What follows belongs to an exercise in optimizing a design on an open flow for small area and a short achievable clock period; a production flow would make more cautious choices. Only simulation tests tie the RTL to the original design; equivalence was not proved. The series may have gaps, and a smaller design here may also do less where the tests do not look. Power and IR drop assume default switching activity.

run_1/m1.png
Scale bar: 200 microns. Cells faint in the background.
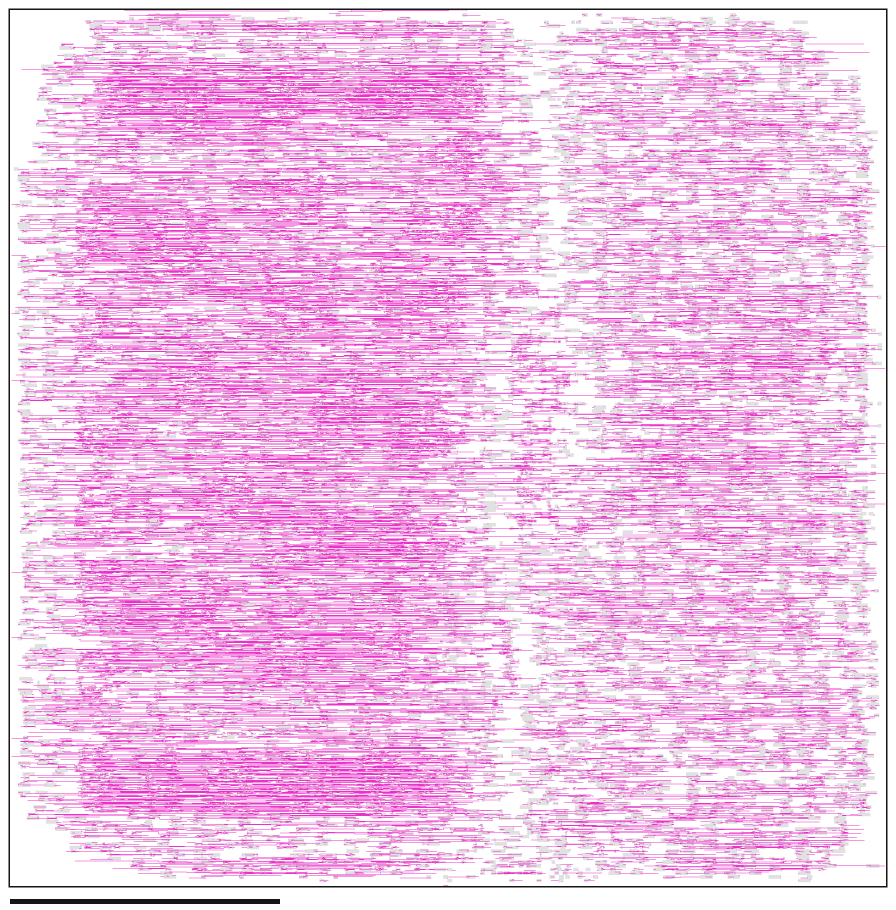
run_1/m2.png
Scale bar: 200 microns.
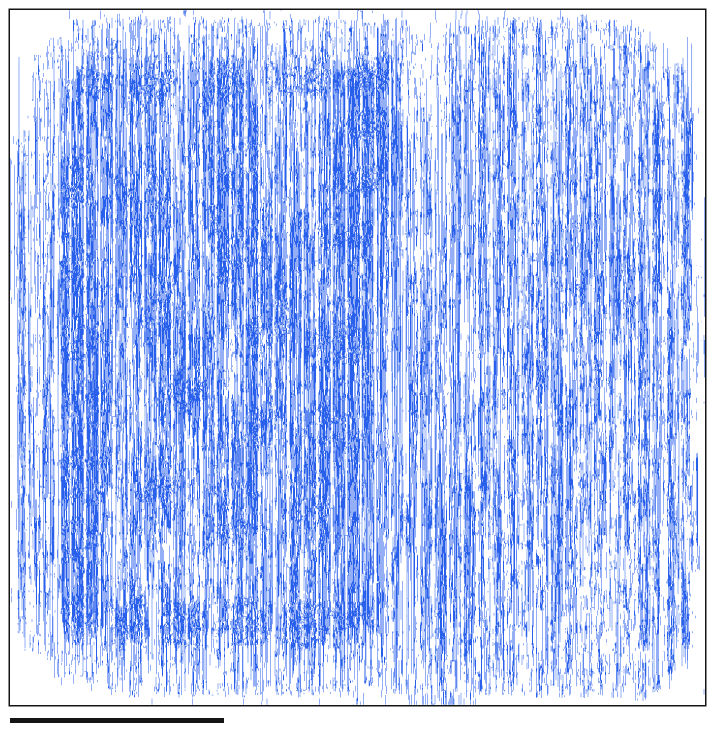
run_1/m3.png
Cells faint in the background.
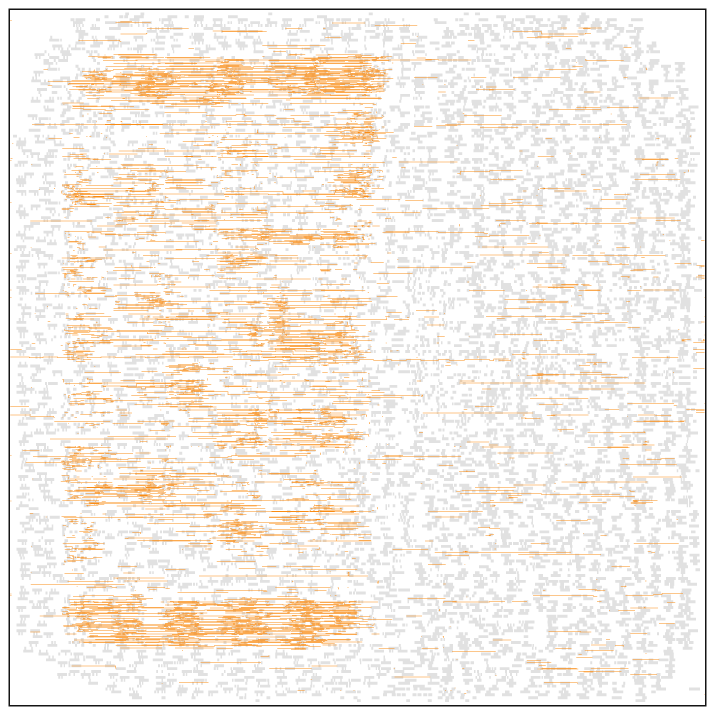
run_1/m4.png
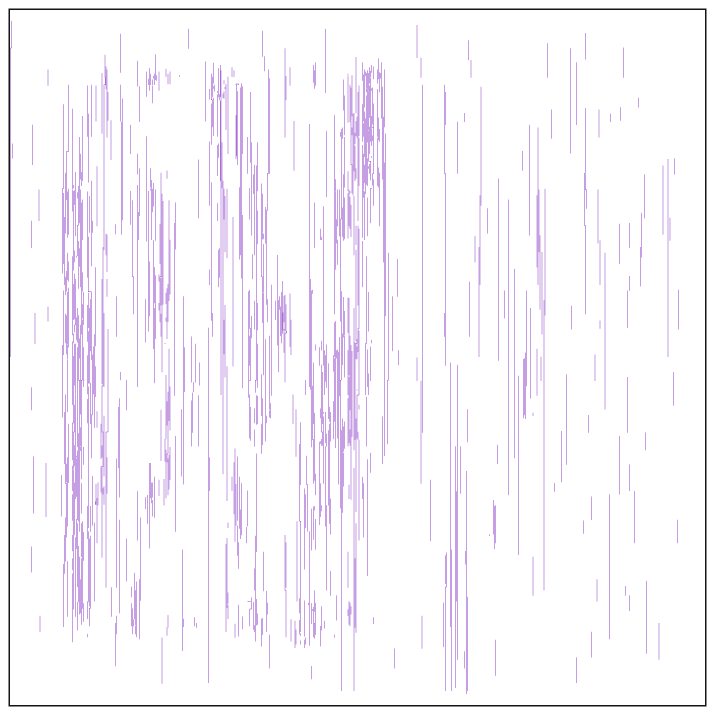
===== design/flow/constraint.sdc =====
create_clock -name core_clock -period 7.0 [get_ports {clk}]
set_input_delay 1.4000 -clock core_clock [delete_from_list [all_inputs] [get_ports {clk}]]
set_output_delay 1.4000 -clock core_clock [all_outputs]
set_load 0.01 [all_outputs]

===== design/flow/design.v =====
module sign_extend(
	input logic [15:0] Imm,
	output logic [31:0] SignImm
	);
	assign SignImm = {{16{Imm[15]}},Imm};
endmodule
module MUX_RegDst(
	input logic RegDst,
	input logic [4:0] WriteReg,
	input logic [4:0] rt,
	output logic [4:0] RegDst_out
	);
	assign RegDst_out = RegDst ? WriteReg : rt;
endmodule
module MUX_ALUSrc(
	input logic ALUSrc,
	input logic [31:0] SignImm,
	input logic [31:0] RD2,
	output logic [31:0] ALUSrc_out
	);
	assign ALUSrc_out = ALUSrc ? SignImm : RD2;
endmodule
module MUX_MemtoReg(
	input logic MemtoReg,
	input logic [31:0] ALUResult,
	input logic [31:0] RD,  
	output logic [31:0] MemtoReg_out
	);
	assign MemtoReg_out = MemtoReg ? RD : ALUResult;
endmodule
module ALU(
	input logic [31:0] SrcA,
	input logic [31:0] SrcB,
	input logic [2:0] ALUControl,
	output logic [31:0] ALUResult
	);
	logic [31:0] sum, SrcBout;
	assign SrcBout = ALUControl[2] ? ~SrcB : SrcB;
	assign sum = SrcA + SrcBout + ALUControl[2];
	assign ALUResult = sum;
endmodule
module instruction_memory(
	input logic clk,
	input logic rst,
	input logic [31:0] instr_in,  
	output logic [31:0] RD  
);
	always@(posedge clk)
		begin
			if(rst)
				RD <= instr_in;
		end
endmodule
module register_file(
	input logic clk,
	input logic rst,
	input logic WE3,  
	input logic [4:0] A1,A2,A3,  
	input logic [31:0] WD3,  
	output logic [31:0] RD1,  
	output logic [31:0] RD2,  
	output logic [31:0] probe_rf
	);
	reg [31:0] rf[31:0];
	always@(posedge clk or negedge rst)
		begin
			if(!rst)
			begin
				for(int i=0; i<32; i++)
				begin
					rf[i] <= i;
				end
			end
			else
				begin
						if(WE3)
							rf[A3] <= WD3;
				end
		end
	always@(posedge clk)
		begin
			if(rst)
			begin
				RD1 <= rf[A1];
				RD2 <= rf[A2];
			end
		end
		assign probe_rf = rf[A3];
endmodule
module data_memory(
	input logic clk,
	input logic rst,
	input logic [31:0] A,  
	input logic [31:0] WD,  
	input logic WE,  
	output logic [31:0] RD,
	output logic [31:0] probe_dm
	);
	reg [31:0] mem[31:0];
	always@(posedge clk or negedge rst)
		begin
			if(!rst)
			begin
				for(int i=0; i<32; i++)
				begin
					mem[i] <= i;
				end
			end
			else
				begin
					if(WE)
						mem[A[4:0]] <= WD;
				end
		end
		assign RD = mem[A[4:0]];
		assign probe_dm = mem[A[4:0]];
endmodule
module PC(
	input logic clk,
	input logic rst,
	input logic [31:0] instruction,  
	input logic RegWrite, MemWrite,  
	output logic [31:0] probe_register_file,
	output logic [31:0] probe_data_memory
	);
	logic [31:0] instr;
	instruction_memory im(.clk(clk), .rst(rst), .instr_in(instruction), .RD(instr));
	logic [4:0] A1;
	assign A1 = instr[25:21];
	logic [4:0] A2;
	assign A2 = instr[20:16];
	logic [4:0] A3;
	assign A3 = instr[15:11];
	logic RegDst;
	assign RegDst = instr[31];
	logic ALUSrc;
	assign ALUSrc = instr[30];
	logic [2:0] ALUControl;
	assign ALUControl = instr[29:27];
	logic MemtoReg;
	assign MemtoReg = instr[26];
	logic [31:0] SrcB;
	logic [4:0] RegDst_out;
	logic [31:0] MemtoReg_out;
	logic [31:0] SrcA;
	logic [31:0] RD1;
	logic [31:0] RD2;
	logic [31:0] SignImm;
	logic [31:0] ALUResult;
	logic [31:0] ALUSrc_out;
	logic [31:0] RD;
	logic [31:0] WD3;
	sign_extend sign_mux(.Imm(instr[15:0]), .SignImm(SignImm));
	MUX_RegDst regmux (.RegDst(RegDst), .WriteReg(A3), .rt(A2), .RegDst_out(RegDst_out));
	register_file rf (.clk(clk), .rst(rst), .WE3(RegWrite), .A1(A1), .A2(A2), .A3(RegDst_out),
		.WD3(MemtoReg_out), .RD1(RD1), .RD2(RD2), .probe_rf(probe_register_file));
	MUX_ALUSrc alumux(.ALUSrc(ALUSrc), .SignImm(SignImm), .RD2(RD2), .ALUSrc_out(ALUSrc_out));
	ALU arithlu(.SrcA(RD1),.SrcB(ALUSrc_out), .ALUControl(ALUControl), .ALUResult(ALUResult));
	data_memory dm(.clk(clk), .rst(rst), .A(ALUResult), .WD(RD2), .WE(MemWrite),.RD(RD),.probe_dm(probe_data_memory));
	MUX_MemtoReg memmux(.MemtoReg(MemtoReg), .ALUResult(ALUResult), .RD(RD), .MemtoReg_out(MemtoReg_out));
endmodule

===== design/flow/run.sh =====
#!/bin/bash
# synth_recipe.tcl (not shown) runs the flow's synth.tcl, then flattens the netlist and writes it again
# the make line also repeats each setting of config.mk as NAME=value (left out here)
make -C /OpenROAD-flow-scripts/flow DESIGN_CONFIG=/design/flow/config.mk WORK_HOME=/design/flow/orfs CLKGATE_MAP_FILE= SYNTH_SCRIPT=/design/flow/synth_recipe.tcl finish

===== design/flow/config.mk =====
export PLATFORM = sky130hd
export DESIGN_NAME = PC
export DESIGN_NICKNAME = PC
export VERILOG_FILES = /design/flow/design.v
export SDC_FILE = /design/flow/constraint.sdc
export NUM_CORES = 4
export LEC_CHECK = 0
export CAP_MARGIN = 20
export CELL_PAD_IN_SITES_DETAIL_PLACEMENT = 1
export CELL_PAD_IN_SITES_GLOBAL_PLACEMENT = 2
export CORE_MARGIN = 2
export CORE_UTILIZATION = 25
export PLACE_DENSITY = 0.3
export SLEW_MARGIN = 20

==> flow_summary.toml, run 1 <==
[power_and_ir_drop]
power_per_cell_area_nw_per_um2 = 538
combinationalPowerShare_pct = 42.4
intPower_mw = 37.4
switchingPower_mw = 30.7
seqPwrFrac_pct = 35.0
irDropWorstVdd_v = 0.000323
swShare_pct = 45.1
pwr-share-clk_pct = 22.7
p_total_mw = 68.2
power.leakage_nw = 52.9

[detailed_routing]
dr.first_iter.drc_count = 12000
ant_nets = 0
m1WireLength_microns = 308000
drc = 0
vias = 97000
dr.pass1.iters = 7
met3_length_microns = 56200
wl_per_cell_microns = 48.1
viasPerCell = 6.24
drt-total-wl_microns = 747000
top_layer_used = "met5"
wl_met2_microns = 343000

[yosys]
yosys-top-cells-count = "1888 x dfrtp_1, 1178 x nand2_1, 1080 x mux2_2"
synth.most_common_cell = "dfrtp_1"
syn_inst = 9739
synth_edf_count = 94
ys_seq_elements = 2142
synthFlopType = "dfrtp_1"
ys_warn_count = 5
yosys-top-cells-area = "dfrtp_1 45%, mux2_2 12%, a22oi_1 5.3%"
synth_area_leader_cell = "dfrtp_1"
synth_top_area_share_pct = 45.3
syn_area_sq_um = 104000
seq_area_frac_synth_pct = 52.1
ys_types = 82
async_flop_share_pct = 95.6
synth_nets = 9807
synth.avg_cell_area_sq_um = 10.7

[worst_setup_path]
crit_buf_inv = 7
max_stage_delay_ns = 0.49
critPathLaunchType = "flop"
crit_top_cell = "buf_4"
cp-startpoint = "im.RD[30]"
rr_startpoint = "im.RD[30]"
reg2reg_slack_ns = 1.55
reg2reg_to = "rf.rf[8][30]"
crit_type = "flop to output pin"
worstPathRequired_ns = 5.60
r2r_cells = 20
crit_chain = "buf_6 > mux2i_4 > xnor2_2 > ha_4 > a21o_4 > buf_4 > or2_2 > mux2i_2 > buf_4 > nor2_2 > buf_4 > mux2_2 > a2111oi_4 > buf_4 > nand3_1 > buf_4 > clkdlybuf4s50_1"
slowest_stage = "clkdlybuf4s50_1"
path_max_fanout = 12
cp.depth = 17
cp_top_family = "buffers and inverters"
worstPathArrival_ns = 5.50
cp-endpoint = "probe_data_memory[31]"
endpoint_kind = "output pin"

[cells_and_area]
multi_input_area_share_pct = 38.2
drive_above_1_share_pct = 25.9
most-common-layout-cells = "1888 x dfrtp_1, 1114 x nand2_1, 1079 x mux2_2, 877 x o21ai_0, 732 x a22oi_1"
inv_count = 6
buf_share_pct = 5.76
fin_nets = 9832
areaGrowthSynthToFinish_pct = 21.5
multi_input_gates = 6625
num-clock-buffers = 449
utilization_pct = 30.5
final_common_cell = "dfrtp_1"
post-route-cell-area_sq_um = 127000
n_antenna_cell = 52
seq_area_share_pct = 42.9
seq_cells = 2142
seq_area_sq_um = 54300
multi_input_area_sq_um = 48400
final_cells = 15500
fill_cells = 45200
clkCellAreaFrac_pct = 7.58
dominant_cells = "flip-flops and latches"
n_all_buffers = 702

[global_routing]
grt_usage_pct = 34.4
grt_pass1_wl_microns = 978000
grt_pass1_vias = 96600
grt_max_degree = 170
use_met2_pct = 55.1
met3_usage_pct = 8.04
met1_usage_pct = 43.6
antenna_found_initial = 88
grt_overflow_total = 0
busiest_layer = "met2"

[floorplanning]
start_util_pct = 25.1
pin_count = 100
core_sq_um = 416000
rows = 237
n_tap_cell = 5497
die_area_sq_um = 422000
die_w_microns = 650
die_y_microns = 650

[sta]
fmax_mhz = 145
tns_ns = 0
slew_viol_final = 0
post-route-period-util_pct = 98.5
setup_violations = 0
tightest_slew_ns = 1.35
relSlewSlack_pct = 10.1
min_period_ns = 6.90
fin_worst_skew_ns = 0.0413
final_hold_viol_count = 0

[cts]
cts_buffers = 287
cts_max_path_buffers = 4
cts_root_buf = "clkbuf_16"
cts_tree = "yes"
path_clk_slew_ns = 0.06
cts_hold_buf = 0
clk_latency_ns = 0.96
post_cts_buffers = 31
cts_sinks = 2142
cts_resized = 122
cts-htree-levels = 5

[outcome]
status = "finished clean"

[min_path]
hold_path_class = "input port to async pin"

[placement]
gp_congestion = 0.903
post-dp-hpwl_microns = 444000
port_buffers = 97
detailed_place.area_sq_um = 116000
place_inst = 14900

[flow_run]
max_cap_violations = 0
About m1.png:
The layer holds 41% of the routed length. The longest straight run is 274 microns. The wires run mostly horizontal. The layer carries 308 mm of wire. 9356 nets have wire on it.

About m2.png:
The layer carries 343 mm of wire. The wires run mostly vertical.

About m3.png:
The layer holds 7.5% of the routed length. The longest straight run is 277 microns.

About m4.png:
The longest straight run is 332 microns. The wires run mostly vertical. The layer carries 39.9 mm of wire.

[run 1: registers in the layout (all words and copies together), names as in the netlist]
signal  flops
im.RD      30
rf.RD1     32
rf.rf    1024
dm.mem   1024
rf.RD2     32
[run 1: power by group through the flow]
stage               registers (mW)  clock network, mW  logic (mW)
global route                  24.3               16.2        30.4
detailed placement            23.7                  0        27.8
finish                        23.8               15.4        28.9
global placement              23.5                  0        27.5
CTS                           23.5               15.8        28.9
floorplan                     21.1                  0        12.8
[run 1: through the flow]
stage / hold WS [ns] / worst slack, ns
after global placement: 0.481 / 0.207
after detailed placement: 0.485 / 0.225
after floorplan: 0.459 / 1.07
final: 0.289 / 0.102
after CTS: 0.422 / -0.0699
after global routing: 0.357 / -0.00335
[run 1: cells by family after synthesis]
| logic type | share of synthesized area (%) |
|---|---|
| flip-flops | 52.1 |
| AO/OA/AOI/OAI | 22.2 |
| multiplexers | 12.3 |
| buffers and inverters | 3.60 |
| adder cells (fa/ha/maj) | 0.391 |
| XOR/XNOR | 0.529 |
| AND/OR/NAND/NOR | 8.94 |
run_1/routed.png
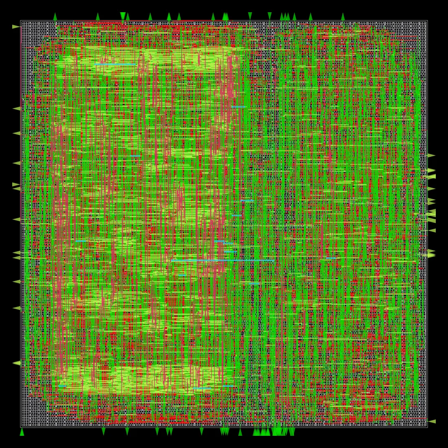

==> run 2: a larger rewrite; changed files in full <==
==> design/flow/design.v <==
module sign_extend(
	input logic [15:0] Imm,
	output logic [31:0] SignImm
	);
	assign SignImm = {{16{Imm[15]}},Imm};
endmodule
module MUX_RegDst(
	input logic RegDst,
	input logic [4:0] WriteReg,
	input logic [4:0] rt,
	output logic [4:0] RegDst_out
	);
	assign RegDst_out = RegDst ? WriteReg : rt;
endmodule
module MUX_ALUSrc(
	input logic ALUSrc,
	input logic [31:0] SignImm,
	input logic [31:0] RD2,
	output logic [31:0] ALUSrc_out
	);
	assign ALUSrc_out = ALUSrc ? SignImm : RD2;
endmodule
module MUX_MemtoReg(
	input logic MemtoReg,
	input logic [31:0] ALUResult,
	input logic [31:0] RD,  
	output logic [31:0] MemtoReg_out
	);
	assign MemtoReg_out = MemtoReg ? RD : ALUResult;
endmodule
module ALU(
	input logic [31:0] SrcA,
	input logic [31:0] SrcB,
	input logic [2:0] ALUControl,
	output logic [31:0] ALUResult
	);
	logic [31:0] sum, SrcBout;
	assign SrcBout = ALUControl[2] ? ~SrcB : SrcB;
	assign sum = SrcA + SrcBout + ALUControl[2];
	assign ALUResult = sum;
endmodule
module register_file(
	input  logic        clk,
	input  logic        rst,
	input  logic        WE3,             
	input  logic [4:0]  A3,              
	input  logic [31:0] WD3,             
	input  logic [4:0]  A1, A2, A4,      
	output logic [31:0] RD1, RD2, RD4    
	);
	logic [1023:0] rf;
	logic [31:0] valid;
	logic [31:0] wen;    
	always_comb begin
		wen = '0;
		wen[A3] = WE3;
	end
	for (genvar i = 0; i < 32; i++) begin : word
		always @(posedge clk or negedge rst)
			if (!rst)
				valid[i] <= 1'b0;
			else if (wen[i])
				valid[i] <= 1'b1;
		always @(posedge clk)
			if (wen[i])
				rf[i*32 +: 32] <= WD3;
	end
	read_port rp1(.A(A1), .valid(valid), .mem(rf), .RD(RD1));
	read_port rp2(.A(A2), .valid(valid), .mem(rf), .RD(RD2));
	read_port rp4(.A(A4), .valid(valid), .mem(rf), .RD(RD4));
endmodule
module read_port(
	input  logic [4:0]  A,
	input  logic [31:0] valid,
	input  logic [1023:0] mem,
	output logic [31:0] RD
	);
	logic [31:0] sel;
	always_comb begin
		sel = '0;
		sel[A] = 1'b1;
		sel = sel & valid;
		RD = '0;
		for (int i = 0; i < 32; i++)
			RD = RD | ({32{sel[i]}} & mem[i*32 +: 32]);
		if (sel == '0)
			RD[4:0] = A;
	end
endmodule
module data_memory(
	input  logic        clk,
	input  logic        rst,
	input  logic        WE,              
	input  logic [4:0]  WA,              
	input  logic [31:0] WD,              
	input  logic [4:0]  RA,              
	output logic [31:0] RD               
	);
	logic [1023:0] mem;
	logic [31:0] valid;
	logic [31:0] wen;    
	always_comb begin
		wen = '0;
		wen[WA] = WE;
	end
	for (genvar i = 0; i < 32; i++) begin : word
		always @(posedge clk or negedge rst)
			if (!rst)
				valid[i] <= 1'b0;
			else if (wen[i])
				valid[i] <= 1'b1;
		always @(posedge clk)
			if (wen[i])
				mem[i*32 +: 32] <= WD;
	end
	read_port rp(.A(RA), .valid(valid), .mem(mem), .RD(RD));
endmodule
module PC(
	input logic clk,
	input logic rst,
	input logic [31:0] instruction,  
	input logic RegWrite, MemWrite,  
	output logic [31:0] probe_register_file,
	output logic [31:0] probe_data_memory
	);
	logic [4:0] nA1, nA2, nA3;
	logic [31:0] nImm;
	assign nA1 = instruction[25:21];
	assign nA2 = instruction[20:16];
	MUX_RegDst regmux(.RegDst(instruction[31]), .WriteReg(instruction[15:11]), .rt(nA2), .RegDst_out(nA3));
	sign_extend sign_ext(.Imm(instruction[15:0]), .SignImm(nImm));
	logic [31:0] X, Y, ALUr, OP2, prf, pdm;
	logic [4:0]  A3r;
	logic        MemtoRegr;
	logic [31:0] WD;
	MUX_MemtoReg memmux(.MemtoReg(MemtoRegr), .ALUResult(ALUr), .RD(pdm), .MemtoReg_out(WD));
	logic [31:0] nB, nALU;
	MUX_ALUSrc alumux(.ALUSrc(instruction[30]), .SignImm(nImm), .RD2(Y), .ALUSrc_out(nB));
	ALU arithlu(.SrcA(X), .SrcB(nB), .ALUControl(instruction[29:27]), .ALUResult(nALU));
	logic [31:0] rd1, rd2, rd3, rdm;
	register_file rf(.clk(clk), .rst(rst), .WE3(RegWrite), .A3(A3r), .WD3(WD),
		.A1(nA1), .A2(nA2), .A4(nA3), .RD1(rd1), .RD2(rd2), .RD4(rd3));
	data_memory dm(.clk(clk), .rst(rst), .WE(MemWrite), .WA(ALUr[4:0]), .WD(OP2),
		.RA(nALU[4:0]), .RD(rdm));
	always @(posedge clk) begin
		X         <= (RegWrite && A3r == nA1) ? WD : rd1;
		Y         <= (RegWrite && A3r == nA2) ? WD : rd2;
		prf       <= (RegWrite && A3r == nA3) ? WD : rd3;
		pdm       <= (MemWrite && ALUr[4:0] == nALU[4:0]) ? OP2 : rdm;
		ALUr      <= nALU;
		OP2       <= Y;
		A3r       <= nA3;
		MemtoRegr <= instruction[26];
	end
	assign probe_register_file = prf;
	assign probe_data_memory = pdm;
endmodule
run_2/routed.png
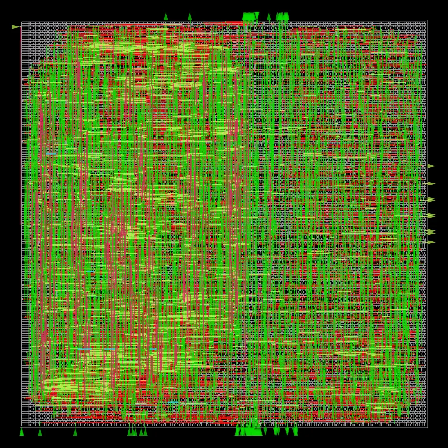
top routing layer used: met5
Tot GR Track Use: 30.2%
M1 WL: 239000 microns
met2 wire len: 293000 microns
met3 routed WL: 36700 microns

run_2/m1.png
Scale bar: 200 microns. Cells faint in the background.
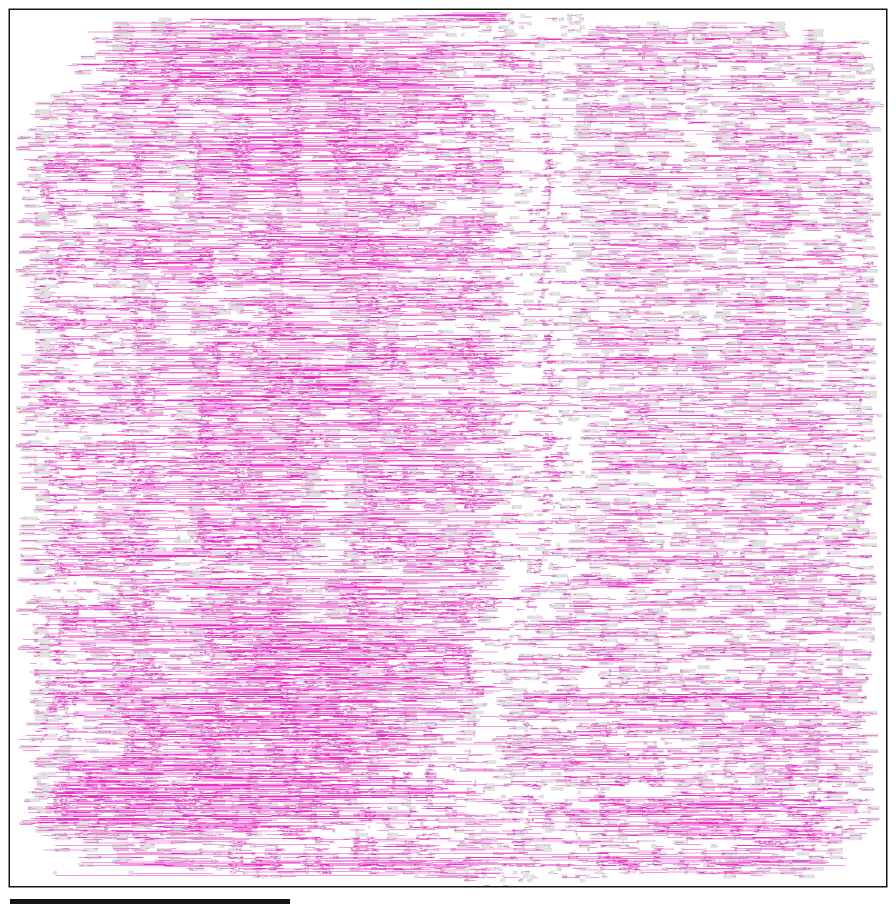
routed vias: 75600
WL final: 606000 microns
met1 layer usage reported by global route: 36.8%

run_2/m2.png
Scale bar: 200 microns.
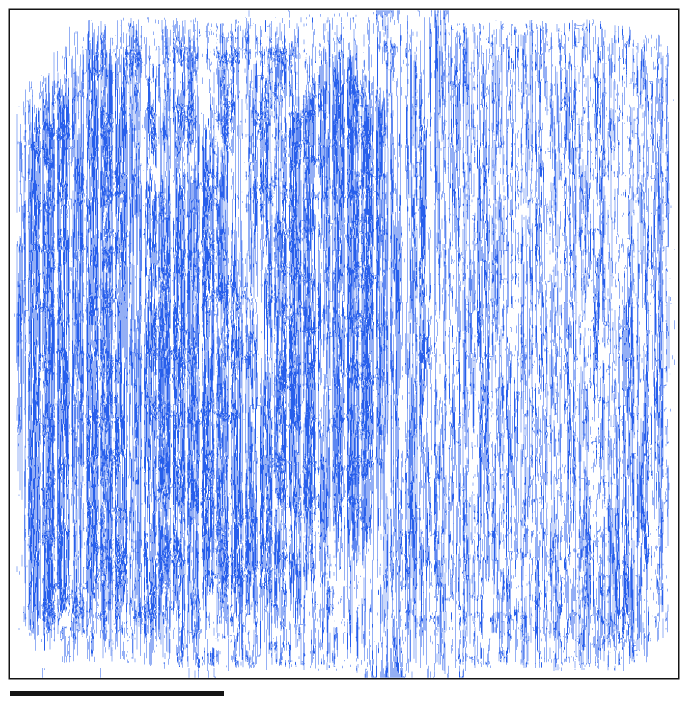
The layer carries 293 mm of wire. 6279 nets have wire on it. The longest straight run is 267 microns. The wires run mostly vertical. The layer holds 48% of the routed length.

run_2/m4.png
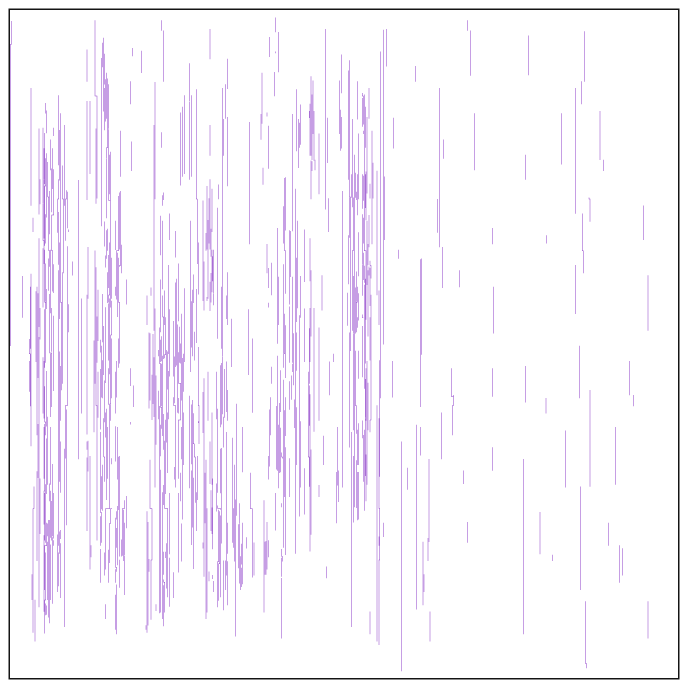
The longest straight run is 341 microns. The layer holds 6.2% of the routed length. The layer carries 37.6 mm of wire. The wires run mostly vertical. 258 nets have wire on it.

==> flow_summary.toml, run 2 <==
[worst_setup_path]
cp-startpoint = "instruction[0]"
path_max_fanout = 8
slowest_stage = "a2111oi_0"
cp-endpoint = "pdm[1]"
cp_top_family = "compound AO/OA/AOI/OAI gates"
reg2reg_slack_ns = 1.26
worstPathRequired_ns = 7.78
critPathLaunchType = "input port"
cp.depth = 18
rr_startpoint = "Y[0]"
crit_chain = "clkdlybuf4s50_1 > mux2i_4 > mux2i_1 > fa_1 > ha_1 > xnor3_1 > and3_1 > a22oi_1 > nor3_1 > a31oi_1 > nor2_1 > nor4_1 > buf_4 > nand3_1 > a2111oi_0 > buf_4 > nand3_1 > o31a_1"
reg2reg_to = "pdm[1]"
worstPathArrival_ns = 7.08
endpoint_kind = "flop"
max_stage_delay_ns = 0.66
r2r_cells = 17
crit_type = "input port to flop"
crit_buf_inv = 3

[min_path]
hold_path_class = "flop to flop"
hold_depth = 0
min_from = "Y[5]"
min_to = "OP2[5]"

[cts]
path_clk_slew_ns = 0.06
cts_tree = "yes"
cts_max_path_buffers = 4
cts_resized = 0
cts-htree-levels = 5
cts_buffers = 296
cts_hold_buf = 0
cts_root_buf = "clkbuf_16"
cts_sinks = 2310
clk_latency_ns = 0.94
post_cts_buffers = 0

[global_routing]
grt_pass1_vias = 76300
grt_pass1_wl_microns = 789000
grt_max_degree = 42
grt_overflow_total = 0
antenna_found_initial = 52

[cells_and_area]
most-common-layout-cells = "2048 x edfxtp_1, 694 x a22oi_1, 480 x buf_4, 471 x a221oi_1, 358 x a22o_1"
top_regs = "dm.mem x1024, rf.rf x1024"
fin_nets = 7147
post-route-cell-area_sq_um = 118000
areaGrowthSynthToFinish_pct = 22.3
final_cells = 12400
drive_above_1_share_pct = 18.0
final_common_cell = "edfxtp_1"
utilization_pct = 30.7

[sta]
post-route-period-util_pct = 90.0
fin_worst_skew_ns = 0.0452
min_period_ns = 6.30
rsz0062_at_grt = "false"
final_hold_viol_count = 0
worst_slack_ns = 0.697
setup_violations = 0
fmax_mhz = 159
slew_viol_final = 0
tightest_slew_ns = 1.16
relSlewSlack_pct = 21.8

[yosys]
yosys-mux-area-fraction_pct = 0.614
seq_area_frac_synth_pct = 69.4
synth.most_common_cell = "edfxtp_1"
synth_top_area_share_pct = 63.7
synth.avg_cell_area_sq_um = 14.5
synth_edf_count = 2048
syn_inst = 6671
synth_nets = 6752
synth_area_leader_cell = "edfxtp_1"
yosys-top-cells-count = "2048 x edfxtp_1, 694 x a22oi_1, 506 x clkbuf_1"
synth_xor_xnor_area_share_pct = 0.997
synth_compound_area_share_pct = 18.9
yosys-top-cells-area = "edfxtp_1 64%, a22oi_1 5.4%, a221oi_1 4.3%"
synth_top_family_by_area = "compound AO/OA/AOI/OAI gates"
synthFlopType = "edfxtp_1"
ys_types = 85
async_flop_share_pct = 2.77
synthAdderAreaFrac_pct = 0.591
syn_area_sq_um = 96600
synth-simple-area-share_pct = 6.99
ys_warn_count = 4
ys_seq_elements = 2310

[power_and_ir_drop]
power.group.top = "sequential cells"
combinationalPowerShare_pct = 30.5
intPower_mw = 31.7
p_seq_mw = 18.8
seqPwrFrac_pct = 37.6
swShare_pct = 36.4
switchingPower_mw = 18.2
powerComb_mw = 15.2
power_clock_mw = 15.9
power_per_cell_area_nw_per_um2 = 422
power.leakage_nw = 38.4
irDropWorstVdd_v = 0.000205
pwr-share-clk_pct = 31.8

[detailed_routing]
viasPerCell = 6.09
dr.pass1.iters = 9
wl_per_cell_microns = 48.9
dr.first_iter.drc_count = 10600
ant_nets = 0
drc = 0

[placement]
gp_congestion = 0.893
place_ws_ns = -0.257
place_inst = 11800
post-dp-hpwl_microns = 399000
detailed_place.area_sq_um = 108000
port_buffers = 97

[outcome]
status = "finished clean"

[floorplanning]
die_y_microns = 626
rows = 228
die_area_sq_um = 391000
die_w_microns = 626
pin_count = 100
core_sq_um = 385000
start_util_pct = 25.1

[flow_run]
max_cap_violations = 0
-- run 2: cell count changes in the layout (fill, tap and decap cells not counted), moves of 63 or more --
cell      delta
a21oi_1     -93
a222oi_1   +131
a22o_1      -76
dfrtp_1   -1824
dfstp_2    -160
dfxtp_1    +191
edfxtp_1  +1954
inv_1       +63
mux2_2    -1073
nand2_1    -902
nand4_1     +76
nor2_1     -149
o21ai_0    -848
-- run 2: metrics by stage --
stage | TNS [ns] | hold slack (ns) | power [mW]
finish | 0 | 0.354 | 49.9
global route | 0 | 0.364 | 51.6
CTS | 0 | 0.354 | 50.3
detailed placement | -0.439 | 0.342 | 34.4
global placement | -0.609 | 0.338 | 34.3
floorplan | 0 | 0.330 | 25.3
-- run 2: area by class of cell --
class                      instances  area [sq um]
antenna                           32          80.1
clock buffer                     394          8220
clock inverter                   153          1650
fill                           40000        267000
inverter                          70           263
multi-input combinational       3727         28300
sequential                      2310         67100
tap                             5060          6330
timing repair buffer             661          6260
-- run 2: per-layer routing --
layer  track usage, %  up-vias  wire length (microns)
li1                 -    29300                      -
met2             51.3     4278                 293000
met4             15.8       12                  37600
met1             36.8    40400                 239000
met3             4.87     1545                  36700
met5                0        -                     78
run_2/m3.png
Cells faint in the background.
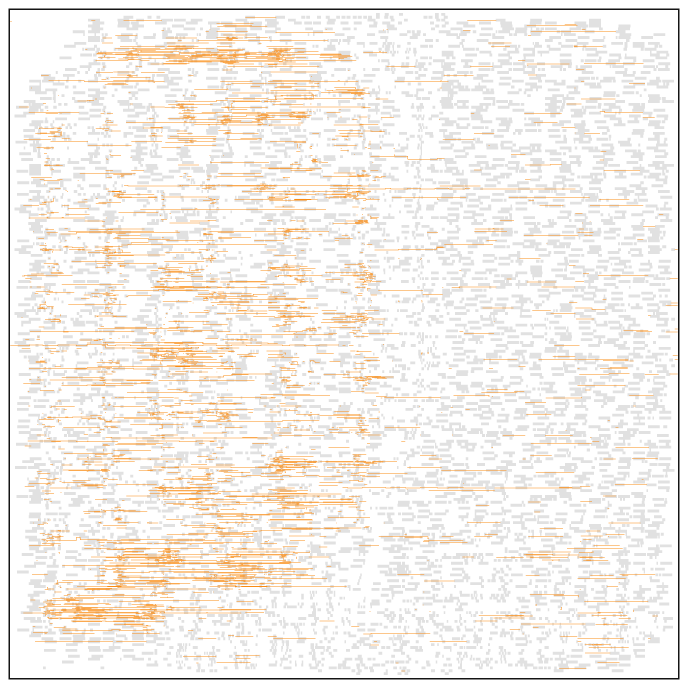

--- run 3 (changed files replaced; the others as in run 2) ---
==> design/flow/design.v <==
module sign_extend(
	input logic [15:0] Imm,
	output logic [31:0] SignImm
	);
	assign SignImm = {{16{Imm[15]}},Imm};
endmodule
module MUX_RegDst(
	input logic RegDst,
	input logic [4:0] WriteReg,
	input logic [4:0] rt,
	output logic [4:0] RegDst_out
	);
	assign RegDst_out = RegDst ? WriteReg : rt;
endmodule
module MUX_ALUSrc(
	input logic ALUSrc,
	input logic [31:0] SignImm,
	input logic [31:0] RD2,
	output logic [31:0] ALUSrc_out
	);
	assign ALUSrc_out = ALUSrc ? SignImm : RD2;
endmodule
module MUX_MemtoReg(
	input logic MemtoReg,
	input logic [31:0] ALUResult,
	input logic [31:0] RD,  
	output logic [31:0] MemtoReg_out
	);
	assign MemtoReg_out = MemtoReg ? RD : ALUResult;
endmodule
module ALU(
	input logic [31:0] SrcA,
	input logic [31:0] SrcB,
	input logic [2:0] ALUControl,
	output logic [31:0] ALUResult
	);
	logic [31:0] b, p, g, c;
	logic [31:0] G [0:5];
	logic [31:0] P [0:5];
	assign b = ALUControl[2] ? ~SrcB : SrcB;
	assign p = SrcA ^ b;
	assign g = (SrcA & b) | {31'd0, p[0] & ALUControl[2]};
	always_comb begin
		G[0] = g;
		P[0] = p;
		for (int l = 0; l < 5; l++) begin
			for (int i = 0; i < 32; i++) begin
				if (i >= (1 << l)) begin
					G[l+1][i] = G[l][i] | (P[l][i] & G[l][i - (1 << l)]);
					P[l+1][i] = P[l][i] & P[l][i - (1 << l)];
				end else begin
					G[l+1][i] = G[l][i];
					P[l+1][i] = P[l][i];
				end
			end
		end
		c = {G[5][30:0], ALUControl[2]};
	end
	assign ALUResult = p ^ c;
endmodule
module register_file(
	input  logic        clk,
	input  logic        rst,
	input  logic        WE3,             
	input  logic [4:0]  A3,              
	input  logic [31:0] WD3,             
	input  logic [31:0] S1, S2, S4,      
	output logic [31:0] RD1, RD2, RD4,   
	output logic        V1, V2, V4       
	);
	logic [1023:0] rf;
	logic [31:0] valid;
	logic [31:0] wen;    
	always_comb begin
		wen = '0;
		wen[A3] = WE3;
	end
	for (genvar i = 0; i < 32; i++) begin : word
		always @(posedge clk or negedge rst)
			if (!rst)
				valid[i] <= 1'b0;
			else if (wen[i])
				valid[i] <= 1'b1;
		always @(posedge clk)
			if (wen[i])
				rf[i*32 +: 32] <= WD3;
	end
	read_port rp1(.sel(S1), .valid(valid), .mem(rf), .RD(RD1), .V(V1));
	read_port rp2(.sel(S2), .valid(valid), .mem(rf), .RD(RD2), .V(V2));
	read_port rp4(.sel(S4), .valid(valid), .mem(rf), .RD(RD4), .V(V4));
endmodule
module read_port(
	input  logic [31:0]   sel,
	input  logic [31:0]   valid,
	input  logic [1023:0] mem,
	output logic [31:0]   RD,
	output logic          V
	);
	logic [31:0] g;
	always_comb begin
		g = sel & valid;
		V = |g;
		RD = '0;
		for (int i = 0; i < 32; i++)
			RD = RD | ({32{g[i]}} & mem[i*32 +: 32]);
	end
endmodule
module data_memory(
	input  logic        clk,
	input  logic        rst,
	input  logic        WE,              
	input  logic [4:0]  WA,              
	input  logic [31:0] WD,              
	input  logic [3:0]  LO,              
	input  logic [7:0]  HOT,             
	output logic [31:0] RD,              
	output logic        V,               
	output logic        HIT              
	);
	logic [1023:0] mem;
	logic [31:0] valid;
	logic [31:0] wen;    
	always_comb begin
		wen = '0;
		wen[WA] = WE;
	end
	for (genvar i = 0; i < 32; i++) begin : word
		always @(posedge clk or negedge rst)
			if (!rst)
				valid[i] <= 1'b0;
			else if (wen[i])
				valid[i] <= 1'b1;
		always @(posedge clk)
			if (wen[i])
				mem[i*32 +: 32] <= WD;
	end
	logic [31:0] grp [0:7];
	logic [7:0]  vgrp, wgrp, g;
	always_comb begin
		for (int k = 0; k < 8; k++) begin
			grp[k] = '0;
			vgrp[k] = 1'b0;
			wgrp[k] = 1'b0;
			for (int j = 0; j < 4; j++) begin
				grp[k]  = grp[k] | ({32{LO[j]}} & mem[(4*k+j)*32 +: 32]);
				vgrp[k] = vgrp[k] | (LO[j] & valid[4*k+j]);
				wgrp[k] = wgrp[k] | (LO[j] & wen[4*k+j]);
			end
		end
		g = HOT & vgrp;
		V = |g;
		HIT = |(HOT & wgrp);
		RD = '0;
		for (int k = 0; k < 8; k++)
			RD = RD | ({32{g[k]}} & grp[k]);
	end
endmodule
module PC(
	input logic clk,
	input logic rst,
	input logic [31:0] instruction,  
	input logic RegWrite, MemWrite,  
	output logic [31:0] probe_register_file,
	output logic [31:0] probe_data_memory
	);
	logic [4:0] nA1, nA2, nA3;
	logic [31:0] nImm;
	assign nA1 = instruction[25:21];
	assign nA2 = instruction[20:16];
	MUX_RegDst regmux(.RegDst(instruction[31]), .WriteReg(instruction[15:11]), .rt(nA2), .RegDst_out(nA3));
	sign_extend sign_ext(.Imm(instruction[15:0]), .SignImm(nImm));
	logic [31:0] X, Y, ALUr, OP2, prf, pdm;
	logic [4:0]  A3r;
	logic        MemtoRegr;
	logic [31:0] WD;
	MUX_MemtoReg memmux(.MemtoReg(MemtoRegr), .ALUResult(ALUr), .RD(pdm), .MemtoReg_out(WD));
	logic [31:0] nB, nALU;
	MUX_ALUSrc alumux(.ALUSrc(instruction[30]), .SignImm(nImm), .RD2(Y), .ALUSrc_out(nB));
	ALU arithlu(.SrcA(X), .SrcB(nB), .ALUControl(instruction[29:27]), .ALUResult(nALU));
	function automatic logic [31:0] dec32(input logic [4:0] a);
		dec32 = '0;
		dec32[a] = 1'b1;
	endfunction
	logic [31:0] s1, s2, s3;
	assign s1 = dec32(nA1);
	assign s2 = dec32(nA2);
	assign s3 = dec32(instruction[15:11]);    
	logic [4:0] nb;
	logic [3:0] lohot;
	logic       c2;
	logic [7:0] hot0, hot;
	assign nb = (instruction[30] ? instruction[4:0] : Y[4:0]) ^ {5{instruction[29]}};
	always_comb begin
		lohot = '0;
		c2 = 1'b0;
		for (int u = 0; u < 32; u++)
			if ({X[1:0], nb[1:0], instruction[29]} == u[4:0]) begin
				lohot[(u[4:3] + u[2:1] + u[0]) % 4] = 1'b1;
				c2 = (u[4:3] + u[2:1] + u[0]) >= 4;
			end
		hot0 = '0;
		for (int u = 0; u < 64; u++)
			if ({X[4:2], nb[4:2]} == u[5:0])
				hot0[(u[5:3] + u[2:0]) % 8] = 1'b1;
	end
	assign hot = c2 ? {hot0[6:0], hot0[7]} : hot0;
	logic [4:0] nAddr;   
	always_comb begin
		nAddr = '0;
		for (int k = 0; k < 8; k++)
			if (hot[k]) nAddr[4:2] = nAddr[4:2] | k[2:0];
		for (int j = 0; j < 4; j++)
			if (lohot[j]) nAddr[1:0] = nAddr[1:0] | j[1:0];
	end
	logic [31:0] rd1, rd2, rd3, rdm;
	logic        v1, v2, v3, vm, hitm;
	register_file rf(.clk(clk), .rst(rst), .WE3(RegWrite), .A3(A3r), .WD3(WD),
		.S1(s1), .S2(s2), .S4(s3), .RD1(rd1), .RD2(rd2), .RD4(rd3), .V1(v1), .V2(v2), .V4(v3));
	data_memory dm(.clk(clk), .rst(rst), .WE(MemWrite), .WA(ALUr[4:0]), .WD(OP2),
		.LO(lohot), .HOT(hot), .RD(rdm), .V(vm), .HIT(hitm));
	function automatic logic [31:0] word(input logic [31:0] d, input logic v, input logic [4:0] a);
		word = {d[31:5], d[4:0] | (a & {5{~v}})};
	endfunction
	logic [31:0] nY;
	assign nY = (RegWrite && A3r == nA2) ? WD : word(rd2, v2, nA2);
	always @(posedge clk) begin
		X         <= (RegWrite && A3r == nA1) ? WD : word(rd1, v1, nA1);
		Y         <= nY;
		prf       <= instruction[31] ? ((RegWrite && A3r == instruction[15:11]) ? WD : word(rd3, v3, instruction[15:11])) : nY;
		pdm       <= hitm ? OP2 : word(rdm, vm, nAddr);
		ALUr      <= nALU;
		OP2       <= Y;
		A3r       <= nA3;
		MemtoRegr <= instruction[26];
	end
	assign probe_register_file = prf;
	assign probe_data_memory = pdm;
endmodule
==> design/flow/config.mk <==
export PLATFORM = sky130hd
export DESIGN_NAME = PC
export DESIGN_NICKNAME = PC
export VERILOG_FILES = /design/flow/design.v
export SDC_FILE = /design/flow/constraint.sdc
export NUM_CORES = 4
export LEC_CHECK = 0
export CAP_MARGIN = 20
export CELL_PAD_IN_SITES_DETAIL_PLACEMENT = 1
export CELL_PAD_IN_SITES_GLOBAL_PLACEMENT = 2
export CORE_MARGIN = 2
export CORE_UTILIZATION = 30
export CTS_CLUSTER_DIAMETER = 60
export CTS_CLUSTER_SIZE = 20
export PLACE_DENSITY = 0.4
export SETUP_SLACK_MARGIN = 2.6
export SLEW_MARGIN = 20
run_3/m3.png
Cells faint in the background.
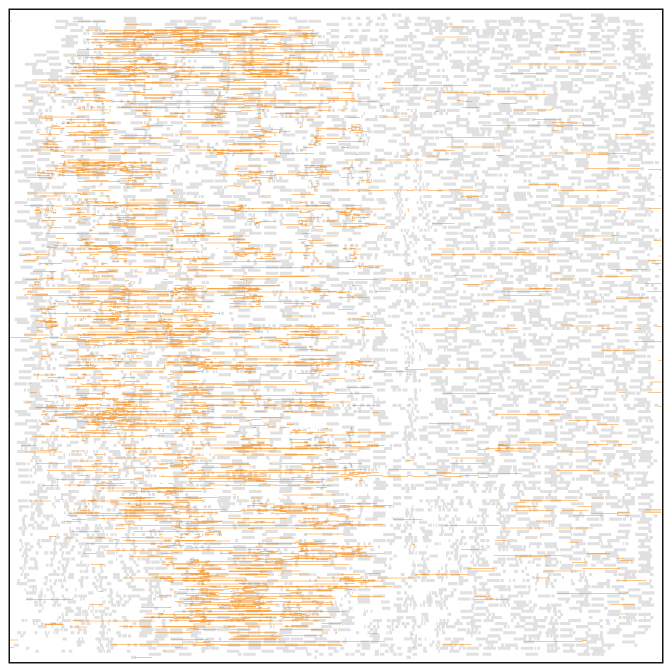
The longest straight run is 205 microns. The layer holds 7.7% of the routed length. 1061 nets have wire on it. The layer carries 44.8 mm of wire. The wires run mostly horizontal.

run_3/routed.png
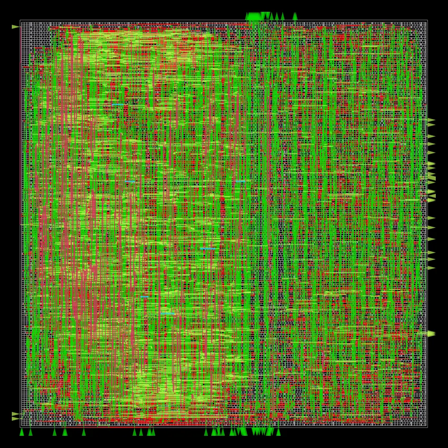
M1 WL: 224000 microns
Tot GR Track Use: 34.0%
met3 routed WL: 44800 microns
WL final: 580000 microns
wire per inst: 48.7 microns

run_3/m2.png
Scale bar: 200 microns.
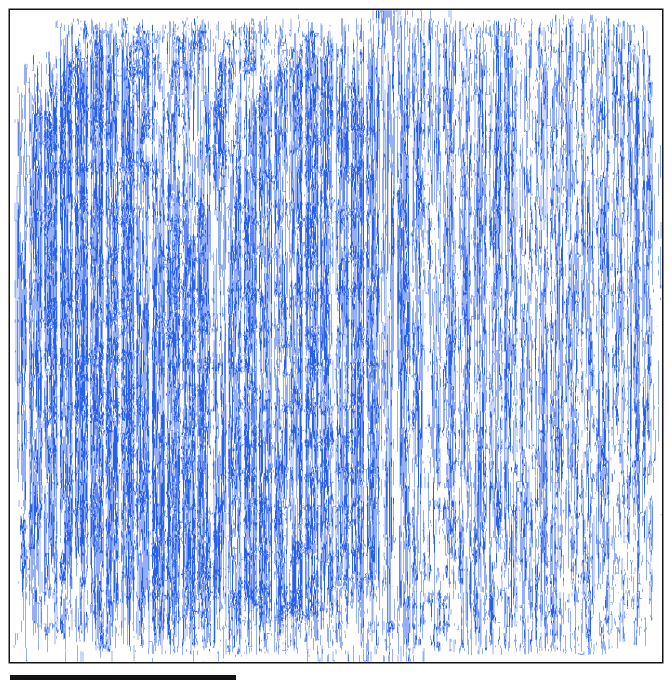
met2 Resource Use GR: 56.6%
routed vias: 78200

run_3/m4.png
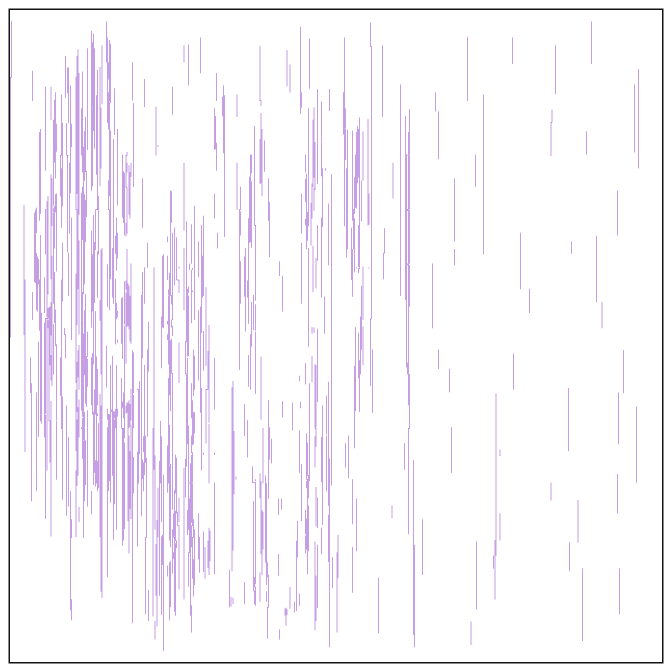

==> flow_summary.toml, run 3 <==
[power_and_ir_drop]
switchingPower_mw = 16.1
power.group.top = "sequential cells"
swShare_pct = 35.7
power_per_cell_area_nw_per_um2 = 376
pwr-share-clk_pct = 31.7
powerComb_mw = 11.9
intPower_mw = 29.0
p_seq_mw = 18.9
irDropWorstVdd_v = 0.000206
combinationalPowerShare_pct = 26.4
power.leakage_nw = 39.4
p_total_mw = 45.1
seqPwrFrac_pct = 41.9
power_clock_mw = 14.3

[yosys]
synth_compound_area_share_pct = 20.2
yosys-top-cells-count = "2048 x edfxtp_1, 974 x a22oi_1, 466 x a221oi_1"
synth_top_area_share_pct = 62.4
seq_area_frac_synth_pct = 68.1
ys_types = 93
ys_seq_elements = 2310
synth_nets = 7003
synth.most_common_cell = "edfxtp_1"
yosys-mux-area-fraction_pct = 1.29
yosys-top-cells-area = "edfxtp_1 62%, a22oi_1 7.4%, a221oi_1 4.1%"
async_flop_share_pct = 2.77
syn_inst = 6921
synth-simple-area-share_pct = 6.44
synth_xor_xnor_area_share_pct = 0.910
synthFlopType = "edfxtp_1"
ys_warn_count = 8
synthAdderAreaFrac_pct = 0.592
syn_area_sq_um = 98500
synth_top_family_by_area = "compound AO/OA/AOI/OAI gates"
synth.avg_cell_area_sq_um = 14.2
synth_edf_count = 2048
synth_area_leader_cell = "edfxtp_1"

[sta]
setup_violations = 0
slew_viol_final = 0
tns_ns = 0
whs_ns = 0.360
min_period_ns = 4.49
rsz0062_at_grt = "true"
fin_worst_skew_ns = 0.0695
relSlewSlack_pct = 14.8
post-route-period-util_pct = 64.1
final_hold_viol_count = 0
worst_slack_ns = 2.51
fmax_mhz = 223
tightest_slew_ns = 1.28

[placement]
post-dp-hpwl_microns = 365000
detailed_place.area_sq_um = 109000
place_ws_ns = 0.554
port_buffers = 97
place_inst = 11300
gp_congestion = 0.920

[floorplanning]
die_area_sq_um = 333000
pin_count = 100
start_util_pct = 30.1
core_sq_um = 327000
rows = 210
die_y_microns = 577
die_w_microns = 577

[worst_setup_path]
critPathLaunchType = "input port"
cp_top_family = "buffers and inverters"
endpoint_kind = "flop"
reg2reg_slack_ns = 2.89
reg2reg_to = "pdm[18]"
max_stage_delay_ns = 0.60
worstPathRequired_ns = 7.84
cp-startpoint = "instruction[12]"
slowest_stage = "nor2_4"
r2r_cells = 14
path_max_fanout = 8
crit_type = "input port to flop"
cp-endpoint = "prf[17]"
crit_chain = "dlygate4sd2_1 > inv_1 > ha_2 > xor2_1 > nor4_1 > buf_4 > nand2_1 > nor2_4 > buf_4 > a22oi_1 > nand4_1 > a211o_1 > o221ai_1 > a21bo_2"
rr_startpoint = "Y[0]"
crit_top_cell = "buf_4"
crit_buf_inv = 4
worstPathArrival_ns = 5.34
cp.depth = 14

[cts]
cts_sinks = 2310
cts_tree = "yes"
cts-htree-levels = 4
clk_latency_ns = 0.98
cts_root_buf = "clkbuf_16"
cts_buffers = 245
cts_max_path_buffers = 4
path_clk_slew_ns = 0.08

[global_routing]
grt_overflow_total = 0
antenna_found_initial = 55
grt_pass1_wl_microns = 760000
grt_pass1_vias = 77400
grt_max_degree = 81

[min_path]
min_from = "Y[18]"
hold_path_class = "flop to flop"
min_to = "OP2[18]"
hold_depth = 0

[detailed_routing]
ant_nets = 0
drc = 0
dr.first_iter.drc_count = 11000
viasPerCell = 6.57
dr.pass1.iters = 7

[flow_run]
max_cap_violations = 0

[outcome]
status = "finished clean"

[cells_and_area]
areaGrowthSynthToFinish_pct = 21.8
final_cells = 11900
most-common-layout-cells = "2048 x edfxtp_1, 969 x a22oi_1, 459 x a221oi_1, 440 x buf_4, 384 x a22o_1"
top_regs = "dm.mem x1024, rf.rf x1024"
fin_nets = 7413
multi_input_area_sq_um = 31300
drive_above_1_share_pct = 20.0
post-route-cell-area_sq_um = 120000
utilization_pct = 36.7
fill_cells = 33200
final_common_cell = "edfxtp_1"
seq_area_sq_um = 67100
## run 3: cell types whose count changed in the layout (fill, tap and decap cells not counted), sizes merged, moves of 41 or more
cell	previous run	this run
a222oi	248	133
a22oi	694	974
mux2	6	47
o22ai	10	131
clkbuf	394	265
inv	83	181
nand4	292	197
a21oi	214	138
nand2	216	304
and3	129	45
nor2	139	208
nand3	193	152
## run 3: what timing repair did
action                                  in CTS  in global routing
pin swaps                                   30                 21
resized for setup                          137                 72
gates cloned                                 5                  2
setup buffers                               81                 34
endpoints found under the setup margin     141                 88
hold buffers                                 0                  0
## run 3: area by class of cell
class / count / share of cell area, %
Sequential cell: 2310 / 55.9
Multi-Input combinational cell: 4005 / 26.1
Timing Repair Buffer: 682 / 5.89
Clock buffer: 262 / 5.33
Tap cell: 4346 / 4.53
Clock inverter: 200 / 1.98
Inverter: 87 / 0.278
Antenna cell: 16 / 0.0334
## run 3: metal layers
metal  vias up  global-route usage (%)  routed length [microns]  part of all wire [%]
met3      1464                    6.94                    44800                   7.7
li1      30200                       -                        -                     -
met4        12                    17.0                    34200                   5.9
met1     41800                    41.8                   224000                    39
met5         -                       0                       82                 0.014
met2      4745                    56.6                   277000                    48
run_3/m1.png
Scale bar: 200 microns. Cells faint in the background.
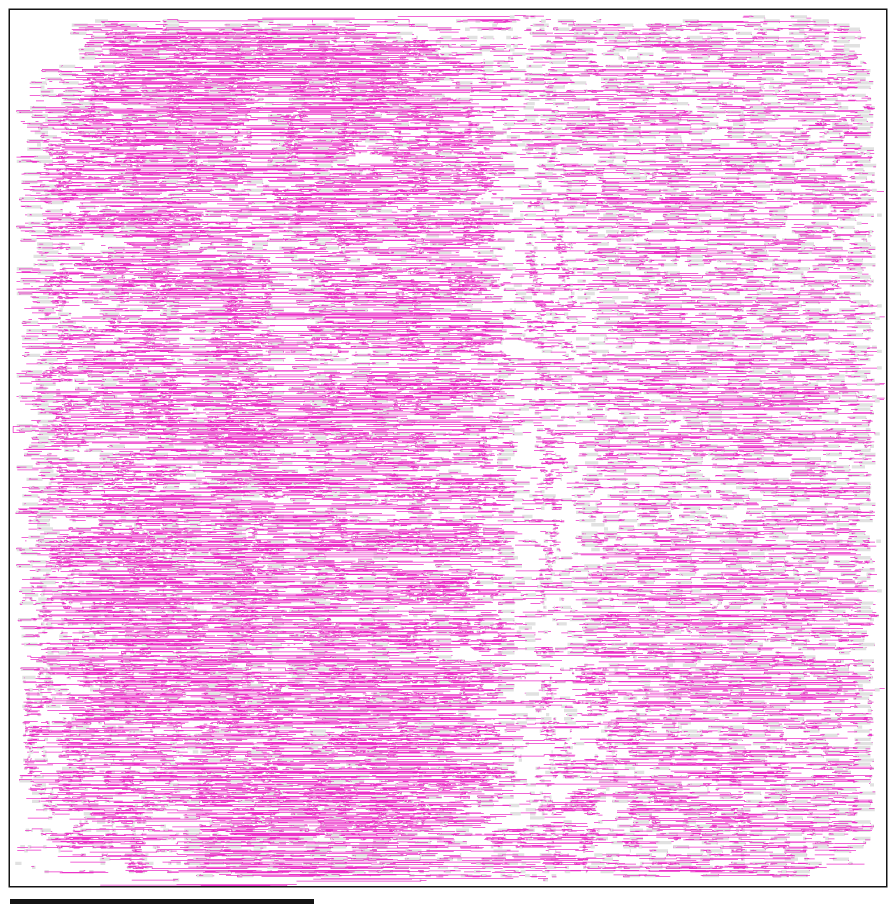

--- run 4 (diff from run 3) ---
--- a/design/flow/design.v
+++ b/design/flow/design.v
@@ -187,21 +187,35 @@
 	assign s3 = dec32(instruction[15:11]);    
-	logic [4:0] nb;
+	function automatic logic [11:0] adec(input logic [4:0] x, input logic [4:0] b, input logic cin);
+		logic [3:0] lh;
+		logic       cy;
+		logic [7:0] h0;
+		lh = '0;
+		cy = 1'b0;
+		for (int u = 0; u < 32; u++)
+			if ({x[1:0], b[1:0], cin} == u[4:0]) begin
+				lh[(u[4:3] + u[2:1] + u[0]) % 4] = 1'b1;
+				cy = (u[4:3] + u[2:1] + u[0]) >= 4;
+			end
+		h0 = '0;
+		for (int u = 0; u < 64; u++)
+			if ({x[4:2], b[4:2]} == u[5:0])
+				h0[(u[5:3] + u[2:0]) % 8] = 1'b1;
+		adec = {cy ? {h0[6:0], h0[7]} : h0, lh};
+	endfunction
+	logic [11:0] dRp, dRm, dIp, dIm, dsel;
+	assign dRp = adec(X[4:0], Y[4:0], 1'b0);
+	assign dRm = adec(X[4:0], ~Y[4:0], 1'b1);
+	assign dIp = adec(X[4:0], instruction[4:0], 1'b0);
+	assign dIm = adec(X[4:0], ~instruction[4:0], 1'b1);
+	always_comb
+		case (instruction[30:29])
+			2'b00: dsel = dRp;
+			2'b01: dsel = dRm;
+			2'b10: dsel = dIp;
+			default: dsel = dIm;
+		endcase
 	logic [3:0] lohot;
-	logic       c2;
-	logic [7:0] hot0, hot;
-	assign nb = (instruction[30] ? instruction[4:0] : Y[4:0]) ^ {5{instruction[29]}};
-	always_comb begin
-		lohot = '0;
-		c2 = 1'b0;
-		for (int u = 0; u < 32; u++)
-			if ({X[1:0], nb[1:0], instruction[29]} == u[4:0]) begin
-				lohot[(u[4:3] + u[2:1] + u[0]) % 4] = 1'b1;
-				c2 = (u[4:3] + u[2:1] + u[0]) >= 4;
-			end
-		hot0 = '0;
-		for (int u = 0; u < 64; u++)
-			if ({X[4:2], nb[4:2]} == u[5:0])
-				hot0[(u[5:3] + u[2:0]) % 8] = 1'b1;
-	end
-	assign hot = c2 ? {hot0[6:0], hot0[7]} : hot0;
+	logic [7:0] hot;
+	assign lohot = dsel[3:0];
+	assign hot = dsel[11:4];
 	logic [4:0] nAddr;   
--- a/design/flow/config.mk
+++ b/design/flow/config.mk
@@ -11,7 +11,7 @@
 export CORE_MARGIN = 2
-export CORE_UTILIZATION = 30
+export CORE_UTILIZATION = 40
 export CTS_CLUSTER_DIAMETER = 60
 export CTS_CLUSTER_SIZE = 20
-export PLACE_DENSITY = 0.4
-export SETUP_SLACK_MARGIN = 2.6
+export PLACE_DENSITY = 0.5
+export SETUP_SLACK_MARGIN = 3.2
 export SLEW_MARGIN = 20
run_4/m1.png
Scale bar: 200 microns. Cells faint in the background.
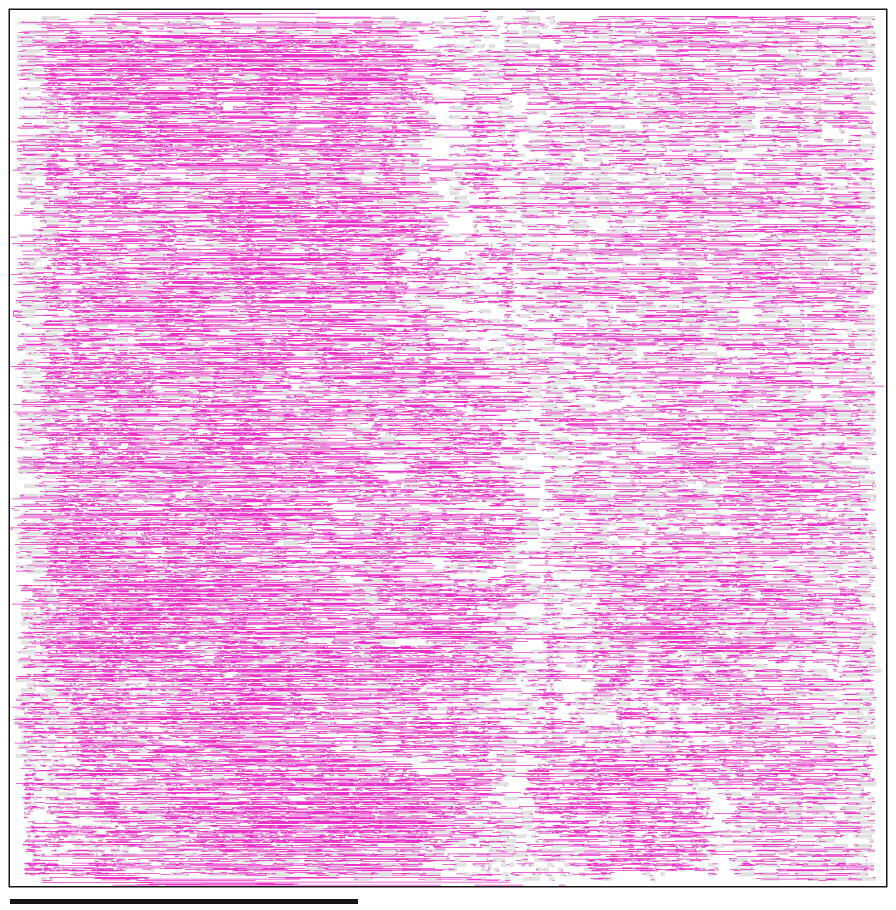
The longest straight run is 213 microns. 7631 nets have wire on it. The wires run mostly horizontal. The layer carries 197 mm of wire.

run_4/m3.png
Cells faint in the background.
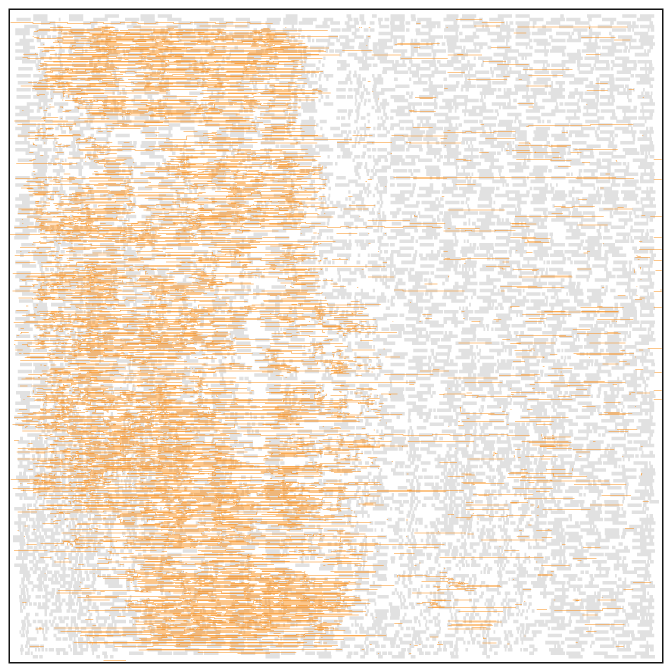
The longest straight run is 261 microns. The layer holds 14% of the routed length. 1479 nets have wire on it. The wires run mostly horizontal. The layer carries 77.3 mm of wire.

==> flow_summary.toml, run 4 <==
[outcome]
status = "finished clean"

[sta]
final_hold_viol_count = 0
setup_violations = 0
rsz0062_at_grt = "true"
tightest_slew_ns = 1.33
tns_ns = 0
post-route-period-util_pct = 61.9
slew_viol_final = 0
worst_slack_ns = 2.67
whs_ns = 0.325
fin_worst_skew_ns = 0.0792
fmax_mhz = 231
relSlewSlack_pct = 8.73
min_period_ns = 4.33

[global_routing]
grt_overflow_total = 0
grt_usage_pct = 43.5
met3_usage_pct = 18.2
antenna_found_initial = 50
grt_pass1_vias = 81200
busiest_layer = "met2"
grt_max_degree = 95
met1_usage_pct = 51.3
grt_pass1_wl_microns = 740000

[yosys]
synth.avg_cell_area_sq_um = 13.7
ys_seq_elements = 2310
syn_inst = 7302
synth_area_leader_cell = "edfxtp_1"
syn_area_sq_um = 99900
synth_top_area_share_pct = 61.6
synth_edf_count = 2048
ys_warn_count = 8
synth.most_common_cell = "edfxtp_1"
ys_types = 103
seq_area_frac_synth_pct = 67.2
async_flop_share_pct = 2.77
yosys-top-cells-count = "2048 x edfxtp_1, 1202 x a22oi_1, 512 x nand2_1"
synth_nets = 7380
yosys-top-cells-area = "edfxtp_1 62%, a22oi_1 9.0%, dfxtp_1 4.0%"
synthFlopType = "edfxtp_1"

[cts]
cts-htree-levels = 4
cts_sinks = 2310
cts_root_buf = "clkbuf_16"
path_clk_slew_ns = 0.07
cts_buffers = 187
cts_tree = "yes"
cts_max_path_buffers = 3
clk_latency_ns = 0.93

[detailed_routing]
wl_per_cell_microns = 50.1
dr.first_iter.drc_count = 16300
top_layer_used = "met5"
dr.pass1.iters = 14
wl_met2_microns = 245000
m1WireLength_microns = 197000
drc = 0
ant_nets = 0
met3_length_microns = 77300
viasPerCell = 7.51

[power_and_ir_drop]
p_total_mw = 45.7
irDropWorstVdd_v = 0.000268
pwr-share-clk_pct = 25.7
swShare_pct = 37.1
intPower_mw = 28.8
powerComb_mw = 14.4
seqPwrFrac_pct = 42.9
power.group.top = "sequential cells"
p_seq_mw = 19.6
combinationalPowerShare_pct = 31.4
switchingPower_mw = 16.9
power_per_cell_area_nw_per_um2 = 373
power.leakage_nw = 41.4
power_clock_mw = 11.8

[placement]
place_inst = 10600
post-dp-hpwl_microns = 326000
port_buffers = 97
place_ws_ns = 0.629
detailed_place.area_sq_um = 108000
gp_congestion = 0.984

[worst_setup_path]
r2r_cells = 12
slowest_stage = "nand4_1"
endpoint_kind = "flop"
max_stage_delay_ns = 0.64
cp_top_family = "compound AO/OA/AOI/OAI gates"
crit_top_cell = "buf_12"
cp-startpoint = "instruction[17]"
rr_startpoint = "A3r[4]"
worstPathRequired_ns = 7.74
worstPathArrival_ns = 5.07
cp.depth = 14
path_max_fanout = 5
crit_chain = "buf_12 > buf_8 > o311a_4 > a41o_4 > and3_4 > buf_12 > a222oi_1 > nand2_1 > a221oi_2 > nand4_1 > a211oi_2 > buf_4 > nor2_4 > buf_6"
critPathLaunchType = "input port"
crit_buf_inv = 5
reg2reg_slack_ns = 3.12
cp-endpoint = "Y[4]"
reg2reg_to = "Y[4]"
crit_type = "input port to flop"

[cells_and_area]
fill_cells = 24100
final_cells = 11400
post-route-cell-area_sq_um = 123000
utilization_pct = 49.4
fin_nets = 7958
areaGrowthSynthToFinish_pct = 22.9
top_regs = "dm.mem x1024, rf.rf x1024"
drive_above_1_share_pct = 23.9
most-common-layout-cells = "2048 x edfxtp_1, 1194 x a22oi_1, 630 x buf_4, 509 x nand2_1, 245 x a21oi_1"
final_common_cell = "edfxtp_1"

[floorplanning]
die_w_microns = 504
start_util_pct = 40.2
core_sq_um = 248000
die_y_microns = 504
die_area_sq_um = 254000
pin_count = 100
rows = 183

[flow_run]
max_cap_violations = 0

[min_path]
hold_path_class = "input port to async pin"
run_4/m4.png
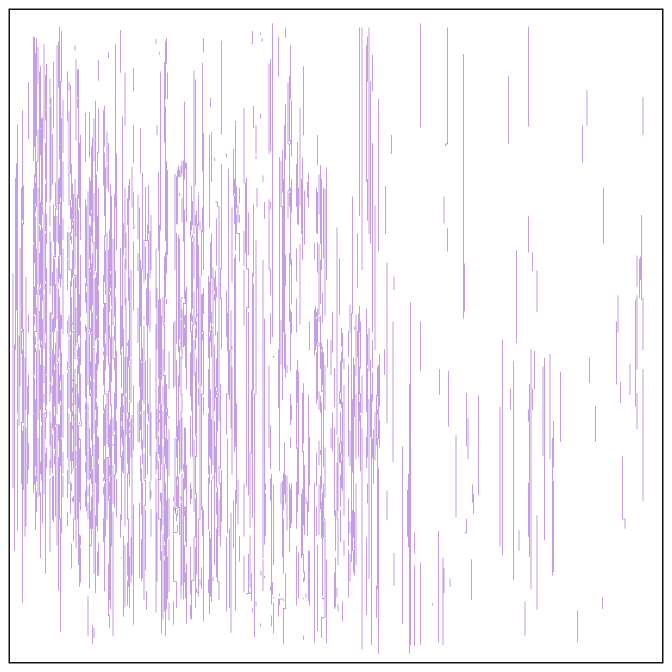
The wires run mostly vertical. 525 nets have wire on it. The layer holds 9.0% of the routed length. The longest straight run is 265 microns. The layer carries 51.4 mm of wire.

run_4/m2.png
Scale bar: 200 microns.
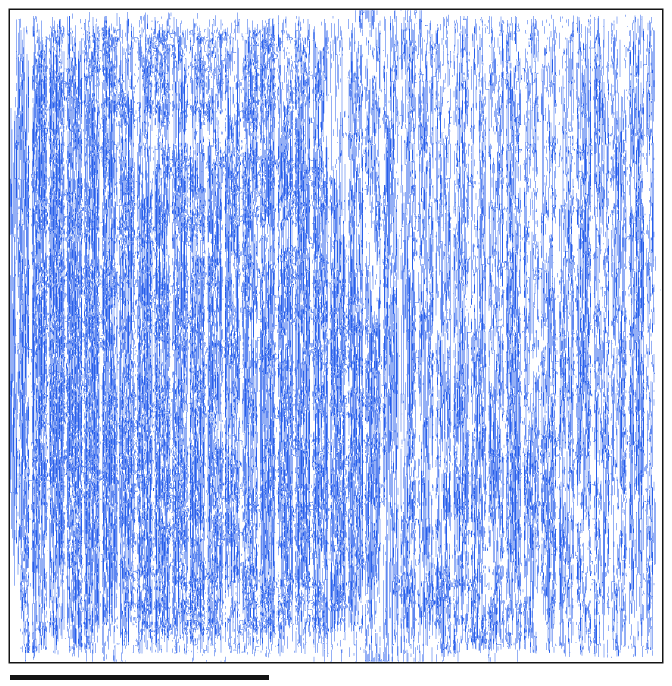
WL final: 572000 microns
met2 Resource Use GR: 64.0%
routed vias: 85700

[run 4: cell types whose count changed after synthesis, sizes merged, moves of 60 or more]
cell | previous run | this run
nand2 | 302 | 512
a22o | 384 | 190
nor2 | 208 | 137
a22oi | 974 | 1202
nand3 | 152 | 222
a222oi | 133 | 221
o22ai | 131 | 15
a221oi | 466 | 283
clkbuf | 387 | 447
a21oi | 138 | 279
[run 4: logic make-up after synthesis]
logic type	after synthesis	share of synthesized area, %
DFF	2310	67.2
buffers and inverters	672	2.75
muxes	111	1.22
and+or+nand+nor	1535	7.80
xor gates and xnor gates	104	0.950
AOI/OAI and AO/OA	2525	19.6
adders and majority gates	45	0.566
[run 4: layout make-up]
class                      instances  area (sq um)  area share [%]
sequential                      2310         67100            54.7
clock inverter                   141          1820            1.48
tap                             3330          4170            3.40
clock buffer                     211          4890            3.99
multi-input combinational       4333         33900            27.6
inverter                          63           280           0.228
antenna                           31          77.6          0.0632
timing repair buffer             985         10500            8.55
[run 4: timing repair]
action / in CTS / in global routing
resized for setup: 515 / 253
pin swaps: 187 / 216
hold buffers: 0 / 0
buffers inserted: 305 / 121
setup endpoints to repair: 387 / 246
gates cloned: 22 / 13
run_4/routed.png
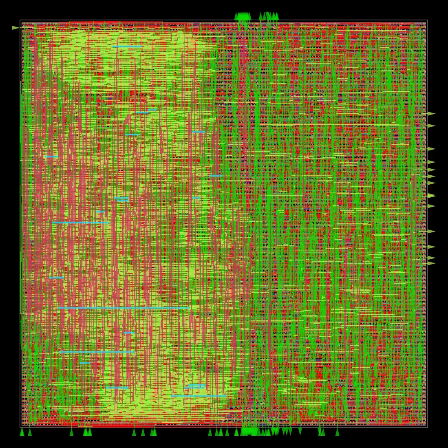

--- run 5 (diff from run 4) ---
--- a/design/flow/design.v
+++ b/design/flow/design.v
@@ -67,2 +67,3 @@
 	input  logic [31:0] S1, S2, S4,      
+	input  logic [4:0]  A1, A2, A4,      
 	output logic [31:0] RD1, RD2, RD4,   
@@ -87,5 +88,5 @@
 	end
-	read_port rp1(.sel(S1), .valid(valid), .mem(rf), .RD(RD1), .V(V1));
-	read_port rp2(.sel(S2), .valid(valid), .mem(rf), .RD(RD2), .V(V2));
-	read_port rp4(.sel(S4), .valid(valid), .mem(rf), .RD(RD4), .V(V4));
+	read_port rp1(.sel(S1), .A(A1), .valid(valid), .mem(rf), .RD(RD1), .V(V1));
+	read_port rp2(.sel(S2), .A(A2), .valid(valid), .mem(rf), .RD(RD2), .V(V2));
+	read_port rp4(.sel(S4), .A(A4), .valid(valid), .mem(rf), .RD(RD4), .V(V4));
 endmodule
@@ -93,2 +94,3 @@
 	input  logic [31:0]   sel,
+	input  logic [4:0]    A,
 	input  logic [31:0]   valid,
@@ -101,3 +103,3 @@
 		g = sel & valid;
-		V = |g;
+		V = valid[A];    
 		RD = '0;
@@ -220,2 +222,21 @@
 	assign hot = dsel[11:4];
+	function automatic logic sum_is(input logic [4:0] x, input logic [4:0] b, input logic cin, input logic [4:0] w);
+		logic [4:0] t;
+		t = x ^ b ^ w;
+		sum_is = (t[0] == cin);
+		for (int i = 0; i < 4; i++)
+			sum_is = sum_is & (t[i+1] == ((x[i] & b[i]) | (x[i] & t[i]) | (b[i] & t[i])));
+	endfunction
+	logic hRp, hRm, hIp, hIm, hitw;
+	assign hRp = sum_is(X[4:0], Y[4:0], 1'b0, ALUr[4:0]);
+	assign hRm = sum_is(X[4:0], ~Y[4:0], 1'b1, ALUr[4:0]);
+	assign hIp = sum_is(X[4:0], instruction[4:0], 1'b0, ALUr[4:0]);
+	assign hIm = sum_is(X[4:0], ~instruction[4:0], 1'b1, ALUr[4:0]);
+	always_comb
+		case (instruction[30:29])
+			2'b00: hitw = MemWrite & hRp;
+			2'b01: hitw = MemWrite & hRm;
+			2'b10: hitw = MemWrite & hIp;
+			default: hitw = MemWrite & hIm;
+		endcase
 	logic [4:0] nAddr;   
@@ -231,3 +252,3 @@
 	register_file rf(.clk(clk), .rst(rst), .WE3(RegWrite), .A3(A3r), .WD3(WD),
-		.S1(s1), .S2(s2), .S4(s3), .RD1(rd1), .RD2(rd2), .RD4(rd3), .V1(v1), .V2(v2), .V4(v3));
+		.S1(s1), .S2(s2), .S4(s3), .A1(nA1), .A2(nA2), .A4(instruction[15:11]), .RD1(rd1), .RD2(rd2), .RD4(rd3), .V1(v1), .V2(v2), .V4(v3));
 	data_memory dm(.clk(clk), .rst(rst), .WE(MemWrite), .WA(ALUr[4:0]), .WD(OP2),
@@ -243,3 +264,3 @@
 		prf       <= instruction[31] ? ((RegWrite && A3r == instruction[15:11]) ? WD : word(rd3, v3, instruction[15:11])) : nY;
-		pdm       <= hitm ? OP2 : word(rdm, vm, nAddr);
+		pdm       <= hitw ? OP2 : word(rdm, vm, nAddr);
 		ALUr      <= nALU;
--- a/design/flow/config.mk
+++ b/design/flow/config.mk
@@ -11,6 +11,6 @@
 export CORE_MARGIN = 2
-export CORE_UTILIZATION = 40
+export CORE_UTILIZATION = 30
 export CTS_CLUSTER_DIAMETER = 60
 export CTS_CLUSTER_SIZE = 20
-export PLACE_DENSITY = 0.5
+export PLACE_DENSITY = 0.4
 export SETUP_SLACK_MARGIN = 3.2
run_5/routed.png
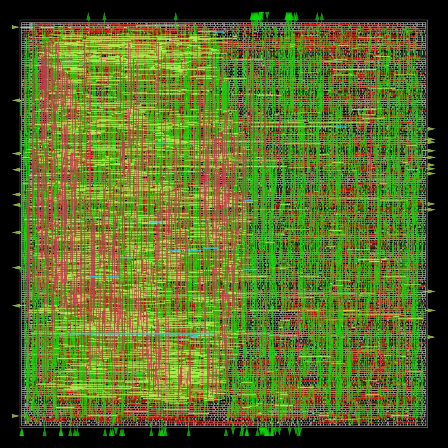
WL final: 637000 microns
met3 routed WL: 59000 microns
M1 WL: 238000 microns
Tot GR Track Use: 36.5%
routed vias: 84100

run_5/m4.png
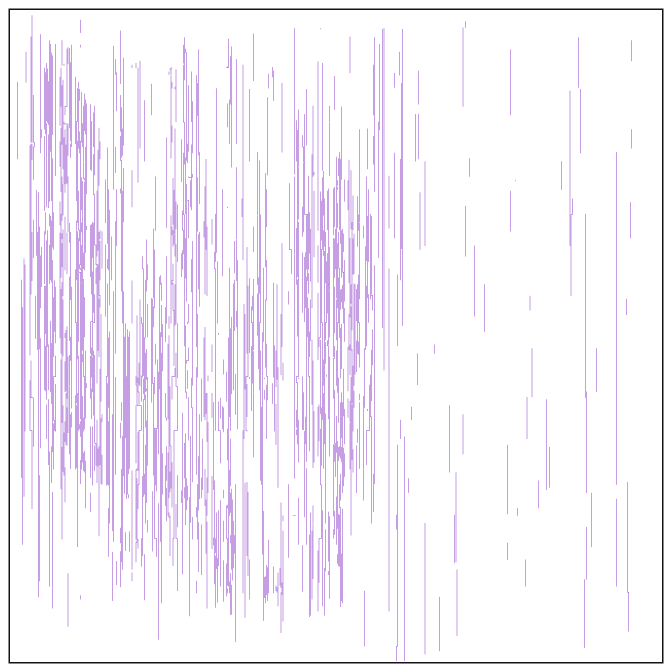
The longest straight run is 362 microns. The layer holds 7.9% of the routed length.

run_5/m1.png
Scale bar: 200 microns. Cells faint in the background.
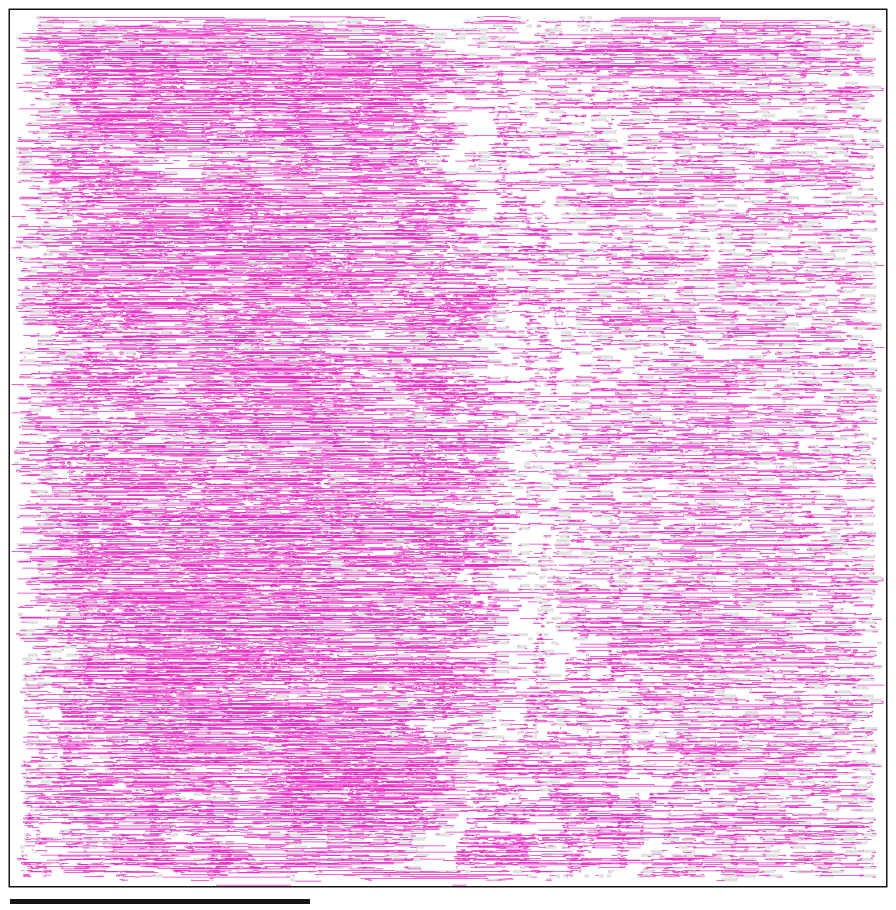
The layer carries 238 mm of wire. 7645 nets have wire on it. The wires run mostly horizontal. The layer holds 37% of the routed length.

run_5/m3.png
Cells faint in the background.
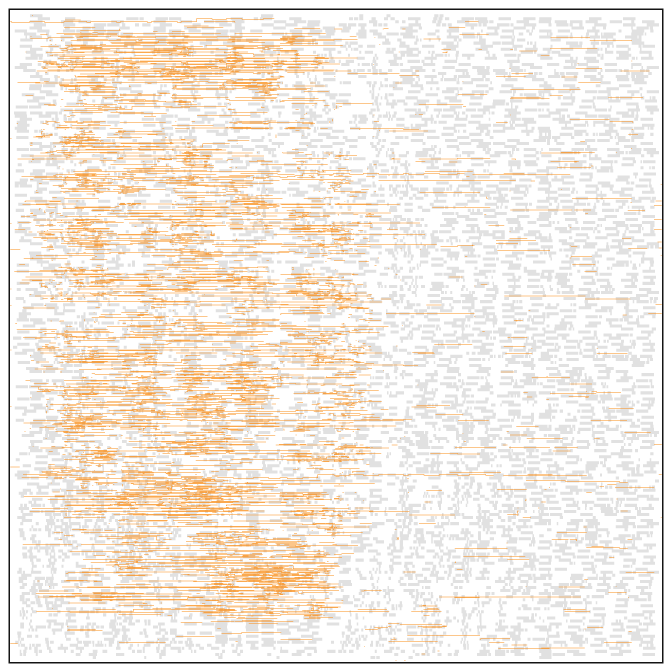
The layer carries 59.0 mm of wire. The longest straight run is 234 microns. 1302 nets have wire on it.

==> flow_summary.toml, run 5 <==
[outcome]
status = "finished clean"

[yosys]
synth_nets = 7387
synthFlopType = "edfxtp_1"
ys_seq_elements = 2310
synth.avg_cell_area_sq_um = 13.8
yosys-top-cells-count = "2048 x edfxtp_1, 1175 x a22oi_1, 490 x nand2_1"
ys_types = 91
async_flop_share_pct = 2.77
yosys-top-cells-area = "edfxtp_1 61%, a22oi_1 8.8%, dfxtp_1 3.9%"
syn_area_sq_um = 101000
synth_top_area_share_pct = 61.1
syn_inst = 7293
ys_warn_count = 8
seq_area_frac_synth_pct = 66.6
synth_area_leader_cell = "edfxtp_1"
synth_edf_count = 2048
synth.most_common_cell = "edfxtp_1"

[floorplanning]
die_area_sq_um = 340000
rows = 212
start_util_pct = 30.2
die_w_microns = 583
core_sq_um = 334000
pin_count = 100
die_y_microns = 583

[cells_and_area]
top_regs = "dm.mem x1024, rf.rf x1024"
utilization_pct = 37.5
final_common_cell = "edfxtp_1"
most-common-layout-cells = "2048 x edfxtp_1, 1163 x a22oi_1, 600 x buf_4, 484 x nand2_1, 261 x a221oi_1"
post-route-cell-area_sq_um = 125000
drive_above_1_share_pct = 23.2
areaGrowthSynthToFinish_pct = 24.4
fin_nets = 7975

[sta]
fin_worst_skew_ns = 0.0835
tns_ns = 0
post-route-period-util_pct = 56.1
setup_violations = 0
min_period_ns = 3.93
relSlewSlack_pct = 14.6
rsz0062_at_grt = "true"
final_hold_viol_count = 0
fmax_mhz = 254
tightest_slew_ns = 1.28
slew_viol_final = 0

[detailed_routing]
wl_per_cell_microns = 51.0
top_layer_used = "met5"
ant_nets = 0
dr.pass1.iters = 13
dr.first_iter.drc_count = 13400
drc = 0
wl_met2_microns = 290000
viasPerCell = 6.73

[power_and_ir_drop]
power_per_cell_area_nw_per_um2 = 367
powerComb_mw = 12.4
seqPwrFrac_pct = 42.6
power_clock_mw = 13.9
swShare_pct = 36.5
power.group.top = "sequential cells"
power.leakage_nw = 41.5
pwr-share-clk_pct = 30.4
irDropWorstVdd_v = 0.000214
combinationalPowerShare_pct = 27.1
p_seq_mw = 19.6
intPower_mw = 29.2
switchingPower_mw = 16.7

[global_routing]
antenna_found_initial = 61
busiest_layer = "met2"
met1_usage_pct = 43.9
met3_usage_pct = 9.59
use_met2_pct = 57.9
grt_pass1_wl_microns = 826000
grt_pass1_vias = 82100
grt_max_degree = 106
grt_overflow_total = 0

[min_path]
hold_path_class = "input port to async pin"

[cts]
cts_hold_buf = 0
cts_sinks = 2310
cts_buffers = 236
path_clk_slew_ns = 0.07
cts_tree = "yes"
cts_root_buf = "clkbuf_16"
cts_resized = 324
cts_max_path_buffers = 4
post_cts_buffers = 221
cts-htree-levels = 4
clk_latency_ns = 1.03

[placement]
gp_congestion = 0.970
post-dp-hpwl_microns = 402000
port_buffers = 97
detailed_place.area_sq_um = 112000

[flow_run]
max_cap_violations = 0

[worst_setup_path]
max_stage_delay_ns = 0.42
cp.depth = 13
crit_buf_inv = 4
reg2reg_slack_ns = 3.24
critPathLaunchType = "input port"
endpoint_kind = "flop"
crit_top_cell = "buf_4"
rr_startpoint = "X[1]"
r2r_cells = 12
worstPathRequired_ns = 7.86
slowest_stage = "a222oi_1"
path_max_fanout = 14
cp_top_family = "compound AO/OA/AOI/OAI gates"
crit_type = "input port to flop"
cp-startpoint = "instruction[17]"
cp-endpoint = "prf[24]"
crit_chain = "buf_4 > inv_6 > ha_4 > xnor2_2 > buf_4 > and3_1 > a21boi_4 > buf_4 > a222oi_1 > nand4_1 > a2111oi_1 > a32oi_1 > mux2_4"
reg2reg_to = "pdm[2]"
worstPathArrival_ns = 4.79
run 5: cell count changes after synthesis, moves of 30 or more:
| cell | delta |
|---|---|
| o2111a_1 | +34 |
| a22o_1 | +44 |
| nand4_1 | +40 |
| nand3_1 | -47 |
| mux4_2 | +30 |
| and3_1 | -38 |
| buf_2 | -38 |
| nor2_1 | +48 |
| or4_1 | -31 |
run 5: area by class of cell:
class                      instances  area, sq um
clock inverter                   179         2210
sequential                      2310        67100
inverter                          78          325
antenna                           27         67.6
timing repair buffer             924         9570
tap                             4387         5490
fill                           33900       209000
clock buffer                     266         6130
multi-input combinational       4331        34200
run 5: through the flow:
stage / setup WS, ns / hold WS (ns) / power (mW) / cells
finish: 3.07 / 0.294 / 45.9 / 12500
global route: 3.16 / 0.301 / 47.4 / 12500
CTS: 3.07 / 0.283 / 45.9 / 12400
detailed placement: 0.811 / 0.337 / 31.3 / 11700
global placement: 0.356 / 0.336 / 31.2 / 11700
floorplan: 2.55 / 0.330 / 24.9 / 7293
run 5: logic make-up after synthesis:
logic type,Yosys count,share of synthesized area [%]
mux,117,1.58
xor+xnor,121,1.11
flops,2310,66.6
compound gates,2587,20.1
simple gates,1445,7.14
fa+ha+maj,58,0.848
buf+inv,655,2.53
run_5/m2.png
Scale bar: 200 microns.
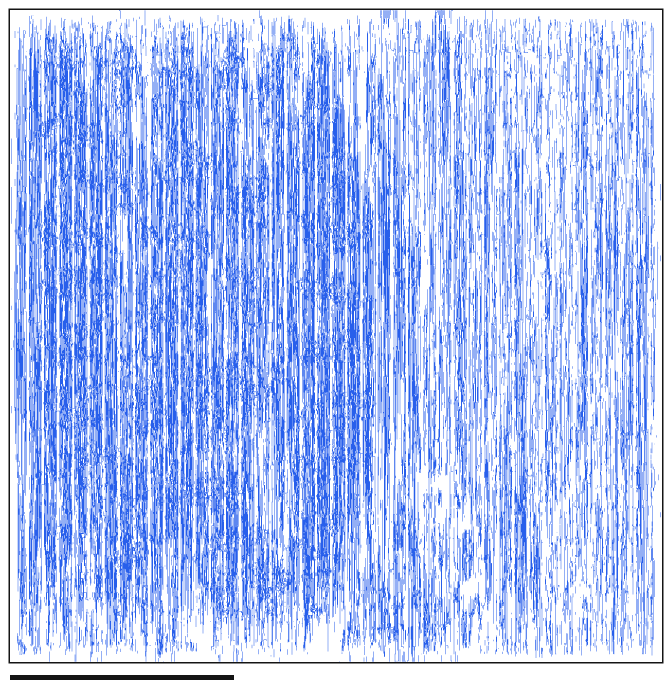

--- run 6 (diff from run 5) ---
--- a/design/flow/config.mk
+++ b/design/flow/config.mk
@@ -15,3 +15,3 @@
 export PLACE_DENSITY = 0.4
-export SETUP_SLACK_MARGIN = 3.2
+export SETUP_SLACK_MARGIN = 3.5
 export SLEW_MARGIN = 20
run_6/m2.png
Scale bar: 200 microns.
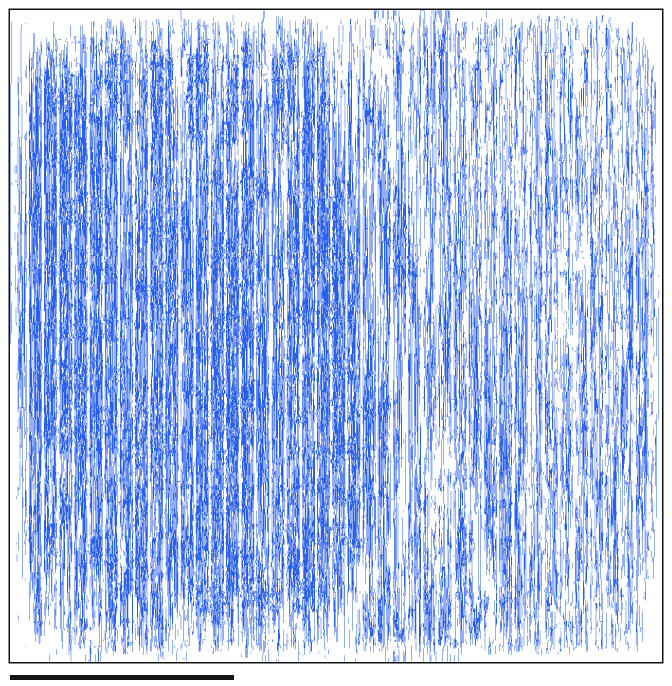
The longest straight run is 234 microns. The layer carries 293 mm of wire. The layer holds 46% of the routed length. 7175 nets have wire on it. The wires run mostly vertical.

run_6/routed.png
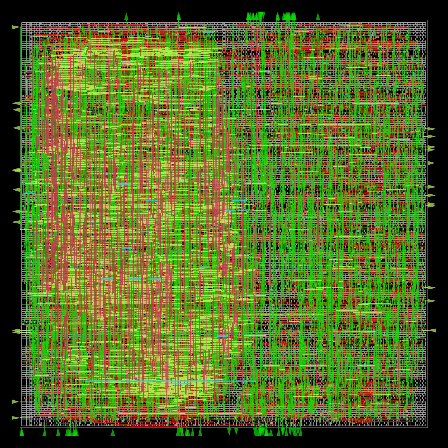
routed vias: 85600
met2 wire len: 293000 microns

run_6/m3.png
Cells faint in the background.
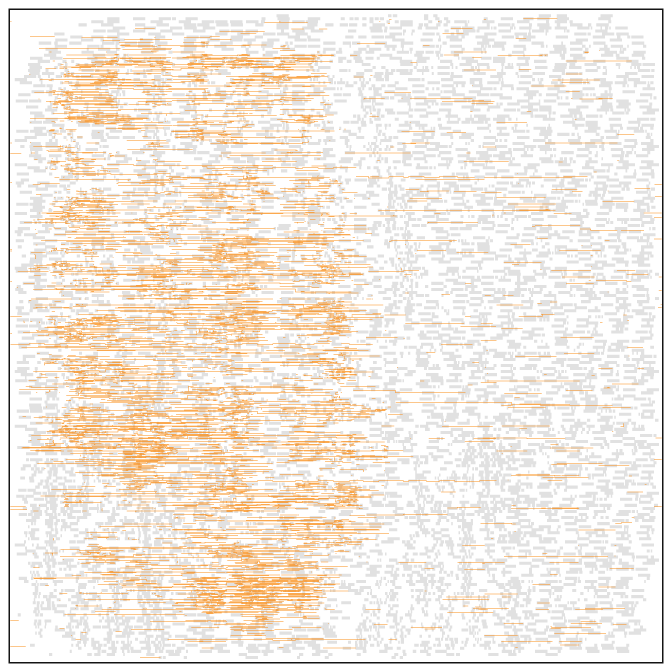
WL final: 638000 microns
GR Util met3: 9.13%

run_6/m1.png
Scale bar: 200 microns. Cells faint in the background.
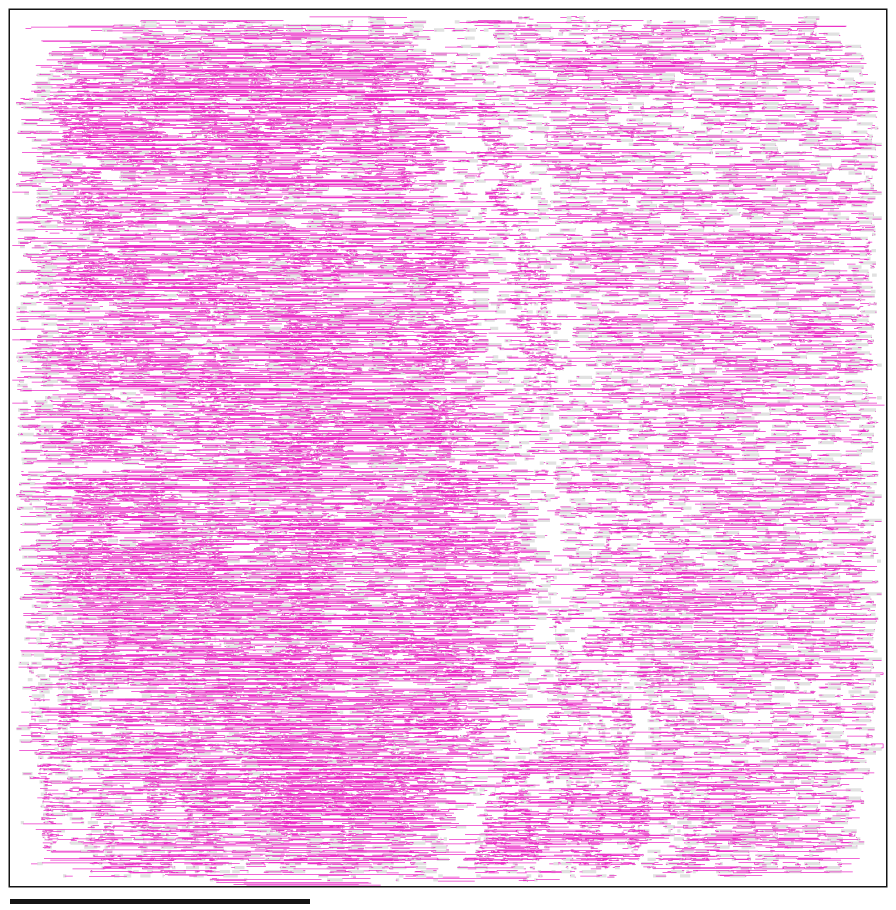
7793 nets have wire on it. The layer carries 236 mm of wire. The layer holds 37% of the routed length. The wires run mostly horizontal.

==> flow_summary.toml, run 6 <==
[detailed_routing]
met3_length_microns = 59900
wl_per_cell_microns = 50.2
dr.pass1.iters = 10
dr.first_iter.drc_count = 13500
m1WireLength_microns = 236000
viasPerCell = 6.74
ant_nets = 0
top_layer_used = "met5"
drc = 0

[outcome]
status = "finished clean"

[cts]
cts_sinks = 2310
path_clk_slew_ns = 0.07
cts_root_buf = "clkbuf_16"
cts_hold_buf = 0
cts_max_path_buffers = 4
cts-htree-levels = 4
cts_tree = "yes"
cts_buffers = 244
clk_latency_ns = 1.04

[worst_setup_path]
rr_startpoint = "Y[4]"
critPathLaunchType = "input port"
max_stage_delay_ns = 0.51
crit_type = "input port to flop"
slowest_stage = "and3_4"
path_max_fanout = 10
endpoint_kind = "flop"
crit_buf_inv = 3
cp-startpoint = "instruction[12]"
cp_top_family = "simple AND/OR/NAND/NOR gates"
reg2reg_slack_ns = 3.46
crit_chain = "buf_6 > inv_6 > ha_4 > nor3b_2 > nand2_2 > o32ai_2 > and3_4 > buf_4 > a22oi_1 > nand2_1 > nor4_2 > a21oi_1 > mux2_4"
worstPathRequired_ns = 7.94
reg2reg_to = "pdm[2]"
worstPathArrival_ns = 4.59
r2r_cells = 12

[global_routing]
antenna_found_initial = 66
use_met2_pct = 57.3
grt_overflow_total = 0
grt_pass1_vias = 83100
busiest_layer = "met2"
met1_usage_pct = 44.1
grt_max_degree = 110
grt_usage_pct = 36.2
grt_pass1_wl_microns = 823000

[yosys]
synth_xor_xnor_area_share_pct = 1.11
yosys-top-cells-area = "edfxtp_1 61%, a22oi_1 8.8%, dfxtp_1 3.9%"
synth.most_common_cell = "edfxtp_1"
synthAdderAreaFrac_pct = 0.848
syn_area_sq_um = 101000
synth_edf_count = 2048
synth-simple-area-share_pct = 7.14
ys_seq_elements = 2310
synth_compound_area_share_pct = 20.1
async_flop_share_pct = 2.77
yosys-mux-area-fraction_pct = 1.58
synth.avg_cell_area_sq_um = 13.8
ys_types = 91
synth_top_family_by_area = "compound AO/OA/AOI/OAI gates"
synth_top_area_share_pct = 61.1
synth_nets = 7387
yosys-top-cells-count = "2048 x edfxtp_1, 1175 x a22oi_1, 490 x nand2_1"
synth_area_leader_cell = "edfxtp_1"
seq_area_frac_synth_pct = 66.6
synthFlopType = "edfxtp_1"
syn_inst = 7293
ys_warn_count = 8

[cells_and_area]
multi_input_area_sq_um = 35500
top_regs = "dm.mem x1024, rf.rf x1024"
clkCellAreaFrac_pct = 6.59
buf_share_pct = 9.52
multi_input_area_share_pct = 27.4
num-clock-buffers = 271
drive_above_1_share_pct = 27.4
fin_nets = 8151
post-route-cell-area_sq_um = 130000
multi_input_gates = 4332
fill_cells = 33700
n_antenna_cell = 38
seq_area_sq_um = 67200
most-common-layout-cells = "2048 x edfxtp_1, 1150 x a22oi_1, 657 x buf_4, 481 x nand2_1, 257 x clkbuf_16"
inv_count = 79
seq_area_share_pct = 51.9
utilization_pct = 38.8
final_cells = 12700
seq_cells = 2310
dominant_cells = "flip-flops and latches"
final_common_cell = "edfxtp_1"
n_all_buffers = 1090
areaGrowthSynthToFinish_pct = 28.7

[floorplanning]
core_sq_um = 334000
n_tap_cell = 4387
die_y_microns = 583
rows = 212
die_w_microns = 583
start_util_pct = 30.2
die_area_sq_um = 340000
pin_count = 100

[power_and_ir_drop]
intPower_mw = 29.9
seqPwrFrac_pct = 41.5
irDropWorstVdd_v = 0.000238
combinationalPowerShare_pct = 28.6
swShare_pct = 36.6
p_total_mw = 47.1
pwr-share-clk_pct = 29.9
power_per_cell_area_nw_per_um2 = 364
switchingPower_mw = 17.2
power.leakage_nw = 43.2

[flow_run]
max_cap_violations = 0

[sta]
relSlewSlack_pct = 22.8
fmax_mhz = 274
tightest_slew_ns = 1.14
fin_worst_skew_ns = 0.0745
worst_slack_ns = 3.35
slew_viol_final = 0
min_period_ns = 3.65
post-route-period-util_pct = 52.2
final_hold_viol_count = 0
setup_violations = 0
whs_ns = 0.313
tns_ns = 0
rsz0062_at_grt = "true"

[placement]
post-dp-hpwl_microns = 383000
place_ws_ns = 0.696
gp_congestion = 0.943
place_inst = 11700
detailed_place.area_sq_um = 112000
port_buffers = 97

[min_path]
hold_path_class = "input port to async pin"
==> run 6: worst max path at each step <==
stage               cells after the start  slack [ns]           to
finish                                 13        3.35      prf[19]
detailed placement                     11        0.70      prf[27]
floorplan                              16        2.55     ALUr[30]
CTS                                     8        3.30  dm.mem[231]
global placement                       11        0.71      prf[27]
global route                           15        3.40     ALUr[30]
==> run 6: power by group through the flow <==
stage	Combinational [mW]	Sequential [mW]	Clock (mW)
2_1_floorplan	6.25	18.8	0
3_3_place_gp	11.4	19.7	0
3_5_place_dp	11.5	19.8	0
4_1_cts	12.8	19.5	14.3
5_1_grt	14.2	19.7	14.8
6_report	13.5	19.6	14.1
==> run 6: timing repair <==
item	CTS	global route
gates cloned	17	13
pin swaps	154	166
resized for setup	562	263
buffers inserted	367	104
setup endpoints to repair	749	306
==> run 6: cells by family (layout without fill, tap and decap cells) <==
| group | after synthesis | after routing |
|---|---|---|
| AOI/OAI and AO/OA | 2587 | 2587 |
| other | 0 | 38 |
| DFF | 2310 | 2310 |
| adders and majority gates | 58 | 58 |
| buffers and inverters | 655 | 1628 |
| and+or+nand+nor | 1445 | 1449 |
| xor gates and xnor gates | 121 | 121 |
| muxes | 117 | 117 |
run_6/m4.png
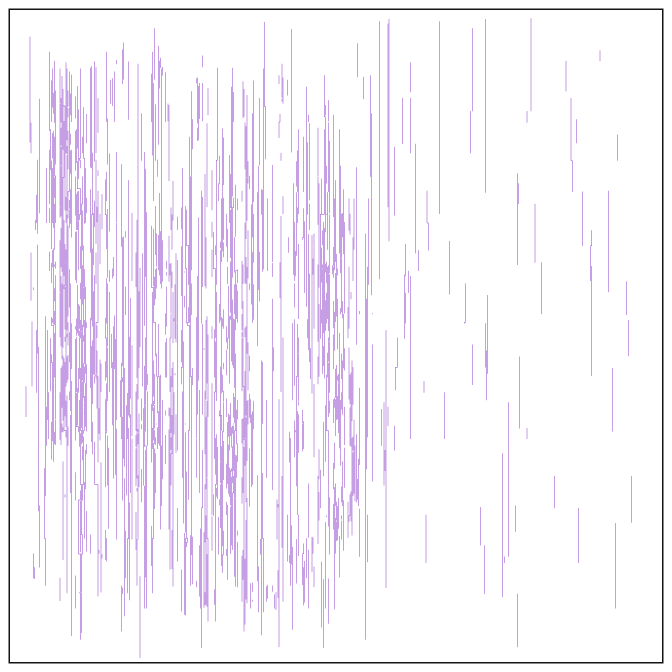

--- run 7 (diff from run 6) ---
--- a/design/flow/config.mk
+++ b/design/flow/config.mk
@@ -14,4 +14,4 @@
 export CTS_CLUSTER_SIZE = 20
-export PLACE_DENSITY = 0.4
-export SETUP_SLACK_MARGIN = 3.5
+export PLACE_DENSITY = 0.5
+export SETUP_SLACK_MARGIN = 3.3
 export SLEW_MARGIN = 20
run_7/m4.png
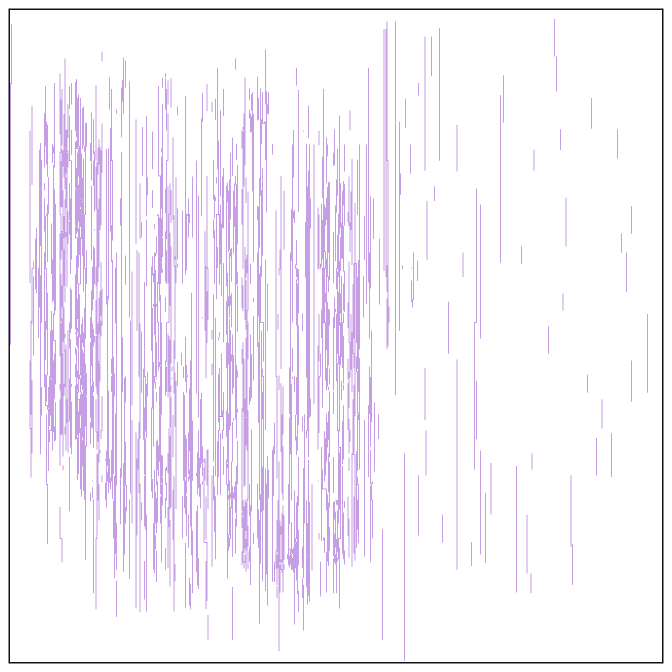
The wires run mostly vertical. The layer holds 8.2% of the routed length. The longest straight run is 334 microns. 421 nets have wire on it. The layer carries 50.8 mm of wire.

run_7/routed.png
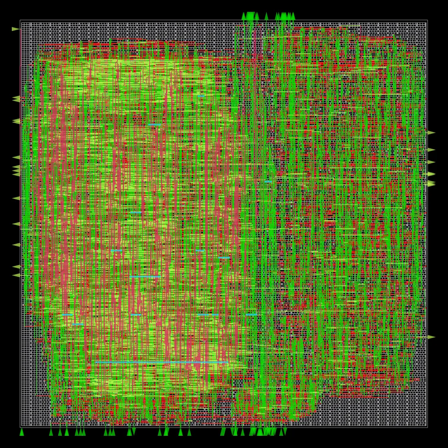
routed vias: 84600
Tot GR Track Use: 35.1%
wire per inst: 49.2 microns

run_7/m3.png
Cells faint in the background.
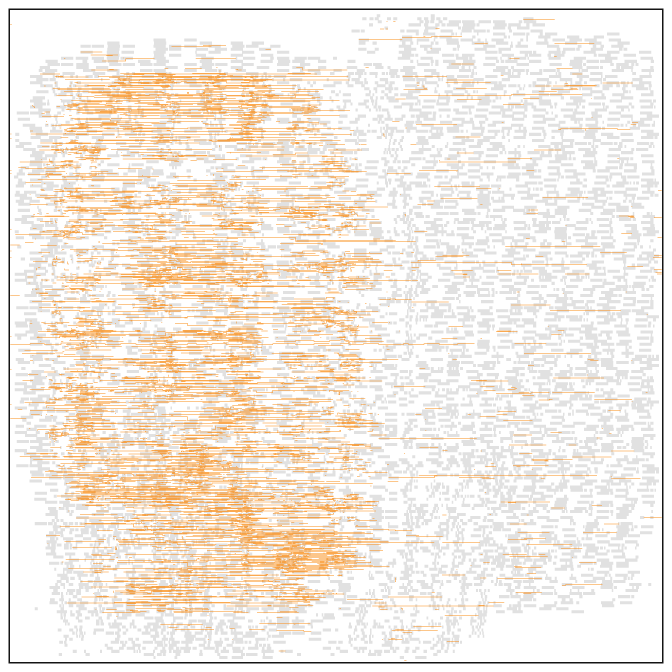
The longest straight run is 258 microns. 1350 nets have wire on it.

run_7/m2.png
Scale bar: 200 microns.
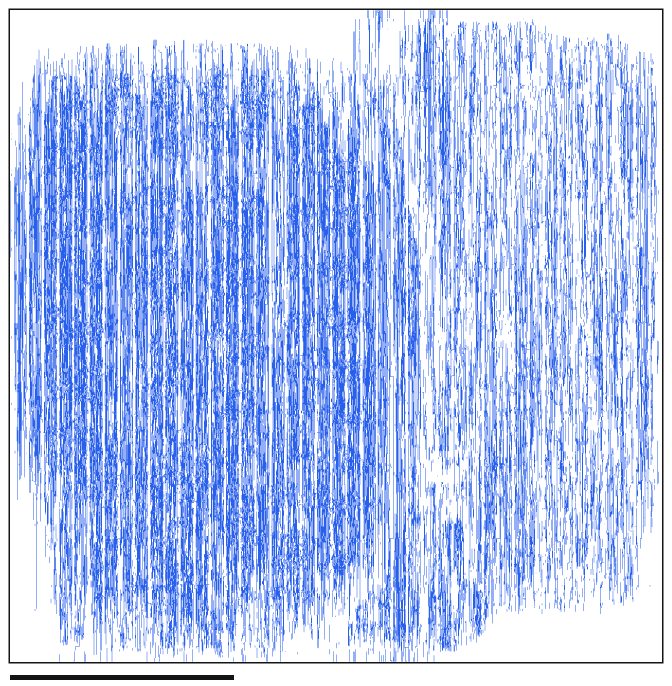
The layer holds 45% of the routed length. 7013 nets have wire on it. The wires run mostly vertical. The layer carries 277 mm of wire.

==> flow_summary.toml, run 7 <==
[yosys]
synth.most_common_cell = "edfxtp_1"
ys_warn_count = 8
synth_area_leader_cell = "edfxtp_1"
synth_edf_count = 2048
syn_area_sq_um = 101000
ys_seq_elements = 2310
async_flop_share_pct = 2.77
syn_inst = 7293
yosys-top-cells-area = "edfxtp_1 61%, a22oi_1 8.8%, dfxtp_1 3.9%"
synth.avg_cell_area_sq_um = 13.8
synth_top_area_share_pct = 61.1
yosys-top-cells-count = "2048 x edfxtp_1, 1175 x a22oi_1, 490 x nand2_1"
ys_types = 91
seq_area_frac_synth_pct = 66.6
synth_nets = 7387

[min_path]
min_to = "OP2[6]"
hold_depth = 0
min_from = "Y[6]"
hold_path_class = "flop to flop"

[cts]
path_clk_slew_ns = 0.08
clk_latency_ns = 1.00
cts_sinks = 2310
cts_tree = "yes"
cts_max_path_buffers = 4
cts_root_buf = "clkbuf_16"

[cells_and_area]
areaGrowthSynthToFinish_pct = 25.7
num-clock-buffers = 262
dominant_cells = "flip-flops and latches"
n_all_buffers = 959
most-common-layout-cells = "2048 x edfxtp_1, 1158 x a22oi_1, 574 x buf_4, 480 x nand2_1, 240 x clkbuf_16"
final_cells = 12500
multi_input_area_sq_um = 34700
drive_above_1_share_pct = 24.3
n_antenna_cell = 29
utilization_pct = 37.9
clkCellAreaFrac_pct = 6.39
final_common_cell = "edfxtp_1"
seq_area_share_pct = 53.1
buf_share_pct = 8.48
fill_cells = 33800
multi_input_gates = 4333
seq_area_sq_um = 67100
post-route-cell-area_sq_um = 126000
inv_count = 78
seq_cells = 2310

[worst_setup_path]
cp-startpoint = "instruction[17]"
worstPathArrival_ns = 4.68
crit_top_cell = "buf_4"
reg2reg_slack_ns = 3.28
path_max_fanout = 9
endpoint_kind = "flop"
cp_top_family = "buffers and inverters"
worstPathRequired_ns = 7.84
max_stage_delay_ns = 0.44
crit_buf_inv = 7
reg2reg_to = "pdm[3]"
critPathLaunchType = "input port"
cp.depth = 15
crit_chain = "buf_8 > inv_6 > ha_4 > buf_12 > xor2_4 > buf_4 > and3_1 > buf_4 > a21boi_4 > buf_6 > a221oi_2 > nand4_1 > and4b_1 > o31ai_1 > buf_4"
slowest_stage = "a21boi_4"

[floorplanning]
n_tap_cell = 4387
pin_count = 100
die_y_microns = 583
start_util_pct = 30.2
core_sq_um = 334000
die_w_microns = 583
die_area_sq_um = 340000

[sta]
fmax_mhz = 260
relSlewSlack_pct = 16.0
fin_worst_skew_ns = 0.117
final_hold_viol_count = 0
whs_ns = 0.352
slew_viol_final = 0
post-route-period-util_pct = 54.9
setup_violations = 0
rsz0062_at_grt = "true"
tightest_slew_ns = 1.22
worst_slack_ns = 3.16
tns_ns = 0

[placement]
port_buffers = 97
post-dp-hpwl_microns = 370000
gp_congestion = 0.953
detailed_place.area_sq_um = 112000
place_ws_ns = 0.612
place_inst = 11700

[global_routing]
grt_pass1_vias = 82300
grt_pass1_wl_microns = 801000
use_met2_pct = 54.6
busiest_layer = "met2"
met1_usage_pct = 42.5
met3_usage_pct = 9.43

[detailed_routing]
wl_met2_microns = 277000
dr.pass1.iters = 10
dr.first_iter.drc_count = 15000
ant_nets = 0
met3_length_microns = 61100
top_layer_used = "met5"
drt-total-wl_microns = 616000
m1WireLength_microns = 227000
viasPerCell = 6.75

[outcome]
status = "finished clean"

[power_and_ir_drop]
irDropWorstVdd_v = 0.000256
p_total_mw = 45.8
power_per_cell_area_nw_per_um2 = 362
==> run 7: cell types whose count changed in the layout (fill, tap and decap cells not counted), moves of 13 or more <==
| cell | delta |
|---|---|
| dfxtp_1 | +18 |
| clkinv_8 | -13 |
| buf_12 | -14 |
| a221oi_2 | -27 |
| buf_6 | -14 |
| clkbuf_16 | -17 |
| a221oi_1 | +28 |
| buf_4 | -83 |
| dfxtp_4 | -15 |
| nor3_1 | +15 |
==> run 7: report_power, final <==
part	internal (mW)	switching, mW
Clock	7.08	6.42
Combinational	4.27	8.48
Sequential	17.8	1.73
Total	29.1	16.6
==> run 7: cells by family after synthesis <==
group,after synthesis,share of synthesized area [%]
AOI/OAI and AO/OA,2587,20.1
xor gates and xnor gates,121,1.11
adders and majority gates,58,0.848
buffers and inverters,655,2.53
DFF,2310,66.6
muxes,117,1.58
and+or+nand+nor,1445,7.14
==> run 7: repair_timing <==
item	in CTS	in global routing
gates resized for setup	363	198
cloned	15	6
setup buffers	239	128
endpoints found under the hold margin	0	0
pin swaps	94	125
endpoints found under the setup margin	316	391
run_7/m1.png
Scale bar: 200 microns. Cells faint in the background.
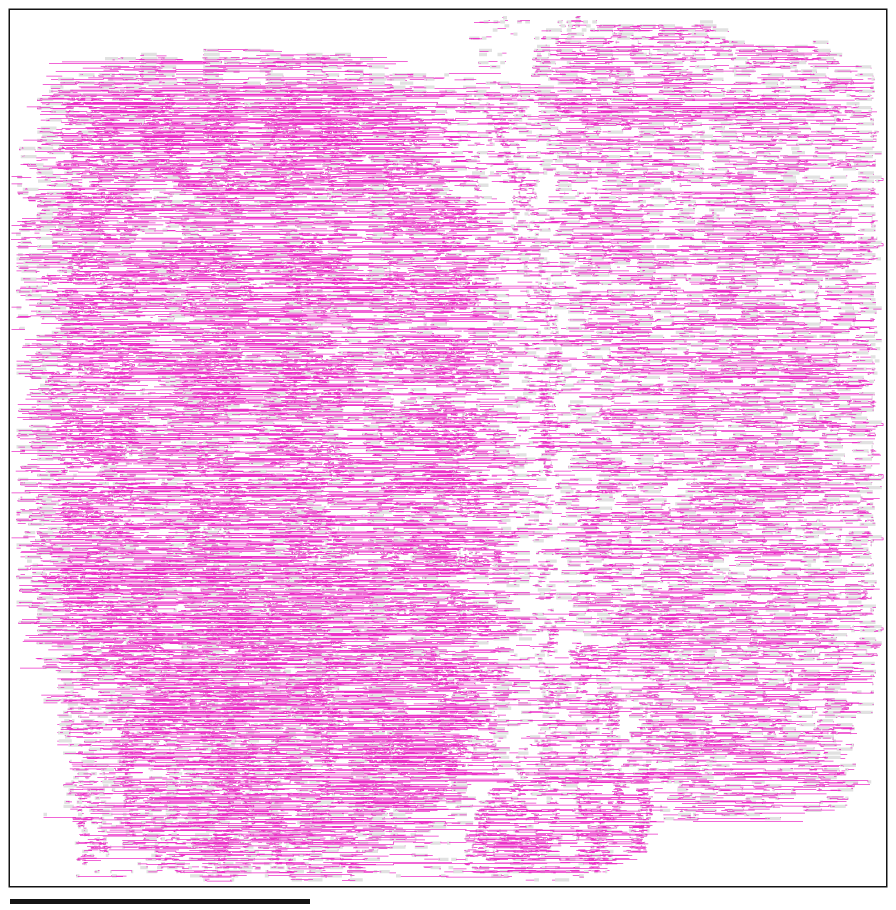

--- run 8 (diff from run 7) ---
--- a/design/flow/config.mk
+++ b/design/flow/config.mk
@@ -11,6 +11,6 @@
 export CORE_MARGIN = 2
-export CORE_UTILIZATION = 30
+export CORE_UTILIZATION = 35
 export CTS_CLUSTER_DIAMETER = 60
 export CTS_CLUSTER_SIZE = 20
-export PLACE_DENSITY = 0.5
+export PLACE_DENSITY = 0.45
 export SETUP_SLACK_MARGIN = 3.3
run_8/m1.png
Scale bar: 200 microns. Cells faint in the background.
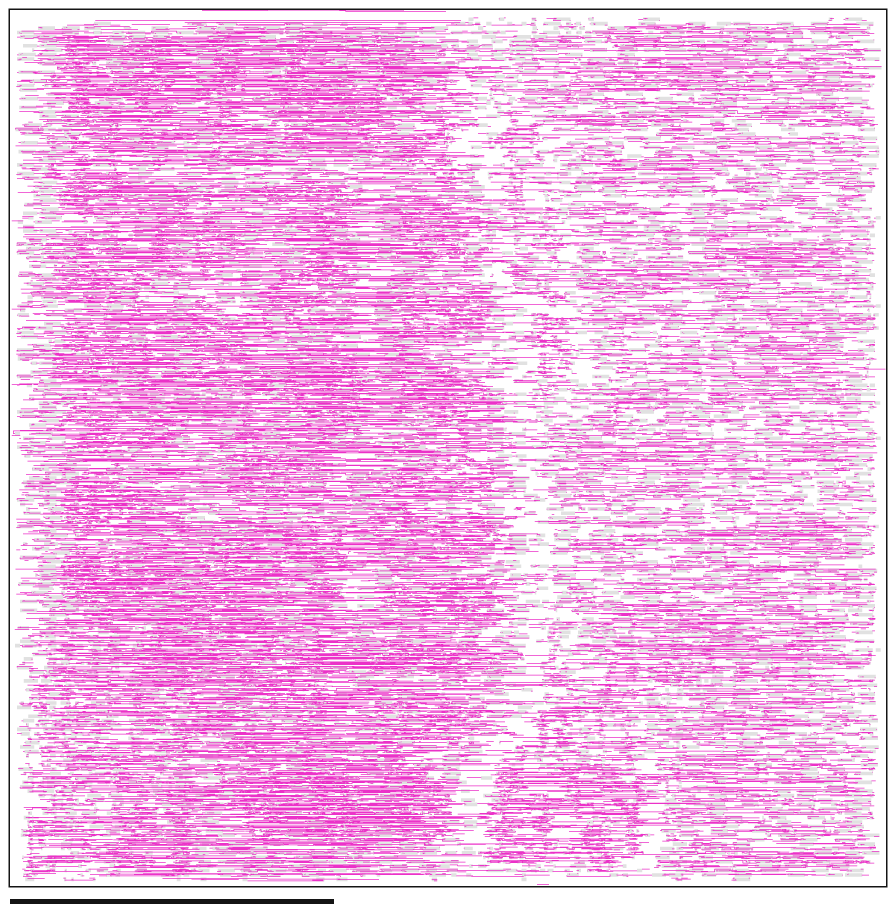
The wires run mostly horizontal. The layer carries 218 mm of wire.

run_8/m3.png
Cells faint in the background.
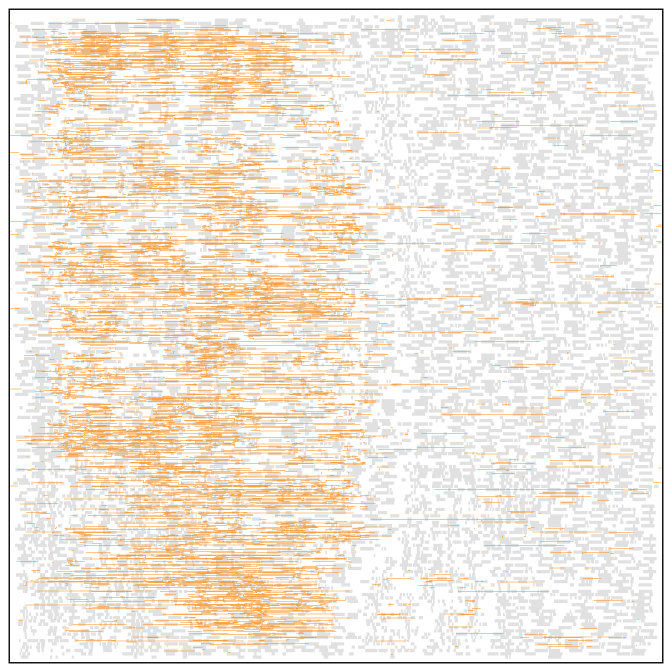
The longest straight run is 249 microns. The layer holds 11% of the routed length.

==> flow_summary.toml, run 8 <==
[detailed_routing]
m1WireLength_microns = 218000
vias = 85300
wl_met2_microns = 269000
ant_nets = 0
drt-total-wl_microns = 604000
dr.first_iter.drc_count = 15200
dr.pass1.iters = 10
drc = 0
top_layer_used = "met5"
met3_length_microns = 66400
viasPerCell = 7.19

[global_routing]
met1_usage_pct = 48.1
grt_pass1_wl_microns = 782000
use_met2_pct = 61.6
grt_max_degree = 122
grt_pass1_vias = 81500
antenna_found_initial = 56
busiest_layer = "met2"
grt_overflow_total = 0
met3_usage_pct = 12.0

[cts]
cts_tree = "yes"
cts_hold_buf = 0
path_clk_slew_ns = 0.08
cts_buffers = 213
cts-htree-levels = 4
cts_sinks = 2310
clk_latency_ns = 0.98
cts_max_path_buffers = 4
cts_root_buf = "clkbuf_16"

[cells_and_area]
post-route-cell-area_sq_um = 125000
final_cells = 11900
utilization_pct = 43.7
n_antenna_cell = 31
fin_nets = 7977
multi_input_gates = 4332
final_common_cell = "edfxtp_1"
top_regs = "dm.mem x1024, rf.rf x1024"
fill_cells = 28200
n_all_buffers = 948
buf_share_pct = 8.31
dominant_cells = "flip-flops and latches"
seq_area_sq_um = 67100
num-clock-buffers = 236
clkCellAreaFrac_pct = 6.09
inv_count = 78
most-common-layout-cells = "2048 x edfxtp_1, 1161 x a22oi_1, 594 x buf_4, 484 x nand2_1, 237 x a221oi_1"
multi_input_area_share_pct = 27.7
drive_above_1_share_pct = 23.6
multi_input_area_sq_um = 34500
seq_cells = 2310
seq_area_share_pct = 53.8
areaGrowthSynthToFinish_pct = 23.9

[yosys]
syn_inst = 7293
synth_top_area_share_pct = 61.1
synth.most_common_cell = "edfxtp_1"
async_flop_share_pct = 2.77
ys_seq_elements = 2310
seq_area_frac_synth_pct = 66.6
synth.avg_cell_area_sq_um = 13.8
yosys-top-cells-area = "edfxtp_1 61%, a22oi_1 8.8%, dfxtp_1 3.9%"
ys_types = 91
syn_area_sq_um = 101000
synth_nets = 7387
yosys-top-cells-count = "2048 x edfxtp_1, 1175 x a22oi_1, 490 x nand2_1"
synth_edf_count = 2048
synth_area_leader_cell = "edfxtp_1"
synthFlopType = "edfxtp_1"
ys_warn_count = 8

[placement]
post-dp-hpwl_microns = 363000
place_inst = 11000
port_buffers = 97
place_ws_ns = 0.776
detailed_place.area_sq_um = 111000
gp_congestion = 0.966

[power_and_ir_drop]
power.leakage_nw = 41.5
p_total_mw = 44.6
power_per_cell_area_nw_per_um2 = 358
irDropWorstVdd_v = 0.000231

[worst_setup_path]
crit_buf_inv = 3
max_stage_delay_ns = 0.71
path_max_fanout = 13
slowest_stage = "and3_4"
crit_type = "input port to flop"
crit_chain = "buf_8 > inv_6 > ha_4 > nor2b_1 > a21oi_4 > o32ai_2 > and3_4 > buf_12 > a22oi_1 > nand4_1 > nor4_2 > a21oi_1 > mux2_2"
r2r_cells = 7
worstPathRequired_ns = 7.86
critPathLaunchType = "input port"
cp_top_family = "simple AND/OR/NAND/NOR gates"
cp.depth = 13
worstPathArrival_ns = 4.64
endpoint_kind = "flop"

[floorplanning]
n_tap_cell = 3762
pin_count = 100
core_sq_um = 285000
die_w_microns = 540
die_y_microns = 540
start_util_pct = 35.3
die_area_sq_um = 292000
rows = 196

[sta]
tns_ns = 0
final_hold_viol_count = 0
whs_ns = 0.342
relSlewSlack_pct = 8.52
setup_violations = 0
fmax_mhz = 264
fin_worst_skew_ns = 0.0970
tightest_slew_ns = 1.33
post-route-period-util_pct = 54.0
worst_slack_ns = 3.22
min_period_ns = 3.78
rsz0062_at_grt = "true"
slew_viol_final = 0

[flow_run]
max_cap_violations = 0

[outcome]
status = "finished clean"

[min_path]
hold_path_class = "input port to async pin"
run_8/m2.png
Scale bar: 200 microns.
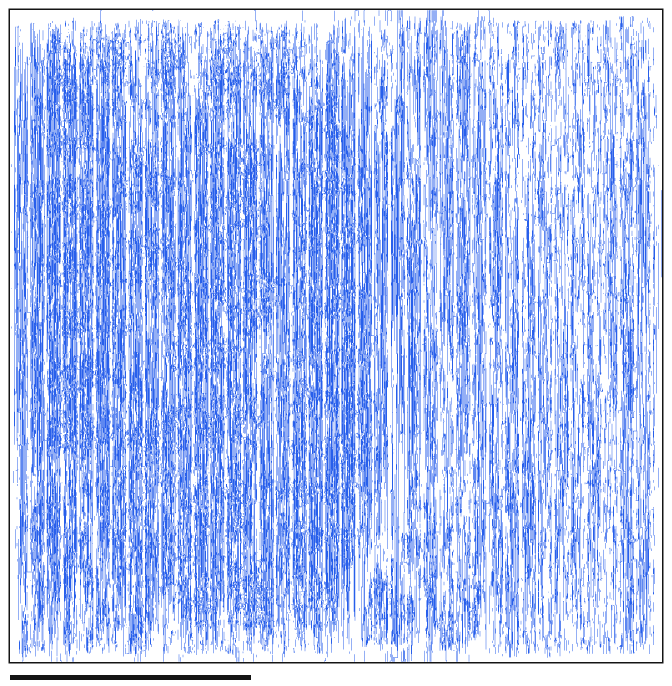
The layer carries 269 mm of wire. 7047 nets have wire on it. The longest straight run is 261 microns. The wires run mostly vertical.

run_8/routed.png
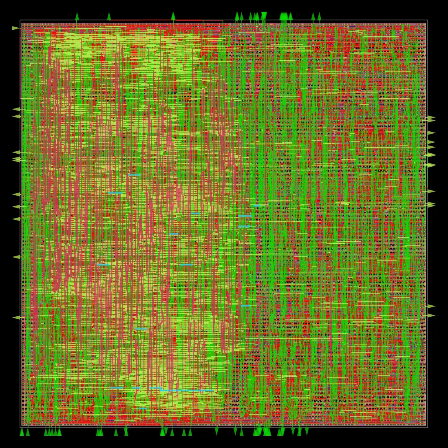
wire per inst: 50.9 microns
Tot GR Track Use: 39.8%

[run 8: cell families (layout without fill, tap and decap cells)]
group                      Yosys count  in the layout  synth area share (%)
other                                0             31                     0
and+or+nand+nor                   1445           1448                  7.14
adders and majority gates           58             58                 0.848
muxes                              117            117                  1.58
DFF                               2310           2310                  66.6
AOI/OAI and AO/OA                 2587           2587                  20.1
xor gates and xnor gates           121            122                  1.11
buffers and inverters              655           1424                  2.53
[run 8: where the power goes]
part           total [mW]  internal (mW)  switching (mW)
Clock                12.9           6.55            6.32
Sequential           19.5           17.8            1.77
Combinational        12.2           4.12            8.10
[run 8: worst paths after layout]
check / end / slack [ns] / startpoint
max in group asynchronous: dm.valid[8] / 5.34 / rst
min in group core_clock: OP2[24] / 0.34 / Y[24]
min: rf.valid[17] / 0.34 / rst
max: prf[26] / 3.22 / instruction[12]
max reg2reg: pdm[2] / 3.25 / Y[4]
min reg2reg: OP2[24] / 0.34 / Y[24]
[run 8: repair_timing]
action	4_1_cts	5_1_grt
buffers inserted	228	140
pin swaps	95	95
cloned	12	11
gates resized for setup	361	146
setup endpoints to repair	302	498
run_8/m4.png
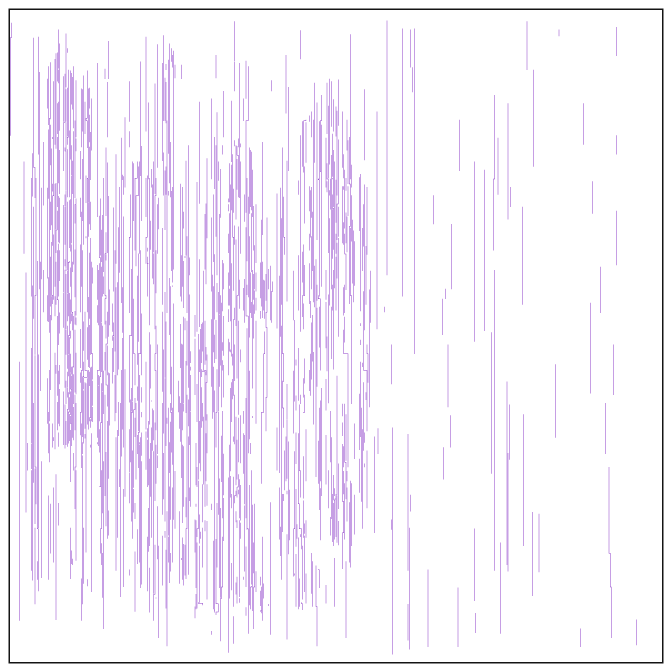

--- run 9 (diff from run 8) ---
--- a/design/flow/config.mk
+++ b/design/flow/config.mk
@@ -11,7 +11,7 @@
 export CORE_MARGIN = 2
-export CORE_UTILIZATION = 35
+export CORE_UTILIZATION = 30
 export CTS_CLUSTER_DIAMETER = 60
 export CTS_CLUSTER_SIZE = 20
-export PLACE_DENSITY = 0.45
-export SETUP_SLACK_MARGIN = 3.3
+export PLACE_DENSITY = 0.4
+export SETUP_SLACK_MARGIN = 3.8
 export SLEW_MARGIN = 20
run_9/m4.png
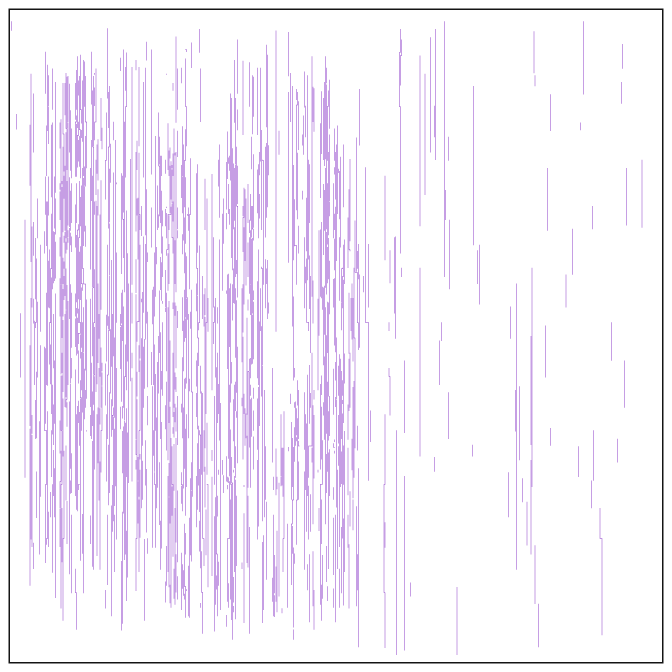
WL final: 670000 microns
routed vias: 87600

run_9/m1.png
Scale bar: 200 microns. Cells faint in the background.
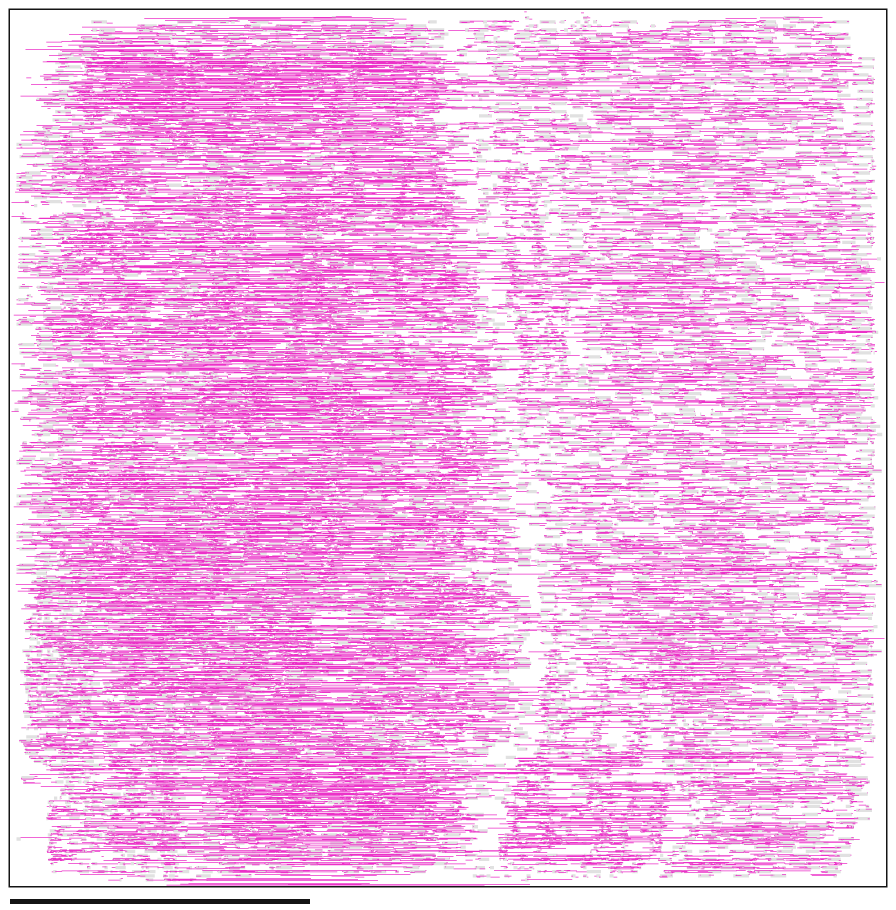
met1 layer usage reported by global route: 45.2%

==> flow_summary.toml, run 9 <==
[detailed_routing]
wl_per_cell_microns = 51.1
drc = 0
dr.first_iter.drc_count = 14200

[floorplanning]
die_y_microns = 583
rows = 212
pin_count = 100

[worst_setup_path]
path_max_fanout = 11
reg2reg_slack_ns = 3.44

[cts]
cts_tree = "yes"
path_clk_slew_ns = 0.07
clk_latency_ns = 1.01

[cells_and_area]
utilization_pct = 41.5
final_cells = 13100
final_common_cell = "edfxtp_1"
multi_input_area_sq_um = 37700
fill_cells = 33200

[sta]
tns_ns = 0
final_hold_viol_count = 0
rsz0062_at_grt = "true"
min_period_ns = 3.75
fin_worst_skew_ns = 0.0996

[yosys]
synth.avg_cell_area_sq_um = 13.8
synth_compound_area_share_pct = 20.1
yosys-top-cells-count = "2048 x edfxtp_1, 1175 x a22oi_1, 490 x nand2_1"
synth_xor_xnor_area_share_pct = 1.11
ys_types = 91

[outcome]
status = "finished clean"

[power_and_ir_drop]
irDropWorstVdd_v = 0.000232
power_per_cell_area_nw_per_um2 = 350
combinationalPowerShare_pct = 30.4
switchingPower_mw = 17.9
p_seq_mw = 19.6
power.leakage_nw = 47.2

[global_routing]
grt_pass1_vias = 85900
grt_pass1_wl_microns = 859000
grt_overflow_total = 0

[placement]
place_inst = 11700
run_9/m3.png
Cells faint in the background.
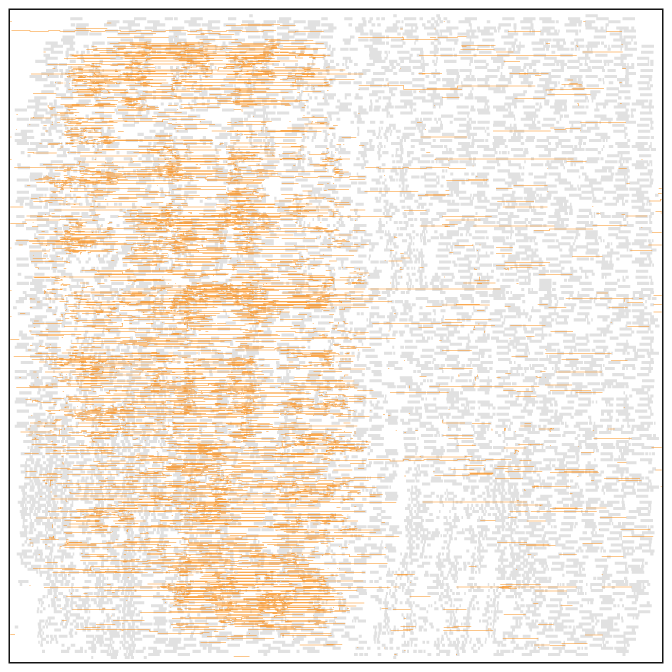
The wires run mostly horizontal. The layer carries 65.2 mm of wire. The layer holds 9.7% of the routed length. The longest straight run is 245 microns.

run_9/routed.png
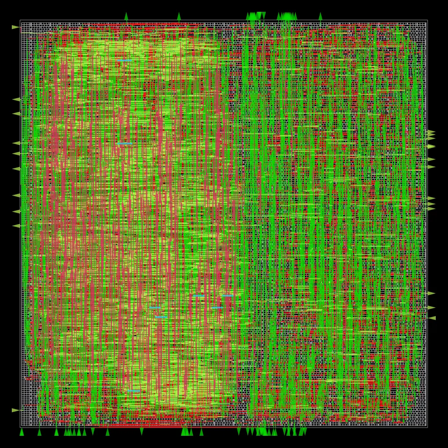
M1 WL: 242000 microns
met3 routed WL: 65200 microns

==> run 9: cell counts after synthesis <==
No cell type changed its count.
==> run 9: routing by layer <==
metal	vias to the layer above	routed length (microns)	global-route usage (%)
met1	45900	242000	45.2
met4	16	56700	26.1
met5	-	123	0
met2	6498	306000	60.2
li1	33100	-	-
met3	2213	65200	10.0
==> run 9: worst max-delay path by stage <==
stage | from | to | slack [ns] | cells after the start
after floorplan | instruction[30] | ALUr[30] | 2.55 | 16
after global placement | instruction[13] | prf[24] | 0.59 | 12
after detailed placement | instruction[13] | prf[24] | 0.67 | 12
after CTS | instruction[11] | prf[21] | 3.43 | 18
after global routing | instruction[16] | prf[19] | 3.29 | 11
final | instruction[11] | prf[19] | 3.25 | 14
==> run 9: cell type report <==
class	count	area share (%)
diodes	34	0.0615
clock buffers	254	4.41
clock inverters	192	1.73
inverters	78	0.248
multi-input cells	4332	27.2
flip-flops and latches	2310	48.6
well taps	4387	3.97
repair buffers	1525	13.8
==> run 9: critical path: cells and delay by family <==
| family | cells | cell delay (ns) |
|---|---|---|
| simple gates | 4 | 0.74 |
| fa+ha+maj | 1 | 0.17 |
| mux | 1 | 0.24 |
| buf+inv | 4 | 0.68 |
| compound gates | 4 | 1.31 |

Re-timed with assumed drivers on the ports (clkbuf_16 on the clock, buf_2 on other inputs), run 9 has 3.263 ns of setup slack against 3.248 ns with ideal ports, and 2.166 ns once port delays also move by the mid clock arrival of 1.098 ns.
